What follows belongs to an exercise in optimizing a design on an open flow for small area; a production flow would make more cautious choices. Where RTL was checked, it was by simulation tests only, not by an equivalence proof against the original. Some runs may be left out. An edit can pass the tests and still lose a function that they never use. The RTL of run 3 was laid out without a check of its function. No activity file was given, so power comes from the tool's default toggle rates.

## design/flow/config.mk

```make
export PLATFORM = sky130hd
export DESIGN_NAME = Cpu
export DESIGN_NICKNAME = Cpu
export VERILOG_FILES = /design/flow/design.v
export SDC_FILE = /design/flow/constraint.sdc
export NUM_CORES = 4
export LEC_CHECK = 0
export CAP_MARGIN = 20
export CORE_MARGIN = 2
export CORE_UTILIZATION = 35
export SETUP_SLACK_MARGIN = 0.2
export SLEW_MARGIN = 20
```

## design/flow/constraint.sdc

```tcl
create_clock -name core_clock -period 12.0 [get_ports {clk}]
set_input_delay 2.4000 -clock core_clock [delete_from_list [all_inputs] [get_ports {clk}]]
set_output_delay 2.4000 -clock core_clock [all_outputs]
set_load 0.01 [all_outputs]
```

## design/flow/design.v

```verilog
`timescale 1ns/100ps
module Cpu(
	clk,
	rst,
	instr_addr,
	instr,
	data_addr,
	data_in,
	data_out,
	mem_read,
	mem_write
);
input wire clk;
input wire rst;
output wire [31:0] instr_addr;
input wire [31:0] instr;
output wire [31:0] data_addr;
output wire [31:0] data_out;
input wire [31:0] data_in;
output wire mem_write;
output wire mem_read;
wire [2:0] aluOp;
wire [15:0] constant;
wire [4:0] rs_addr;
wire [4:0] rt_addr;
wire [4:0] rd_addr;
wire reg_write;
wire [31:0] rs_data;
wire [31:0] rt_data;
wire [31:0] rd_data;
wire [31:0] rd_data_post;
wire ovf;
wire zero;
wire alusrc1;
wire alusrc2;
wire memtoreg;
wire reg_dst;
wire [31:0] aluin2;
wire [31:0] constant_ext;
wire [25:0] jump_immediate;
wire jump;
wire noop;
program_counter pc(
	.clk(clk),
	.rst(rst),
	.immediate_value(constant_ext),
	.zero(zero),
	.pc_out(instr_addr),
	.jump(jump),
	.jump_immediate(jump_immediate),
	.noop(noop)
);
reg_file regfile(
	.clk(clk),
	.rst(rst),
	.wr_en(reg_write),
	.rd0_addr(rs_addr),
	.rd1_addr(rt_addr),
	.rd0_data(rs_data),
	.rd1_data(rt_data),
	.wr_addr(rd_addr),
	.wr_data(rd_data_post)
);
inst_decoder decoder(
	.mem_write(mem_write),
	.instruction(instr),
	.mem_read(mem_read),
	.ALUOp(aluOp),
	.immediate_constant(constant),
	.reg_write(reg_write),
	.read_reg1_addr(rs_addr),
	.read_reg2_addr(rt_addr),
	.write_reg_addr(rd_addr),
	.ALUSrc1(alusrc1),
	.ALUSrc2(alusrc2),
	.mem_to_reg(memtoreg),
	.reg_dst(reg_dst),
	.jump_immediate(jump_immediate),
	.jump(jump),
	.noop(noop)
);
alu alu(
	.a(rs_data),
	.b(aluin2),
	.sel(aluOp),
	.f(rd_data),
	.ovf(ovf),
	.zero(zero)
);
assign data_addr = rd_data;
assign data_out = rt_data;
sign_extend extend(
	.in(constant),
	.out(constant_ext)
);
mux alu_src_mux(
	.a(rt_data),
	.b(constant_ext),
	.sel(alusrc2),
	.out(aluin2)
);
mux reg_write_mux(
	.a(rd_data),
	.b(data_in),
	.sel(memtoreg),
	.out(rd_data_post)
);
endmodule
module alu(
  a,
  b,
  sel,
  f,
  ovf,
  zero
);
  input [31:0] a;
  input [31:0] b;
  input [2:0] sel;
  output [31:0] f;
  output ovf;
  output zero;
  reg [31:0] f;
  reg ovf;
  reg zero;
  wire [31:0] a;
  wire [31:0] b;
  wire [2:0] sel;
  always @ (*)
  begin
	zero = 0;
	ovf = 0;
	f = 32'd0;
	case(sel)
  	3'b000:  
    	begin
    	f = a + b;
    	ovf = (a[31]~^b[31] && f[31]!=a[31])?1:0;
    	end
  	3'b001:  
    	begin
    	f = 32'd0;
    	end
  	3'b010:  
    	begin
    	f = a&b;
    	end
  	3'b011:  
        begin
    	f = a|b;
    	end
  	3'b100:  
    	begin
        if($signed(a) < $signed(b))
          f = 32'd1;
        else
          f = 32'd0;
    	end
  	3'b101:  
    	begin
    	f = {a[30:0],1'b0};
    	end
  	3'b110:  
    	begin
    	if(a==b)
      	zero = 1;
    	end
  	3'b111:  
    	begin
    	f = 32'd0;
    	if(a!=b)
      	zero = 1;
    	end
  	default:
    	begin
    	f = 32'd0;   	
    	end
	endcase
  end
endmodule
module inst_decoder(
input [31:0] instruction,
output reg reg_write,
output reg reg_dst,
output reg [15:0] immediate_constant,
output reg ALUSrc1,
output reg ALUSrc2,
output reg [2:0] ALUOp,
output reg mem_write,
output reg mem_read,
output reg mem_to_reg,
output reg [4:0] read_reg1_addr,
output reg [4:0] read_reg2_addr,
output reg [4:0] write_reg_addr,
output reg [25:0] jump_immediate,
output reg jump,
output reg noop
    );
reg [5:0] opcode;
reg [5:0] funct;
reg [5:0] padding; 
always @(*)
begin
ALUSrc1 = 1'b0;
mem_write = 1'b0;
mem_read = 1'b0;
immediate_constant = instruction[15:0];
mem_to_reg = 1'b0;
reg_dst = 1'b0;
opcode = instruction[31:26];
funct = instruction[5:0];
reg_write = 1'b1;
ALUSrc2 = 1'b0;
ALUOp = 0;
read_reg1_addr = instruction[25:21];  
read_reg2_addr = instruction[20:16];  
write_reg_addr = instruction[15:11];  
jump_immediate = instruction[25:0];
jump = 0;
noop = 0;
case(opcode)
    6'd 4:  
    begin
    immediate_constant = instruction [15:0];
    ALUOp = 3'b110;
    reg_write = 0;
    write_reg_addr = instruction[20:16];  
    end
    6'd 0:
    case(funct)
     6'h 20:  
          begin
            ALUOp = 3'b000;
            reg_dst = 1'b1;
            write_reg_addr = instruction[15:11];  
            end
     6'h 2A:
          begin
            ALUOp = 3'b 100;
            reg_dst = 1'b1;
            write_reg_addr = instruction[15:11];  
          end
   endcase
     6'h 23:  
          begin
       immediate_constant = instruction [15:0];
       ALUOp = 3'b000;
       mem_to_reg = 1'b1;
       mem_read = 1'b1;
       ALUSrc2 = 1'b1;
       write_reg_addr = instruction[20:16];  
     end
     6'h 2b:  
          begin
       immediate_constant = instruction [15:0];
       ALUOp = 3'b000;
       mem_write = 1'b1;
       reg_write = 1'b0;
       ALUSrc2 = 1'b1;
       write_reg_addr = instruction[20:16];  
     end
     6'd 8:  
          begin
       immediate_constant = instruction [15:0];
       write_reg_addr = instruction[20:16];  
       ALUOp = 3'b000;
       ALUSrc2 = 1'b1;
     end     
     6'd 2:
      begin
      jump = 1;
        end  
    6'h 3f:
    begin
      noop = 1;
      reg_write = 0;
      ALUOp = 3'b001;
    end
endcase
end
endmodule
module program_counter(input clk, 
          input rst, 
          input [31:0] immediate_value, 
          input zero,
          input jump,
          input [25:0] jump_immediate,
          input noop, 
          output reg [31:0] pc_out);
  wire [31:0] pc_plus4 = pc_out + 4;
  always@(posedge clk or posedge rst)
    begin
       if(rst)
            begin
                pc_out <= 32'h3000 - 4;
            end
       else
        begin
            if(zero)
                pc_out <= pc_out + 4 + immediate_value * 4;
            else if(jump) begin
                pc_out <= {pc_plus4[31:28], jump_immediate, 2'b00};
            end else if(noop) begin
                pc_out <= pc_out;
            end else
                pc_out <= pc_out + 4;             
        end 
    end
endmodule
module reg_file(
  input clk,
  input rst,
  input wr_en,
  input [4:0] rd0_addr,
  input [4:0] rd1_addr,
  input [4:0] wr_addr,
  input [31:0] wr_data,
  output [31:0] rd0_data,
  output [31:0] rd1_data
);
  reg [31:0] mem [0:31];
  integer i;
  always @ (posedge clk or posedge rst)  
    begin
        if(rst)  
            begin
               for(i = 0; i < 32; i = i+1)
                  mem[i] <= 0;       
            end
        else
            begin
                if (wr_en)  
                      mem[wr_addr] <= wr_data;                               
            end
    end    
assign rd0_data = (rd0_addr == 0) ? 32'd0 : mem[rd0_addr];
assign rd1_data = (rd1_addr == 0) ? 32'd0 : mem[rd1_addr];
endmodule
module mux(
    input [31:0] a,
    input [31:0] b,
    input sel,
    output reg [31:0] out
    );
    always @(*)
    case(sel)
    1'b0: out = a;
    1'b1: out = b;
    endcase
endmodule
module sign_extend(in, out);
	input [15:0] in;
	output reg [31:0] out;
	always @ (in)
	begin
		if(in[15] == 1) begin
			out <= 32'hFFFF0000 | in;
		end else begin
			out <= in;
		end
	end
endmodule
```

## design/flow/run.sh

```bash
#!/bin/bash
# synth_recipe.tcl (not shown) runs the flow's synth.tcl, then flattens the netlist and writes it again
# the make line also repeats each setting of config.mk as NAME=value (left out here)
make -C /OpenROAD-flow-scripts/flow DESIGN_CONFIG=/design/flow/config.mk WORK_HOME=/design/flow/orfs CLKGATE_MAP_FILE= SYNTH_SCRIPT=/design/flow/synth_recipe.tcl finish
```

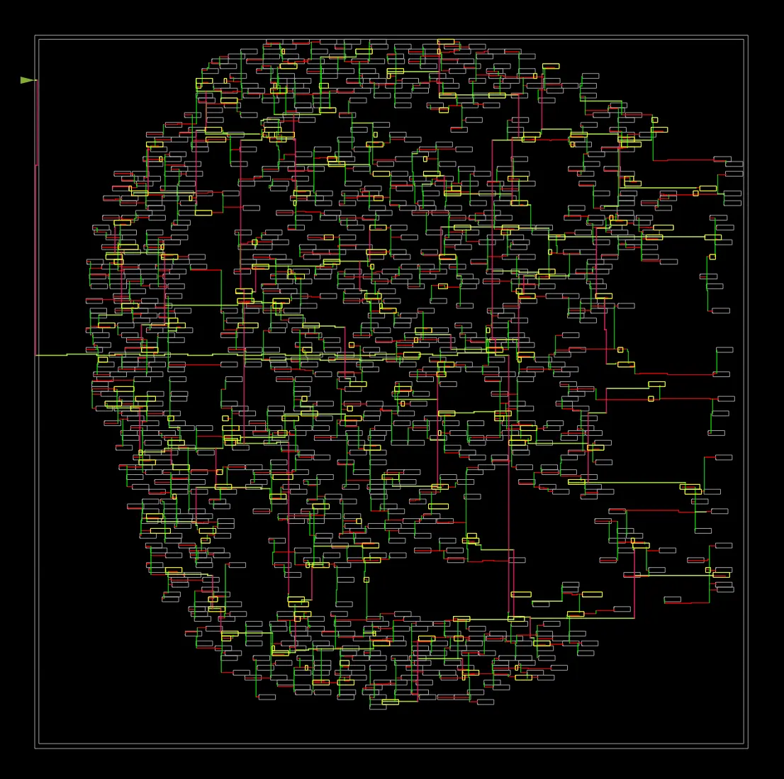
run_1/final_clocks.png
CLK BUF: 153
Clock Sinks: 1022

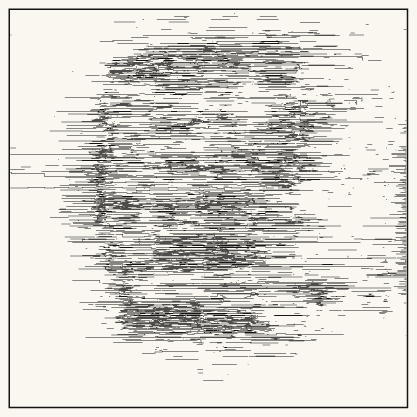
run_1/met3.png
Drawn at 1 px/µm.
The layer holds 15% of the routed length. The longest straight run is 235 µm.
met3 Use GR: 14.5%
final WL: 297000 µm
vias post-DR: 55587

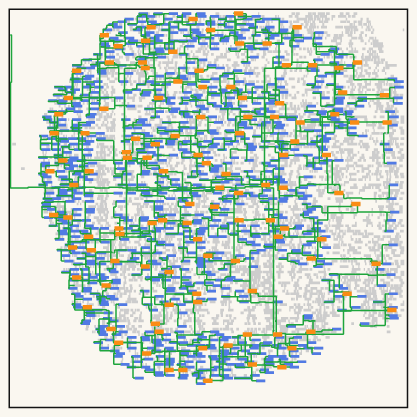
run_1/clock_map.png
Drawn at 1 px/µm.
Key: orange = cells driving clock nets [count 114]; blue = flip-flops [count 1022]; green = clock wires [length 14400 µm]
Position of the flops: widely spread. There are 115 routed clock nets.
Worst Clk Skew: 54.6 ps
clock power share: 21.5%

==> impl_metrics.env, run 1 <==
export IMPL_status="no timing/DRC/antenna violations"
export IMPL_max_freq_mhz=85.5
export IMPL_reg2reg_depth=24
export IMPL_rsz0062_at_grt="false"
export IMPL_fp_dieH_um=397
export IMPL_ff_latch_area_mm2=0.0256
export IMPL_drcViolationCount=0
export IMPL_min_period_ps=11690
export IMPL_fin_util_pct=41.6
export IMPL_die_area_mm2=0.157
export IMPL_critPathCaptureType="output pin"
export IMPL_peakVddDrop_mv=0.286
export IMPL_power_density_mw_per_mm2=280
export IMPL_synth_cells=6121
export IMPL_layout_common_cells="dfrtp_1 (1011), nor2_1 (682), a21oi_1 (648)"
export IMPL_ctsHtreeMaxLevel=3
export IMPL_drtPass1Iterations=13
export IMPL_cts_clk_slew_worst_paths_ps=60
export IMPL_synth_flop_cell="dfrtp_1"
export IMPL_cts_tree="done"
export IMPL_hold_slack_ps=480
export IMPL_cts_buffers=114
export IMPL_syn_to_final_growth_pct=18.2
export IMPL_place_area_mm2=0.0593
export IMPL_power_total_mw=17.8
export IMPL_viasPerCell=6.68
export IMPL_worstHoldPathType="register to register"
export IMPL_grtUsageTotal_pct=36.7
export IMPL_coreArea_mm2=0.154
export IMPL_ys_ff_latch=1022
export IMPL_cp_arrival_ps=9290
export IMPL_mostFrequentLayoutCell="dfrtp_1"
export IMPL_crit_path_end="data_addr[31]"
export IMPL_critPathKind="primary input to output pin"
export IMPL_cp_required_ps=9600
export IMPL_insertion_delay_ps=800
export IMPL_leakagePower_nw=27.1
export IMPL_r2r_start="regfile.mem[12][10]"
export IMPL_rows=144
export IMPL_rr_endpoint="regfile.mem[16][31]"
export IMPL_critPathLaunch="instr[24]"
export IMPL_io_buffers=161
export IMPL_finalCritPeriodShare_pct=97.4
export IMPL_cts_root_buf="clkbuf_16"
export IMPL_antenna_found_initial=18
export IMPL_async_flop_share_pct=100
export IMPL_max_slew_worst_pin_slew_ps=1230
export IMPL_crit_chain="clkdlybuf4s50_1, buf_4, nand3b_1, nor2_4, buf_4, a222oi_1, nand3_1, nor3_1, a22oi_1, ha_1, nor4_1, a21oi_1, nor2_1, o21ai_0, inv_1, a311oi_2, a21oi_2, nand3_1, a31oi_1, xor2_1, nor2_1, clkdlybuf4s50_1"
export IMPL_first_iter_violations=11887
export IMPL_synth_edf_count=0
export IMPL_hpwlAfterDp_um=189000
export IMPL_finalSetupViolations=0
export IMPL_post_synth_cell_area_avg_um2=8.82
export IMPL_start_util_pct=35.2
export IMPL_grt_pass1_wl_um=411000
export IMPL_fin_nets=6360
export IMPL_ys_warnings_count=7
export IMPL_seq_area_frac_synth_pct=47.4
export IMPL_hold_buffers=0
export IMPL_cpPeakStageDelay_ps=770
export IMPL_hold_viol=0
export IMPL_layout_drive_gt1_share_pct=11.9
export IMPL_gr_total_overflow=0
export IMPL_grt_start_max_net_pins=167
export IMPL_antenna_left=0
export IMPL_multi_input_area_mm2=0.0267
export IMPL_final_cell_area_mm2=0.0638
export IMPL_routabilityCongestion=1.00
export IMPL_crit_slowest_cell="clkdlybuf4s50_1"
export IMPL_synth_area_mm2=0.0540
export IMPL_slew_viol_final=0
export IMPL_hp_start="pc.pc_out[31]"
export IMPL_rrSetupSlack_ps=5750
export IMPL_ys_types=92
export IMPL_die_w_um=397
export IMPL_nFillCells=15096
export IMPL_grt_pass1_vias=51737
export IMPL_max_cap_violations=0
export IMPL_slew_headroom_pct=17.7
export IMPL_cp_start_kind="primary input"
export IMPL_wire_per_inst_um=35.7
export IMPL_worstPathMaxFanout=12
export IMPL_cts_path_max_buffers=3
export IMPL_ios=164
[run 1: critical path, delay by kind of cell]
kind                       cells  cell delay, ps
adders and majority gates      1             440
and+or+nand+nor                8            2230
AOI/OAI and AO/OA              7            1690
buffers and inverters          5            2180
xor gates and xnor gates       1             310
[run 1: layer usage]
layer | share of wire (%) | up-vias | global-route usage (%)
li1 | - | 22401 | -
met1 | 37 | 26834 | 47.2
met2 | 41 | 4880 | 52.4
met3 | 15 | 1446 | 14.5
met4 | 7.2 | 26 | 20.5
met5 | 0.094 | - | 0.369
[run 1: stage by stage]
stage                     setup TNS [ps]  cells  setup slack (ps)
after floorplan                 -4531040   6122             -4480
after global placement                 0   8064               203
after detailed placement               0   8065               114
after CTS                              0   8282               333
after global routing                   0   8320               217
final                                  0   8321               307
[run 1: repair_timing]
action                     in CTS  in global routing
buffers inserted                7                 35
setup endpoints to repair       3                  8
pin swaps                       2                 11
resized for setup               1                 11
hold endpoints to repair        0                  0
[run 1: layout make-up]
| class | instances | share of cell area [%] |
|---|---|---|
| multi-input cells | 4448 | 41.9 |
| flip-flops and latches | 1022 | 40.1 |
| repair buffers | 491 | 7.02 |
| clock buffers | 153 | 5.06 |
| well taps | 2044 | 4.01 |
| clock inverters | 57 | 1.31 |
| inverters | 104 | 0.618 |
| diodes | 2 | 0.00784 |
[run 1: cells by family after synthesis]
| family | after synthesis | share of synthesized area (%) |
|---|---|---|
| flip-flops | 1022 | 47.4 |
| buffers and inverters | 652 | 4.71 |
| multiplexers | 84 | 1.64 |
| AND/OR/NAND/NOR | 1905 | 15.2 |
| XOR/XNOR | 80 | 1.30 |
| other | 1 | 0.00695 |
| AO/OA/AOI/OAI | 2264 | 27.1 |
| adder cells (fa/ha/maj) | 113 | 2.65 |
[run 1: registers in the layout, summed over array words and instances (netlist names)]
register     count
regfile.mem    992
pc.pc_out       30
[run 1: worst min path at each step]
stage                    endpoint  slack (ps)  depth (start not counted)
4_1_cts             pc.pc_out[31]         490                          1
3_3_place_gp        pc.pc_out[31]         460                          1
5_1_grt             pc.pc_out[31]         510                          1
3_5_place_dp        pc.pc_out[31]         480                          1
6_report            pc.pc_out[31]         480                          1
2_1_floorplan  regfile.mem[20][3]         460                          2
[run 1: cell usage after synthesis (58+ instances only)]
cell type  number  area share, %
clkbuf_1      482            3.4
xnor2_1        59           0.96
nand3_1       156            1.4
o21ai_1        69           0.64
nand2_1       647            4.5
mux2i_1        59            1.1
inv_1         104           0.72
nor2_1        758            5.3
nand4_1       108            1.3
a222oi_1       58            1.1
nor3_1         88           0.82
dfrtp_1      1011             47
a22oi_1       601            8.4
ha_1          111            2.6
a21oi_1       666            6.2
a22o_1        130            2.1
o21ai_0       457            4.2
a221oi_1      118            1.9
[run 1: where the power goes]
part | switching [mW] | internal [mW]
Combinational | 4.67 | 2.33
Sequential | 1.92 | 5.09
Clock | 1.62 | 2.22
==> run 1 -> run 2 <==
==> design/flow/design.v (replaced) <==
module Cpu(
	clk,
	rst,
	instr_addr,
	instr,
	data_addr,
	data_in,
	data_out,
	mem_read,
	mem_write
);
input wire clk;
input wire rst;
output wire [31:0] instr_addr;
input wire [31:0] instr;
output wire [31:0] data_addr;
output wire [31:0] data_out;
input wire [31:0] data_in;
output wire mem_write;
output wire mem_read;
wire [5:0] op    = instr[31:26];
wire [4:0] rs    = instr[25:21];
wire [4:0] rt    = instr[20:16];
wire [4:0] rd    = instr[15:11];
wire [5:0] funct = instr[5:0];
wire [15:0] imm  = instr[15:0];
wire is_slt  = (op == 6'h00) & (funct == 6'h2A);
wire is_lw   = (op == 6'h23);
wire is_sw   = (op == 6'h2B);
wire is_addi = (op == 6'h08);
wire is_beq  = (op == 6'h04);
wire is_j    = (op == 6'h02);
wire is_halt = (op == 6'h3F);
wire use_imm   = is_lw | is_sw | is_addi;
wire wr_rt     = is_lw | is_addi;
wire reg_write = ~(is_sw | is_beq | is_halt);
wire [4:0] wa  = wr_rt ? rt : rd;
wire sub       = is_slt | is_beq;
reg [31:2] pc;
assign instr_addr = {pc, 2'b00};
reg  [31:1] valid;
wire [31:1] we;
wire [31:1] sel_a;
wire [31:1] sel_b;
wire [31:0] wdata;
wire [32*32-1:0] rf;
assign rf[31:0] = 32'd0;
genvar i;
genvar j;
generate
	for (i = 1; i < 32; i = i + 1) begin : r
		reg  [31:0] q;
		wire [31:0] d;
		assign we[i]    = reg_write & (wa == i);
		assign sel_a[i] = valid[i] & (rs == i);
		assign sel_b[i] = valid[i] & (rt == i);
		assign rf[32*i +: 32] = q;
		for (j = 0; j < 32; j = j + 1) begin : b
			rf_hold hold(.we(we[i]), .wen(~we[i]), .wd(wdata[j]), .q(q[j]), .d(d[j]));
		end
		always @(posedge clk)
			q <= d;
	end
endgenerate
always @(posedge clk or posedge rst)
	if (rst)
		valid <= 31'd0;
	else
		valid <= valid | we;
wire [32*10-1:0] ga_n;
wire [32*10-1:0] gb_n;
generate
	for (i = 0; i < 10; i = i + 1) begin : g
		for (j = 0; j < 32; j = j + 1) begin : b
			rf_aoi3 ra(.s0(sel_a[3*i+1]), .s1(sel_a[3*i+2]), .s2(sel_a[3*i+3]),
			           .a(rf[32*(3*i+1)+j]), .b(rf[32*(3*i+2)+j]), .c(rf[32*(3*i+3)+j]),
			           .y(ga_n[32*i+j]));
			rf_aoi3 rb(.s0(sel_b[3*i+1]), .s1(sel_b[3*i+2]), .s2(sel_b[3*i+3]),
			           .a(rf[32*(3*i+1)+j]), .b(rf[32*(3*i+2)+j]), .c(rf[32*(3*i+3)+j]),
			           .y(gb_n[32*i+j]));
		end
	end
endgenerate
reg [31:0] rs_data;
reg [31:0] rt_data;
integer k;
always @(*) begin
	rs_data = {32{sel_a[31]}} & rf[32*31 +: 32];
	rt_data = {32{sel_b[31]}} & rf[32*31 +: 32];
	for (k = 0; k < 10; k = k + 1) begin
		rs_data = rs_data | ~ga_n[32*k +: 32];
		rt_data = rt_data | ~gb_n[32*k +: 32];
	end
end
wire [31:0] imm_ext = {{16{imm[15]}}, imm};
wire [31:0] b   = use_imm ? imm_ext : (rt_data ^ {32{sub}});
wire [31:0] sum = rs_data + b + {31'd0, sub};
wire eq = (rs_data == rt_data);
wire lt = (rs_data[31] ^ rt_data[31]) ? rs_data[31] : sum[31];
assign wdata = is_lw ? data_in : (is_slt ? {31'd0, lt} : sum);
assign data_addr = sum;
assign data_out  = rt_data;
assign mem_read  = is_lw;
assign mem_write = is_sw;
wire [31:2] pc4    = pc + 30'd1;
wire [31:2] target = pc4 + imm_ext[29:0];
always @(posedge clk or posedge rst)
	if (rst)
		pc <= 30'h00000BFF;
	else if (is_beq & eq)
		pc <= target;
	else if (is_j)
		pc <= {pc4[31:28], instr[25:0]};
	else if (!is_halt)
		pc <= pc4;
endmodule
module rf_hold(
	input we,
	input wen,
	input wd,
	input q,
	output d
);
	assign d = (we & wd) | (wen & q);
endmodule
module rf_aoi3(
	input s0,
	input s1,
	input s2,
	input a,
	input b,
	input c,
	output y
);
	assign y = ~((s0 & a) | (s1 & b) | (s2 & c));
endmodule
--- a/design/flow/config.mk
+++ b/design/flow/config.mk
@@ -10,3 +10,4 @@
 export CORE_UTILIZATION = 35
 export SETUP_SLACK_MARGIN = 0.2
 export SLEW_MARGIN = 20
+export SYNTH_HIERARCHICAL = 1
==> run 2 against run 1 <==
Net effect:
- power decreased by 30%
- worst setup slack improved by 180 ps
- combinational power down 49%
- register-to-register slack worse by 250 ps
- largest cell class unchanged
==> impl_metrics.env, run 2 <==
export IMPL_status="no timing/DRC/antenna violations"
export IMPL_regMostFlops="r.q"
export IMPL_yosys_cell_count_top_type="a22o_1"
export IMPL_grt_pass1_vias=41299
export IMPL_critPathCaptureType="output pin"
export IMPL_slew_viol_final=0
export IMPL_grt_start_max_net_pins=62
export IMPL_layout_common_cells="a22o_1 (1015), dfxtp_1 (992), a222oi_1 (641)"
export IMPL_min_period_ps=11520
export IMPL_start_util_pct=35.4
export IMPL_grtUsageTotal_pct=30.9
export IMPL_crit_slowest_cell="clkdlybuf4s50_1"
export IMPL_r2r_start="valid[22]"
export IMPL_coreArea_mm2=0.128
export IMPL_routabilityCongestion=1.03
export IMPL_cpPeakStageDelay_ps=890
export IMPL_synth_edf_count=0
export IMPL_hp_start="valid[18]"
export IMPL_hpwlAfterDp_um=136000
export IMPL_finalCritPeriodShare_pct=96.0
export IMPL_async_flop_share_pct=5.79
export IMPL_hold_viol=0
export IMPL_antenna_found_initial=9
export IMPL_rows=131
export IMPL_grt_use_met1_pct=43.1
export IMPL_met2_usage_pct=43.3
export IMPL_layout_drive_gt1_share_pct=10.4
export IMPL_ys_ff_latch=1053
export IMPL_cts_path_max_buffers=3
export IMPL_worstPathMaxFanout=21
export IMPL_synth_area_mm2=0.0452
export IMPL_ctsHtreeMaxLevel=3
export IMPL_slew_headroom_pct=13.7
export IMPL_power_total_mw=12.5
export IMPL_first_iter_violations=10411
export IMPL_die_area_mm2=0.132
export IMPL_seq_area_frac_synth_pct=47.3
export IMPL_post_cts_setup_buffer_count=0
export IMPL_cts_clk_slew_worst_paths_ps=60
export IMPL_final_cell_area_mm2=0.0540
export IMPL_leakagePower_nw=21.6
export IMPL_critPathLaunch="instr[21]"
export IMPL_place_area_mm2=0.0501
export IMPL_ys_types=72
export IMPL_path_delay_family="buffers and inverters"
export IMPL_post_place_ws_ps=422
export IMPL_drtPass1Iterations=14
export IMPL_wire_per_inst_um=35.0
export IMPL_power_density_mw_per_mm2=232
export IMPL_synth_common_cells="a22o_1 (1019), dfxtp_1 (992), a222oi_1 (641)"
export IMPL_max_slew_worst_pin_slew_ps=1290
export IMPL_ys_warnings_count=7
export IMPL_fp_dieH_um=363
export IMPL_cts_root_buf="clkbuf_16"
export IMPL_max_cap_violations=0
export IMPL_synth_area_leaders="dfxtp_1 (44%), a22o_1 (20%), a222oi_1 (14%), dfrtp_1 (2.8%), xnor2_1 (1.9%)"
export IMPL_max_freq_mhz=86.8
export IMPL_fin_nets=4527
export IMPL_viasPerCell=7.30
export IMPL_io_buffers=161
export IMPL_die_w_um=363
export IMPL_yosys_area_top_type="dfxtp_1"
export IMPL_post_synth_cell_area_avg_um2=11.3
export IMPL_cp_start_kind="primary input"
export IMPL_cp_arrival_ps=9120
export IMPL_ios=164
export IMPL_rsz0062_at_grt="true"
export IMPL_crit_chain="clkdlybuf4s50_1, nor2b_1, nor2b_1, and3_1, buf_4, a222oi_1, nand4_1, a2111o_1, ha_1, a21oi_1, nor2b_1, or3_1, o41ai_1, nor3_1, buf_4, inv_1, clkdlybuf4s50_1"
export IMPL_gr_total_overflow=0
export IMPL_mostFrequentLayoutCell="a22o_1"
export IMPL_grt_pass1_wl_um=303000
export IMPL_path_buf_inv=5
export IMPL_insertion_delay_ps=750
export IMPL_cts_tree="done"
export IMPL_cts_buffers=112
## run 2: Yosys stat by module, one instance, submodules excluded
module / area [µm²] / times used
Cpu: 30100 / 1
rf_aoi3: 10.0 / 640
rf_hold: 8.76 / 992
## run 2: stage by stage
step	hold WS [ps]	instances
4_1_cts	477	6147
3_3_place_gp	465	5946
3_5_place_dp	462	5946
5_1_grt	508	6147
2_1_floorplan	440	4011
6_report	476	6152
## run 2: routing by layer
layer  share of wire, %  vias to the layer above
li1                   -                    18574
met3                 14                      582
met5              0.032                        -
met4                5.7                       12
met2                 40                     3690
met1                 40                    22082
## run 2: cell type report
type | count | area (µm²)
antenna | 5 | 12.5
clock buffer | 161 | 3330
clock inverter | 40 | 509
fill | 12090 | 73900
inverter | 69 | 259
multi-input combinational | 2842 | 23500
sequential | 1053 | 21400
tap | 1662 | 2080
timing repair buffer | 320 | 2810
## run 2: path summary, 6_finish.rpt
check                                     end  slack, ps  cells past startpoint
worst min register to register      valid[18]        480                      1
min in group asynchronous           valid[27]       2260                      3
max in group asynchronous           valid[13]       9120                      3
worst min-delay path                valid[18]        480                      1
worst max-delay path            data_addr[31]        480                     17
worst max register to register    r[10].q[29]       5500                     20
## run 2: report_power, final
group	switching, mW	internal [mW]
Sequential	0.831	4.46
Clock	1.54	2.10
Combinational	2.09	1.48
Total	4.46	8.05
## run 2: repair_timing
action,CTS,global route
setup endpoints to repair,0,8
hold buffers,0,0
gates resized for setup,0,4
## run 2: logic make-up after synthesis
logic type	after synthesis	share of synthesized area, %
other cells	1	0.00830
flops	1053	47.3
xor+xnor	145	2.81
mux	28	0.631
buf+inv	116	1.07
compound gates	1974	39.0
fa+ha+maj	64	1.82
simple gates	629	7.31
## run 2: worst register-to-register path: stages (launching register included)
cell and delay [ps]:
dfrtp_1 400, and3_1 380, buf_4 360, a222oi_1 380, nand4_1 270, a2111o_1 550
xnor2_1 210, a21oi_1 90, ha_1 380, o21a_1 190, o31a_1 150, o311ai_1 530
o21ai_0 150, buf_4 200, nand3_1 130, nand2_1 130, a311oi_1 350, o21ai_0 150
xor2_1 240, a31o_2 910, a22o_1 320
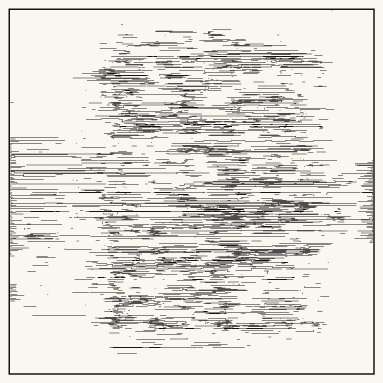
run_2/met3.png
Drawn at 1 px/µm.
913 nets have wire on it. The layer holds 14% of the routed length. The wires run mostly horizontal.
final WL: 215000 µm
vias post-DR: 44940
met3 Use GR: 9.14%

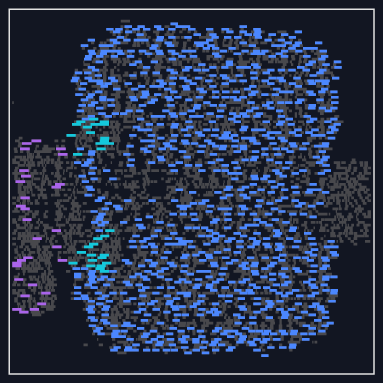
run_2/registers.png
Drawn at 1 px/µm. Other cells in grey.
Key: blue = r.q [placed flops 992]; cyan = valid [placed flops 31]; purple = pc [placed flops 30]
FF/Latch Area: 0.0214 mm²
post-layout util: 42.2%
Seq group: 5.29 mW
sequential share of cell area: 39.7%

==> run 2 -> run 3 <==
--- a/design/flow/design.v
+++ b/design/flow/design.v
@@ -95,7 +95,8 @@
 wire [31:0] imm_ext = {{16{imm[15]}}, imm};
 wire [31:0] b   = use_imm ? imm_ext : (rt_data ^ {32{sub}});
 wire [31:0] sum = rs_data + b + {31'd0, sub};
-wire eq = (rs_data == rt_data);
+wire [31:0] p   = rs_data ^ b;
+wire eq = &p;
 wire lt = (rs_data[31] ^ rt_data[31]) ? rs_data[31] : sum[31];
 assign wdata = is_lw ? data_in : (is_slt ? {31'd0, lt} : sum);
 assign data_addr = sum;
==> design/flow/flow/run.sh (new file) <==
#!/bin/bash
# Layout flow: the standard ORFS flow with smaller port buffers and a
# leaner clock tree (larger sink clusters, no dummy loads).
set -euo pipefail
export BUFFER_PORTS_ARGS="-buffer_cell sky130_fd_sc_hd__buf_2"
export CTS_ARGS="-sink_clustering_enable -repair_clock_nets -dont_use_dummy_load -sink_clustering_size 24 -sink_clustering_max_diameter 80"
bash standard.sh finish > standard_flow.log 2>&1
==> design/flow/standard.sh (new file) <==
#!/bin/bash
# synth_recipe.tcl (not shown) runs the flow's synth.tcl, then flattens the netlist and writes it again
# the make line also repeats each setting of config.mk as NAME=value (left out here)
make -C /OpenROAD-flow-scripts/flow DESIGN_CONFIG=/design/flow/config.mk WORK_HOME=/design/flow/orfs CLKGATE_MAP_FILE= SYNTH_SCRIPT=/design/flow/synth_recipe.tcl "${@:-finish}"
--- a/design/flow/config.mk
+++ b/design/flow/config.mk
@@ -7,7 +7,8 @@
 export LEC_CHECK = 0
 export CAP_MARGIN = 20
 export CORE_MARGIN = 2
-export CORE_UTILIZATION = 35
+export CORE_UTILIZATION = 50
+export PLACE_DENSITY = 0.62
 export SETUP_SLACK_MARGIN = 0.2
 export SLEW_MARGIN = 20
 export SYNTH_HIERARCHICAL = 1
removed: design/flow/run.sh
==> run 3 against run 2 <==
Net effect:
- power shrank 26%
- combinational power shrank 32%
- wire length shrank 6.3%
- global-route usage grew 10 points
==> impl_metrics.env, run 3 <==
export IMPL_coreArea_mm2=0.0896
export IMPL_insertion_delay_ps=720
export IMPL_die_w_um=304
export IMPL_leakagePower_nw=19.9
export IMPL_grt_start_max_net_pins=62
export IMPL_grt_pass1_vias=40288
export IMPL_nFillCells=7757
export IMPL_worstHoldPathType="register to register"
export IMPL_antenna_found_initial=0
export IMPL_largest_reg_flops=992
export IMPL_rows=110
export IMPL_ios=164
export IMPL_rsz0062_at_grt="false"
export IMPL_viasPerCell=7.98
export IMPL_io_buffers=161
export IMPL_cts_path_max_buffers=3
export IMPL_layout_common_cells="a22o_1 (1008), dfxtp_1 (992), a222oi_1 (640)"
export IMPL_regMostFlops="r.q"
export IMPL_cts_buffers=53
export IMPL_drt_wl_total_um=202000
export IMPL_die_area_mm2=0.0924
export IMPL_synth_area_leaders="dfxtp_1 (44%), a22o_1 (20%), a222oi_1 (14%), dfrtp_1 (2.8%), nand4_1 (2.0%)"
export IMPL_async_flop_share_pct=5.79
export IMPL_cts_resized_gates=0
export IMPL_finalCritPeriodShare_pct=93.6
export IMPL_ys_warnings_count=7
export IMPL_max_freq_mhz=89.1
export IMPL_synth_common_cells="a22o_1 (1015), dfxtp_1 (992), a222oi_1 (640)"
export IMPL_slew_viol_final=0
export IMPL_yosys_area_top_type="dfxtp_1"
export IMPL_worstPathMaxFanout=18
export IMPL_synth_edf_count=0
export IMPL_synth_area_mm2=0.0450
export IMPL_min_period_ps=11230
export IMPL_start_util_pct=50.2
export IMPL_cts_sink_count=1053
export IMPL_gr_total_overflow=0
export IMPL_clock_skew_ps=90.4
export IMPL_layout_drive_gt1_share_pct=11.7
export IMPL_fp_dieH_um=304
export IMPL_cp_start_kind="primary input"
export IMPL_cp_arrival_ps=8830
export IMPL_cts_root_buf="clkbuf_16"
export IMPL_peakVddDrop_mv=0.163
export IMPL_fin_nets=4463
export IMPL_max_slew_worst_pin_slew_ps=1090
export IMPL_max_cap_violations=0
export IMPL_seq_area_frac_synth_pct=47.6
export IMPL_syn_to_final_growth_pct=10.9
export IMPL_ys_types=71
export IMPL_hpwlAfterDp_um=126000
export IMPL_synth_flop_cell="dfxtp_1"
export IMPL_finalSetupViolations=0
export IMPL_tns_ps=0
export IMPL_hold_buffers=0
export IMPL_critPathKind="primary input to output pin"
export IMPL_drtPass1Iterations=17
export IMPL_critPathCaptureType="output pin"
export IMPL_hold_viol=0
export IMPL_slew_headroom_pct=26.6
export IMPL_ys_ff_latch=1053
export IMPL_reg_top3="r.q x992, valid x31, pc x30"
export IMPL_vias=43969
export IMPL_cp_required_ps=9600
export IMPL_grtUsageTotal_pct=41.3
export IMPL_routabilityCongestion=1.08
export IMPL_synth_cells=4021
export IMPL_mostFrequentLayoutCell="a22o_1"
export IMPL_cts_clk_slew_worst_paths_ps=60
export IMPL_drcViolationCount=0
export IMPL_grt_pass1_wl_um=287000
export IMPL_post_cts_setup_buffer_count=0
export IMPL_cts_tree="done"
export IMPL_wire_per_inst_um=36.6
export IMPL_yosys_cell_count_top_type="a22o_1"
export IMPL_ctsHtreeMaxLevel=2
export IMPL_post_synth_cell_area_avg_um2=11.2
export IMPL_antenna_left=0
export IMPL_power_density_mw_per_mm2=185
export IMPL_synth_top_area_share_pct=44.1
export IMPL_first_iter_violations=10224
export IMPL_status="no timing/DRC/antenna violations"
run 3: cell count changes after synthesis, sizes merged, moves of 10 or more:
cell,delta
a21oi,-12
xnor2,-10
clkbuf,+11
o21ai,+35
and3,-14
a21o,+20
mux2i,-16
xor2,-22
nor2,+13
nand2,+17
run 3: path summary, 6_finish.rpt:
kind | startpoint | end | slack (ps) | cells past startpoint
worst min-delay path | pc[31] | pc[31] | 470 | 1
worst max register to register | valid[30] | r[22].q[0] | 5020 | 20
max in group asynchronous | rst | pc[14] | 9390 | 3
worst min register to register | pc[31] | pc[31] | 470 | 1
worst max-delay path | instr[18] | data_addr[31] | 770 | 21
min in group asynchronous | rst | valid[12] | 2000 | 3
run 3: metrics by stage:
step	cells	worst slack [ps]	total power, mW	hold slack [ps]	area, µm²
2_1_floorplan	4022	2590	6.24	440	45000
3_3_place_gp	5452	1200	7.18	453	48500
3_5_place_dp	5452	1050	7.20	456	48500
4_1_cts	5505	1050	9.11	468	49800
5_1_grt	5507	614	9.54	500	49900
6_report	5508	772	9.21	467	49900
run 3: kinds of logic (layout without fill, tap and decap cells):
group / after synthesis / in the layout / synth area share (%)
compound gates: 2003 / 2003 / 39.5
xor+xnor: 113 / 113 / 2.22
fa+ha+maj: 65 / 65 / 1.85
buf+inv: 109 / 418 / 0.965
flops: 1053 / 1053 / 47.6
mux: 10 / 10 / 0.228
other cells: 1 / 3 / 0.00833
simple gates: 667 / 667 / 7.69
run 3: cell type report:
type / count / area, µm² / share of cell area [%]
Antenna cell: 1 / 2.50 / 0.00502
Multi-Input combinational cell: 2860 / 23500 / 47.2
Sequential cell: 1053 / 21400 / 42.9
Tap cell: 1176 / 1470 / 2.95
Clock buffer: 53 / 1330 / 2.66
Timing Repair Buffer: 306 / 1930 / 3.86
Inverter: 59 / 221 / 0.444
run 3: critical path, stage by stage:
cell and delay, ps:
buf_2 170, inv_1 140, nor3_1 760, and3_2 720
buf_4 370, a222oi_1 110, nand4_1 350, a2111o_1 200
xnor2_1 120, o21ai_0 100, ha_1 370, nand3_1 180
nor2_1 100, a21oi_1 130, o21ai_0 350, o211ai_1 600
a21oi_1 250, a31oi_1 750, xnor2_1 220, inv_1 240
buf_2 180
run 3: report_power, final:
group / switching [mW] / internal (mW)
combinational: 1.45 / 0.978
sequential: 0.606 / 4.21
clock: 1.17 / 0.787
total: 3.23 / 5.98
run 3: modules after synthesis (local to each module, per instance):
module,copies in the design,cell area (µm²),flip-flops and latches,cells
Cpu,1,29900,1053,2389
rf_aoi3,640,10.0,0,1
rf_hold,992,8.76,0,1
run 3: metal layers:
| layer | vias to the layer above | global-route usage, % | share of wire (%) |
|---|---|---|---|
| met5 | - | 0.413 | 0.024 |
| met3 | 514 | 11.5 | 15 |
| met1 | 21305 | 57.9 | 39 |
| met4 | 2 | 21.8 | 6.0 |
| li1 | 18374 | - | - |
| met2 | 3774 | 57.2 | 40 |
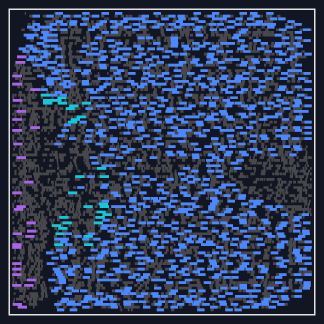
run_3/registers.png
Drawn at 1 px/µm. Other cells in grey.
Key: purple = pc [placed flops 30, where a vertical strip on the left]; blue = r.q [placed flops 992, where widely spread]; cyan = valid [placed flops 31]
Seq group: 4.82 mW
sequential share of cell area: 42.9%
post-layout util: 55.7%

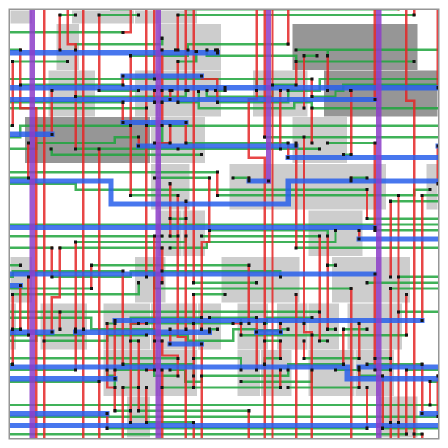
run_3/zoom.png
Window x 139 to 164, y 139 to 164 µm. Cells in grey, sequential cells in the stronger grey; small squares are vias.
Key: green = met1; blue = met3; red = met2; purple = met4
Most frequent: nor2_1 (4). Sequential cells in the window: 3. 36 logic cells have their middle in the window. Netlist names of flops here include r.q (3).

==> run 3 -> run 4 <==
--- a/design/flow/design.v
+++ b/design/flow/design.v
@@ -35,7 +35,6 @@
 wire wr_rt     = is_lw | is_addi;
 wire reg_write = ~(is_sw | is_beq | is_halt);
 wire [4:0] wa  = wr_rt ? rt : rd;
-wire sub       = is_slt | is_beq;
 reg [31:2] pc;
 assign instr_addr = {pc, 2'b00};
 reg  [31:1] valid;
@@ -92,19 +91,19 @@
 		rt_data = rt_data | ~gb_n[32*k +: 32];
 	end
 end
+wire [31:2] pc4 = pc + 30'd1;
 wire [31:0] imm_ext = {{16{imm[15]}}, imm};
-wire [31:0] b   = use_imm ? imm_ext : (rt_data ^ {32{sub}});
-wire [31:0] sum = rs_data + b + {31'd0, sub};
-wire [31:0] p   = rs_data ^ b;
-wire eq = &p;
+wire [31:0] a   = is_beq ? {2'b00, pc4} : rs_data;
+wire [31:0] b   = (use_imm | is_beq) ? imm_ext : (rt_data ^ {32{is_slt}});
+wire [31:0] sum = a + b + {31'd0, is_slt};
+wire eq = (rs_data == rt_data);
 wire lt = (rs_data[31] ^ rt_data[31]) ? rs_data[31] : sum[31];
 assign wdata = is_lw ? data_in : (is_slt ? {31'd0, lt} : sum);
 assign data_addr = sum;
 assign data_out  = rt_data;
 assign mem_read  = is_lw;
 assign mem_write = is_sw;
-wire [31:2] pc4    = pc + 30'd1;
-wire [31:2] target = pc4 + imm_ext[29:0];
+wire [31:2] target = sum[29:0];
 always @(posedge clk or posedge rst)
 	if (rst)
 		pc <= 30'h00000BFF;
==> design/flow/flow/run.sh (replaced) <==
#!/bin/bash
# Layout flow: the standard ORFS flow with smaller port buffers and a
# leaner clock tree (larger sink clusters, no dummy loads).
set -euo pipefail
export BUFFER_PORTS_ARGS="-buffer_cell sky130_fd_sc_hd__buf_1"
export CTS_ARGS="-sink_clustering_enable -repair_clock_nets -dont_use_dummy_load -sink_clustering_size 24 -sink_clustering_max_diameter 80"
bash standard.sh finish > standard_flow.log 2>&1
==> design/flow/config.mk (replaced) <==
export PLATFORM = sky130hd
export DESIGN_NAME = Cpu
export DESIGN_NICKNAME = Cpu
export VERILOG_FILES = /design/flow/design.v
export SDC_FILE = /design/flow/constraint.sdc
export NUM_CORES = 4
export LEC_CHECK = 0
export CAP_MARGIN = 10
export CORE_MARGIN = 2
export CORE_UTILIZATION = 50
export PLACE_DENSITY = 0.62
export SETUP_SLACK_MARGIN = 0.2
export SLEW_MARGIN = 10
export SYNTH_HIERARCHICAL = 1
==> run 4 against run 3 <==
Net effect:
- sequential share of layout area is 0.97 points higher
- hold slack better by 17 ps
- sequential cell count stayed put
- global-route usage is 4.0 points higher
- worst setup slack worse by 200 ps
- power is 11% higher
- still clean on timing, DRC and antenna
- synthesized cell count is 3.4% lower
- sequential power is 9.1% higher
- first-iteration DRC count is 1.0% lower
- clock-buffer cell count is 1 higher
==> impl_metrics.env, run 4 <==
export IMPL_rsz0062_at_grt="false"
export IMPL_synth_cells=3885
export IMPL_slew_headroom_pct=13.8
export IMPL_place_area_mm2=0.0474
export IMPL_vias=44289
export IMPL_synth_area_leaders="dfxtp_1 (45%), a22o_1 (20%), a222oi_1 (15%), dfrtp_1 (2.8%), nand4_1 (1.9%)"
export IMPL_finalWorstSetupSlack_ps=570
export IMPL_worstPathMaxFanout=11
export IMPL_ios=164
export IMPL_cts_path_max_buffers=3
export IMPL_die_area_mm2=0.0908
export IMPL_grt_pass1_wl_um=300000
export IMPL_wire_per_inst_um=40.0
export IMPL_multi_input_area_mm2=0.0225
export IMPL_power_total_mw=10.2
export IMPL_layout_common_cells="a22o_1 (1020), dfxtp_1 (992), a222oi_1 (640)"
export IMPL_fp_dieH_um=301
export IMPL_reg_top3="r.q x992, valid x31, pc x30"
export IMPL_hold_buffers=0
export IMPL_routabilityCongestion=1.02
export IMPL_status="no timing/DRC/antenna violations"
export IMPL_synth_common_cells="a22o_1 (1022), dfxtp_1 (992), a222oi_1 (640)"
export IMPL_antenna_left=0
export IMPL_async_flop_share_pct=5.79
export IMPL_critPathKind="primary input to output pin"
export IMPL_peakVddDrop_mv=0.228
export IMPL_finalSetupViolations=0
export IMPL_synth_edf_count=0
export IMPL_viasPerCell=8.23
export IMPL_ys_ff_latch=1053
export IMPL_crit_slowest_cell="a2111o_1"
export IMPL_start_util_pct=50.2
export IMPL_final_cell_area_mm2=0.0488
export IMPL_drt_wl_total_um=215000
export IMPL_nFillCells=7794
export IMPL_cp_required_ps=9600
export IMPL_yosys_cell_count_top_type="a22o_1"
export IMPL_cts_clk_slew_worst_paths_ps=60
export IMPL_critPathCaptureType="output pin"
export IMPL_worstHoldPathType="register to register"
export IMPL_synth_area_mm2=0.0442
export IMPL_cts_root_buf="clkbuf_16"
export IMPL_grt_pass1_vias=39392
export IMPL_cts_sink_count=1053
export IMPL_clock_skew_ps=69.9
export IMPL_cp_start_kind="primary input"
export IMPL_insertion_delay_ps=690
export IMPL_synth_flop_cell="dfxtp_1"
export IMPL_syn_to_final_growth_pct=10.4
export IMPL_io_buffers=161
-- run 4: cell types whose count changed after synthesis, moves of 14 or more --
| cell | change |
|---|---|
| a21o_1 | -35 |
| ha_1 | -30 |
| a21oi_1 | -27 |
| o21ai_0 | -23 |
| a2111o_1 | -20 |
| nor2_1 | -20 |
| a22oi_1 | +14 |
| nand3_1 | -14 |
-- run 4: kinds of logic after synthesis --
logic type	Yosys count	synth area share, %
buf+inv	109	1.09
other cells	1	0.00849
flops	1053	48.4
compound gates	1935	39.4
fa+ha+maj	33	0.969
simple gates	614	7.28
xor+xnor	119	2.36
mux	21	0.481
-- run 4: final timing paths --
path,depth (start not counted),from,slack (ps),endpoint
setup / recovery,19,instr[18],570,data_addr[28]
hold / removal,1,valid[6],480,valid[6]
setup reg to reg,18,valid[7],5000,r[11].q[29]
hold reg to reg,1,valid[6],480,valid[6]
max in group asynchronous,3,rst,9320,valid[4]
min in group asynchronous,3,rst,2000,pc[22]
-- run 4: timing repair --
action | in CTS | in global routing
endpoints found under the setup margin | 0 | 2
resized for setup | 0 | 3
buffers inserted | 0 | 0
-- run 4: layer usage --
metal  up-vias  track usage (%)  part of all wire (%)
met5         -                0                  0.10
met4        36             26.6                   7.3
met3       826             15.2                    15
met2      3922             64.9                    41
met1     21580             58.9                    37
li1      17925                -                     -
-- run 4: per-module statistics from Yosys (local to each module, per instance) --
module	flip-flops and latches	area (µm²)
Cpu	1053	29100
rf_aoi3	0	10.0
rf_hold	0	8.76
-- run 4: per-stage QoR --
| stage | hold WS [ps] | std cells |
|---|---|---|
| 4_1_cts | 479 | 5377 |
| 5_1_grt | 496 | 5377 |
| 3_3_place_gp | 457 | 5323 |
| 3_5_place_dp | 463 | 5323 |
| 6_report | 484 | 5382 |
| 2_1_floorplan | 440 | 3886 |
-- run 4: area by class of cell --
cell class	instances	area share, %
diodes	5	0.0257
repair buffers	330	3.84
multi-input cells	2724	46.1
inverters	51	0.393
clock buffers	54	2.77
well taps	1165	2.99
flip-flops and latches	1053	43.9
-- run 4: power by group --
part           switching (mW)  total [mW]  leakage [nW]  internal, mW
Clock                    1.17        1.97         0.665         0.800
Sequential              0.813        5.26          8.77          4.45
Combinational            1.90        2.99          9.53          1.09
Total                    3.89        10.2          19.0          6.34
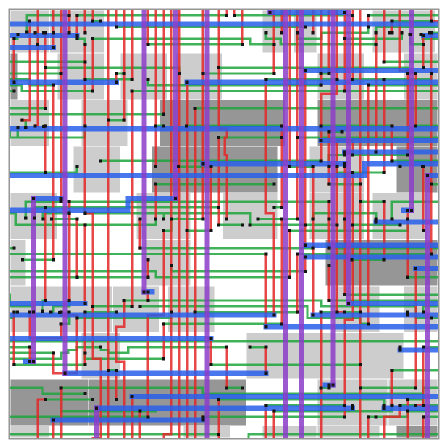
run_4/zoom.png
Window x 138 to 163, y 138 to 163 µm. Cells in grey, sequential cells in the stronger grey; small squares are vias.
Key: green = met1; red = met2; purple = met4; blue = met3
Most frequent: buf_4 (11), a22o_1 (9), a222oi_1 (5). 37 logic cells have their middle in the window. Netlist names of flops here include r.q (4), valid (2). Sequential cells in the window: 6.

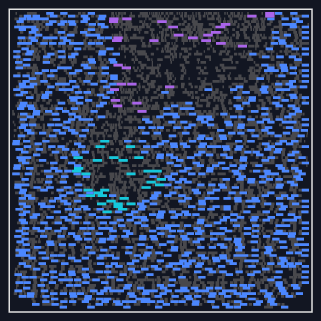
run_4/registers.png
Drawn at 1 px/µm. Other cells in grey.
Key: purple = pc [placed flops 30, where top centre]; blue = r.q [placed flops 992, where widely spread]; cyan = valid [placed flops 31]
post-layout util: 55.4%
Seq group: 5.26 mW
sequential share of cell area: 43.9%

==> run 4 -> run 5 <==
--- a/design/flow/design.v
+++ b/design/flow/design.v
@@ -91,11 +91,10 @@
 		rt_data = rt_data | ~gb_n[32*k +: 32];
 	end
 end
-wire [31:2] pc4 = pc + 30'd1;
 wire [31:0] imm_ext = {{16{imm[15]}}, imm};
-wire [31:0] a   = is_beq ? {2'b00, pc4} : rs_data;
+wire [31:0] a   = is_beq ? {2'b00, pc} : rs_data;
 wire [31:0] b   = (use_imm | is_beq) ? imm_ext : (rt_data ^ {32{is_slt}});
-wire [31:0] sum = a + b + {31'd0, is_slt};
+wire [31:0] sum = a + b + {31'd0, is_slt | is_beq};
 wire eq = (rs_data == rt_data);
 wire lt = (rs_data[31] ^ rt_data[31]) ? rs_data[31] : sum[31];
 assign wdata = is_lw ? data_in : (is_slt ? {31'd0, lt} : sum);
@@ -103,16 +102,29 @@
 assign data_out  = rt_data;
 assign mem_read  = is_lw;
 assign mem_write = is_sw;
-wire [31:2] target = sum[29:0];
+wire [31:2] pc_inc;
+wire [32:2] pc_c;
+assign pc_c[2] = ~is_halt;
+wire taken = is_beq & eq;
+wire keep  = ~(taken | is_j);
+wire [31:2] pc_d;
+generate
+	for (i = 2; i < 32; i = i + 1) begin : pn
+		pc_inc_bit inc(.a(pc[i]), .ci(pc_c[i]), .s(pc_inc[i]), .co(pc_c[i+1]));
+		if (i < 28) begin : lo
+			pc_sel3 sel(.s0(taken), .a(sum[i-2]), .s1(is_j), .b(instr[i-2]),
+			            .s2(keep), .c(pc_inc[i]), .y(pc_d[i]));
+		end else begin : hi
+			pc_sel3 sel(.s0(taken), .a(sum[i-2]), .s1(1'b0), .b(1'b0),
+			            .s2(~taken), .c(pc_inc[i]), .y(pc_d[i]));
+		end
+	end
+endgenerate
 always @(posedge clk or posedge rst)
 	if (rst)
 		pc <= 30'h00000BFF;
-	else if (is_beq & eq)
-		pc <= target;
-	else if (is_j)
-		pc <= {pc4[31:28], instr[25:0]};
-	else if (!is_halt)
-		pc <= pc4;
+	else
+		pc <= pc_d;
 endmodule
 module rf_hold(
 	input we,
@@ -134,3 +146,23 @@
 );
 	assign y = ~((s0 & a) | (s1 & b) | (s2 & c));
 endmodule
+module pc_inc_bit(
+	input a,
+	input ci,
+	output s,
+	output co
+);
+	assign s  = a ^ ci;
+	assign co = a & ci;
+endmodule
+module pc_sel3(
+	input s0,
+	input a,
+	input s1,
+	input b,
+	input s2,
+	input c,
+	output y
+);
+	assign y = (s0 & a) | (s1 & b) | (s2 & c);
+endmodule
==> design/flow/flow/run.sh (replaced) <==
#!/bin/bash
# Layout flow: the standard ORFS flow with smaller port buffers and a
# leaner clock tree (larger sink clusters, no dummy loads).
set -euo pipefail
export BUFFER_PORTS_ARGS="-buffer_cell sky130_fd_sc_hd__buf_1"
export CTS_ARGS="-sink_clustering_enable -repair_clock_nets -dont_use_dummy_load -sink_clustering_size 28 -sink_clustering_max_diameter 70"
bash standard.sh finish > standard_flow.log 2>&1
==> run 5 against run 4 <==
Net effect:
- worst setup slack gained 140 ps
- highest routed layer unchanged
- sequential share of layout area grew 0.26 points
- wire length shrank 3.6%
- final cell count shrank 2.1%
- clock power is essentially flat
- global-route usage shrank 1.4 points
- die area shrank 1.1%
- final area shrank 0.60%
==> impl_metrics.env, run 5 <==
export IMPL_status="no timing/DRC/antenna violations"
export IMPL_tns_ps=0
export IMPL_grt_pass1_vias=39421
export IMPL_viasPerCell=8.20
export IMPL_synth_compound_area_share_pct=39.6
export IMPL_synth_area_mm2=0.0437
export IMPL_ctsHtreeMaxLevel=2
export IMPL_grt_pass1_wl_um=290000
export IMPL_critPathLaunch="instr[18]"
export IMPL_ios=164
export IMPL_rsz0062_at_grt="false"
export IMPL_critPathCaptureType="output pin"
export IMPL_layout_common_cells="a22o_1 (1017), dfxtp_1 (992), a222oi_1 (670)"
export IMPL_synth_area_leaders="dfxtp_1 (45%), a22o_1 (20%), a222oi_1 (15%), dfrtp_1 (2.9%), nand4_1 (2.0%)"
export IMPL_hold_path_depth=1
export IMPL_hold_buffers=0
export IMPL_largest_reg_flops=992
export IMPL_yosys_cell_count_top_type="a22o_1"
export IMPL_cp_start_kind="primary input"
export IMPL_wire_per_inst_um=39.4
export IMPL_ys_types=67
export IMPL_cts_resized_gates=0
export IMPL_routabilityCongestion=1.01
export IMPL_min_period_ps=11290
export IMPL_slew_viol_final=0
export IMPL_synth_flop_cell="dfxtp_1"
export IMPL_io_buffers=161
export IMPL_dp_cells=5210
export IMPL_peakVddDrop_mv=0.189
export IMPL_cts_sink_count=1053
export IMPL_reg_top3="r.q x992, valid x31, pc x30"
export IMPL_syn_to_final_growth_pct=11.0
export IMPL_cts_tree="done"
export IMPL_place_area_mm2=0.0471
export IMPL_synth_mux_area_share_pct=0.0945
export IMPL_finalSetupViolations=0
export IMPL_cts_path_max_buffers=3
export IMPL_fin_util_pct=56.0
export IMPL_stdcell_count=5268
export IMPL_vias=43220
export IMPL_drtPass1Iterations=11
export IMPL_max_freq_mhz=88.6
export IMPL_cp_required_ps=9600
export IMPL_post_cts_setup_buffer_count=0
export IMPL_synth_cells=3765
export IMPL_seq_area_frac_synth_pct=49.0
export IMPL_gr_total_overflow=0
export IMPL_hold_viol=0
export IMPL_yosys_area_top_type="dfxtp_1"
export IMPL_hp_start="valid[3]"
export IMPL_synth_top_family_by_area="compound AO/OA/AOI/OAI gates"
export IMPL_slew_headroom_pct=13.7
export IMPL_async_flop_share_pct=5.79
export IMPL_layout_drive_gt1_share_pct=8.00
export IMPL_critPathKind="primary input to output pin"
export IMPL_ys_ff_latch=1053
export IMPL_synth_adder_area_share_pct=1.81
export IMPL_post_synth_cell_area_avg_um2=11.6
export IMPL_worstPathMaxFanout=32
export IMPL_hpwlAfterDp_um=130000
export IMPL_yosys_area_share_simple_pct=6.44
export IMPL_r2r_start="pc[2]"
export IMPL_worstHoldPathType="register to register"
export IMPL_synth_edf_count=0
export IMPL_start_util_pct=50.4
export IMPL_drt_wl_total_um=208000
export IMPL_fp_dieH_um=300
export IMPL_antenna_left=0
export IMPL_die_area_mm2=0.0898
export IMPL_cts_root_buf="clkbuf_16"
export IMPL_cts_clk_slew_worst_paths_ps=90
export IMPL_reg2reg_depth=32
export IMPL_synth_xor_area_share_pct=1.92
export IMPL_ys_warnings_count=7
export IMPL_final_cell_area_mm2=0.0485
export IMPL_synth_common_cells="a22o_1 (1017), dfxtp_1 (992), a222oi_1 (670)"
[run 5: logic make-up after synthesis]
family,after synthesis
compound gates,1910
xor+xnor,96
fa+ha+maj,62
buf+inv,119
flops,1053
mux,4
other cells,1
simple gates,520
[run 5: power by group]
group / switching [mW] / total [mW] / internal (mW) / leakage (nW)
clock network: 1.17 / 1.99 / 0.815 / 0.678
registers: 0.681 / 4.99 / 4.31 / 8.75
logic: 1.60 / 2.51 / 0.916 / 9.50
[run 5: path summary, 6_finish.rpt]
check,endpoint,slack (ps)
min in group asynchronous,pc[12],1990
max reg2reg,pc[31],4940
min,valid[3],490
min reg2reg,valid[3],490
max in group asynchronous,valid[28],9280
max,data_addr[28],710
[run 5: critical path: stages]
cell	delay (ps)
buf_1	510
nor2b_1	510
and2_1	270
and3_2	780
a222oi_1	300
nand4_1	230
a2111o_1	320
xnor2_1	100
nor2_1	110
a21oi_1	70
fa_1	480
fa_1	480
nor2b_1	130
o21ai_1	80
a21o_1	210
a31o_2	270
o31a_1	360
o21a_1	290
o31ai_1	420
xor2_1	360
buf_1	200
[run 5: layout make-up]
class | count | area [µm²]
clock buffers | 55 | 1380
diodes | 3 | 7.51
inverters | 76 | 285
well taps | 1155 | 1450
fillers | 7555 | 38100
flip-flops and latches | 1053 | 21400
repair buffers | 324 | 1840
multi-input cells | 2602 | 22100
[run 5: Yosys stat by module (local to each module, per instance)]
module | cells inside | flops+latches | area, µm² | copies in the design
Cpu | 2043 | 1053 | 27800 | 1
pc_inc_bit | 1 | 0 | 12.5 | 30
pc_sel3 | 2 | 0 | 13.8 | 30
rf_aoi3 | 1 | 0 | 10.0 | 640
rf_hold | 1 | 0 | 8.76 | 992
[run 5: routing by layer]
metal | vias up | global-route usage [%] | wire (µm)
met5 | - | 0.476 | 135
met4 | 16 | 24.7 | 14500
met3 | 728 | 13.8 | 30100
met2 | 3762 | 62.8 | 84500
met1 | 21156 | 58.2 | 78400
li1 | 17558 | - | -
[run 5: stage by stage]
step           hold slack [ps]  power [mW]  setup slack, ps
5_1_grt                    500        9.75              600
3_3_place_gp               465        7.37             1020
2_1_floorplan              439        6.26             2350
3_5_place_dp               465        7.40             1010
4_1_cts                    489        9.32              982
6_report                   489        9.49              711
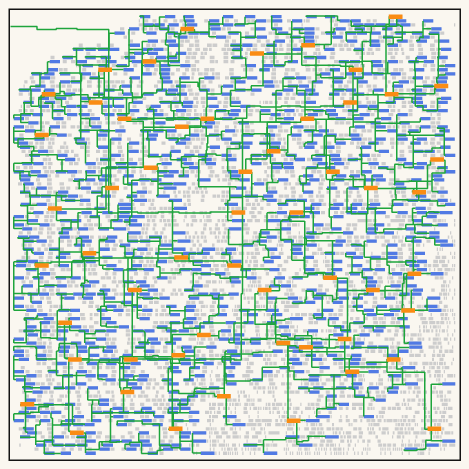
run_5/clock_map.png
Drawn at 1.5 px/µm.
Key: green = clock wires [length 11500 µm]; orange = cells driving clock nets [count 55]; blue = flip-flops [count 1053]
Position of the flops: widely spread. There are 56 routed clock nets.
Worst Clk Skew: 86.2 ps
worst-skew pair later-pin latency: 730 ps
clock power share: 20.9%

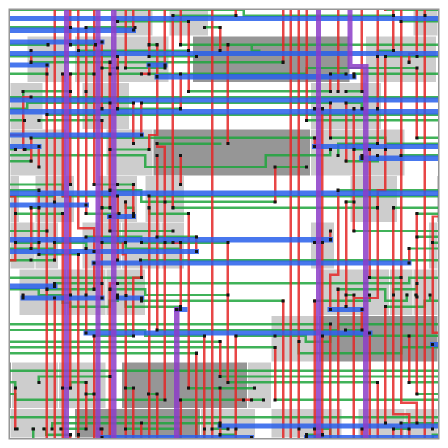
run_5/zoom.png
Window x 137 to 162, y 137 to 162 µm. Cells in grey, sequential cells in the stronger grey; small squares are vias.
Key: blue = met3; purple = met4; green = met1; red = met2
Sequential cells in the window: 5. Most frequent: buf_4 (8), and3_1 (5), nor2b_1 (4). 41 logic cells have their middle in the window. Netlist names of flops here include r.q (3), valid (2).

==> run 5 -> run 6 <==
==> design/flow/flow/run.sh (replaced) <==
#!/bin/bash
# Layout flow: the standard ORFS flow with smaller port buffers and a
# leaner clock tree (larger sink clusters, no dummy loads).
set -euo pipefail
export BUFFER_PORTS_ARGS="-buffer_cell sky130_fd_sc_hd__buf_1"
export CTS_ARGS="-sink_clustering_enable -repair_clock_nets -dont_use_dummy_load -sink_clustering_size 28 -sink_clustering_max_diameter 85"
bash standard.sh finish > standard_flow.log 2>&1
==> run 6 against run 5 <==
Net effect:
- first-iteration DRC count rose by 0.80%
- critical path depth unchanged
- clock-buffer cell count decreased by 7
- global-route usage decreased by 0.085 points
- synthesized cell count unchanged
- largest power group unchanged
- highest routed layer unchanged
==> impl_metrics.env, run 6 <==
export IMPL_hold_viol=0
export IMPL_slew_viol_final=0
export IMPL_hold_path_end="valid[10]"
export IMPL_seq_area_frac_synth_pct=49.0
export IMPL_critPathCaptureType="output pin"
export IMPL_r2r_start="pc[2]"
export IMPL_cts_path_max_buffers=3
export IMPL_cts_clk_slew_worst_paths_ps=110
export IMPL_regMostFlops="r.q"
export IMPL_drcViolationCount=0
export IMPL_synth_area_mm2=0.0437
export IMPL_ys_types=67
export IMPL_mostFrequentLayoutCell="a22o_1"
export IMPL_peakVddDrop_mv=0.174
export IMPL_gr_total_overflow=0
export IMPL_hp_start="valid[10]"
export IMPL_post_cts_setup_buffer_count=0
export IMPL_die_w_um=300
export IMPL_synth_cells=3765
export IMPL_first_iter_violations=10711
export IMPL_grt_start_max_net_pins=62
export IMPL_max_slew_worst_pin_slew_ps=1340
export IMPL_synth_flop_cell="dfxtp_1"
export IMPL_synth_edf_count=0
export IMPL_leakagePower_nw=18.9
export IMPL_worstHoldPathType="register to register"
export IMPL_grt_pass1_vias=39462
export IMPL_finalCritPeriodShare_pct=94.5
export IMPL_reg_top3="r.q x992, valid x31, pc x30"
export IMPL_cts_resized_gates=0
export IMPL_max_freq_mhz=88.1
export IMPL_cts_tree="done"
export IMPL_hpwlAfterDp_um=130000
export IMPL_layout_drive_gt1_share_pct=7.85
export IMPL_status="no timing/DRC/antenna violations"
export IMPL_finalSetupViolations=0
export IMPL_hold_path_depth=1
export IMPL_synth_top_area_share_pct=45.5
export IMPL_nFillCells=7571
export IMPL_die_area_mm2=0.0898
export IMPL_grtUsageTotal_pct=43.7
export IMPL_async_flop_share_pct=5.79
export IMPL_ys_ff_latch=1053
export IMPL_viasPerCell=8.21
export IMPL_vias=43212
export IMPL_tns_ps=0
export IMPL_max_cap_violations=0
export IMPL_worstPathMaxFanout=32
export IMPL_rr_endpoint="pc[31]"
export IMPL_fin_nets=4233
export IMPL_yosys_cell_count_top_type="a22o_1"
export IMPL_largest_reg_flops=992
export IMPL_drtPass1Iterations=15
export IMPL_yosys_area_top_type="dfxtp_1"
export IMPL_ios=164
export IMPL_layout_common_cells="a22o_1 (1017), dfxtp_1 (992), a222oi_1 (670)"
export IMPL_grt_pass1_wl_um=290000
export IMPL_min_period_ps=11340
export IMPL_hold_buffers=0
export IMPL_post_synth_cell_area_avg_um2=11.6
export IMPL_drt_wl_total_um=207000
export IMPL_synth_area_leaders="dfxtp_1 (45%), a22o_1 (20%), a222oi_1 (15%), dfrtp_1 (2.9%), nand4_1 (2.0%)"
export IMPL_wire_per_inst_um=39.3
export IMPL_ff_latch_area_mm2=0.0214
export IMPL_critPathKind="primary input to output pin"
export IMPL_fp_dieH_um=300
export IMPL_cp_start_kind="primary input"
export IMPL_ys_warnings_count=7
export IMPL_reg2reg_depth=32
export IMPL_cp_required_ps=9600
export IMPL_rrSetupSlack_ps=4920
export IMPL_multi_input_area_mm2=0.0221
export IMPL_ctsHtreeMaxLevel=2
export IMPL_power_total_mw=9.37
export IMPL_antenna_left=0
export IMPL_slew_headroom_pct=10.3
export IMPL_antenna_found_initial=16
export IMPL_rsz0062_at_grt="false"
export IMPL_syn_to_final_growth_pct=10.6
export IMPL_cts_root_buf="clkbuf_16"
export IMPL_rows=108
export IMPL_routabilityCongestion=1.01
export IMPL_start_util_pct=50.4
export IMPL_synth_common_cells="a22o_1 (1017), dfxtp_1 (992), a222oi_1 (670)"
export IMPL_io_buffers=161
## run 6: cell counts after synthesis
No cell type changed its count.
## run 6: through the flow
step,setup slack (ps),hold WS [ps],cells,util (%),area (µm²)
5_1_grt,557,505,5259,55.8,48300
4_1_cts,982,494,5258,55.8,48300
6_report,655,492,5262,55.8,48300
3_5_place_dp,1010,465,5210,54.4,47100
3_3_place_gp,1020,465,5210,54.4,47100
2_1_floorplan,2350,439,3774,-,43700
## run 6: logic make-up (layout without fill, tap and decap cells)
group / count (synthesis) / count (layout) / synth area share, %
compound gates: 1910 / 1910 / 39.6
xor+xnor: 96 / 96 / 1.92
fa+ha+maj: 62 / 62 / 1.81
buf+inv: 119 / 448 / 1.11
flops: 1053 / 1053 / 49.0
mux: 4 / 4 / 0.0945
other cells: 1 / 14 / 0.00858
simple gates: 520 / 520 / 6.44
## run 6: Yosys stat by module, one instance, submodules excluded
module	flip-flops and latches	cells inside	copies in the design
Cpu	1053	2043	1
pc_sel3	0	2	30
pc_inc_bit	0	1	30
rf_hold	0	1	992
rf_aoi3	0	1	640
## run 6: worst max-delay path by stage
stage | startpoint | to | slack [ps] | cells past startpoint
after floorplan | instr[16] | data_addr[30] | 2350 | 21
after global placement | instr[20] | data_addr[28] | 1020 | 21
after global routing | instr[20] | data_addr[28] | 560 | 21
after detailed placement | instr[20] | data_addr[28] | 1010 | 21
after CTS | instr[20] | data_addr[28] | 980 | 21
final | instr[18] | data_addr[28] | 660 | 21
## run 6: where the power goes
part	switching [mW]	internal (mW)
logic	1.60	0.915
clock network	1.14	0.718
registers	0.679	4.31
## run 6: layout make-up
class,count,area share (%)
Multi-Input combinational cell,2602,45.8
Sequential cell,1053,44.3
Timing Repair Buffer,324,3.81
Tap cell,1155,2.99
Clock buffer,48,2.49
Inverter,76,0.591
Antenna cell,4,0.0207
## run 6: layer usage
metal / GRT usage, % / up-vias / wire length, µm / share of wire, %
li1: - / 17545 / - / -
met1: 57.8 / 21116 / 77300 / 37
met2: 62.8 / 3790 / 84300 / 41
met3: 14.0 / 749 / 30700 / 15
met4: 24.6 / 12 / 14600 / 7.0
met5: 0.476 / - / 118 / 0.057
## run 6: critical path, cell delays in order
cell	delay [ps]
buf_1	520
nor2b_1	560
and2_1	280
and3_2	790
a222oi_1	270
nand4_1	200
a2111o_1	340
xnor2_1	110
nor2_1	120
a21oi_1	70
fa_1	480
fa_1	480
nor2b_1	120
o21ai_1	80
a21o_1	220
a31o_2	270
o31a_1	370
o21a_1	300
o31ai_1	410
xor2_1	340
buf_1	200
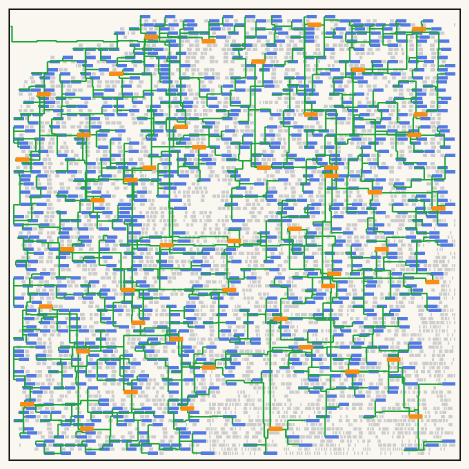
run_6/clock_map.png
Drawn at 1.5 px/µm.
Key: green = clock wires [length 11200 µm]; orange = cells driving clock nets [count 48]; blue = flip-flops [count 1053]
There are 49 routed clock nets. Position of the flops: widely spread.
P_clk: 1.86 mW
clock power share: 19.9%
worst-skew pair later-pin latency: 680 ps

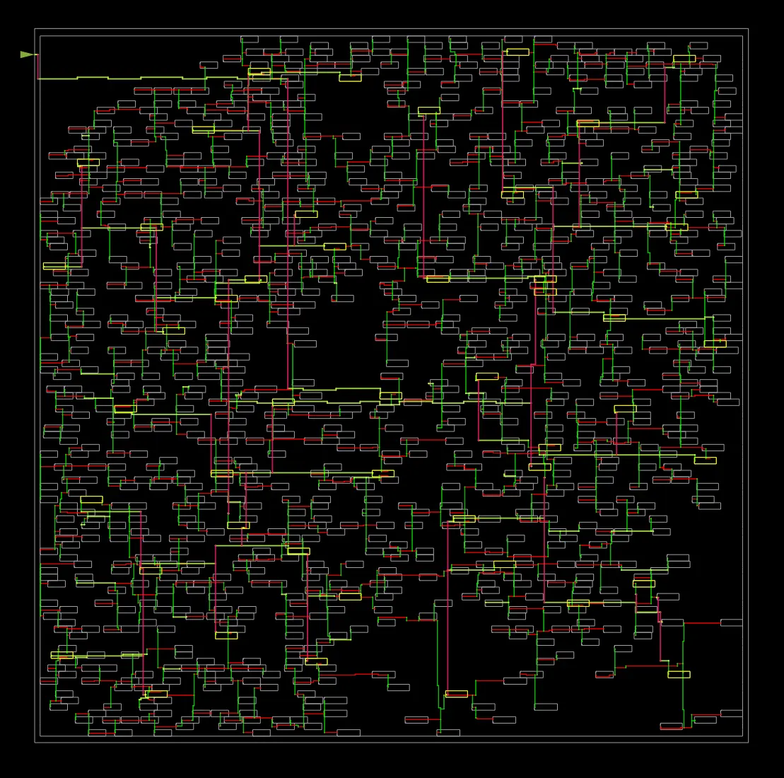
run_6/final_clocks.png
Worst Clk Skew: 68.8 ps
num sequential: 1053
Clock Sinks: 1053
cts bufs inserted: 48

[what the ideal ports hide]
In the flow no input, the clock included, has a driving cell. The finished layouts below were timed again as built, in two steps. Step 1: set_driving_cell puts a clkbuf_16 on clk and a buf_2 on each other input, an assumption about the parent block. Step 2 adds t to the input delays and takes it off the output delays; t is the mean of the earliest and latest rising clock arrival at the registers after step 1. Input paths then give back, and output paths get back, about the clock's delay inside the block. a / b / c = ideal ports / drivers / drivers and shift; a / b = the first two.
| run | t, ns | slack for setup (ns) | clock arrival spread, ns | slew at the worst register clock pin (ns) | pins driven straight from the clock port |
|---|---|---|---|---|---|
| run 1 | 0.845 | 0.307 / 0.284 / 0.284 | 0.055 / 0.055 | 0.07 / 0.07 | 1 |
| run 2 | 0.786 | 0.483 / 0.454 / 0.454 | 0.082 / 0.082 | 0.07 / 0.07 | 1 |
| run 3 | 0.748 | 0.772 / 0.724 / 0.724 | 0.090 / 0.090 | 0.10 / 0.10 | 1 |
| run 4 | 0.739 | 0.570 / 0.455 / 0.455 | 0.070 / 0.070 | 0.10 / 0.10 | 1 |
| run 5 | 0.752 | 0.711 / 0.674 / 0.674 | 0.086 / 0.086 | 0.12 / 0.12 | 1 |
| run 6 | 0.715 | 0.655 / 0.622 / 0.622 | 0.068 / 0.069 | 0.11 / 0.11 | 1 |
After both steps every run listed still meets setup and hold. For run 4, which loses most, drivers alone change the setup slack by -0.115 ns; drivers and shift together by -0.115 ns.
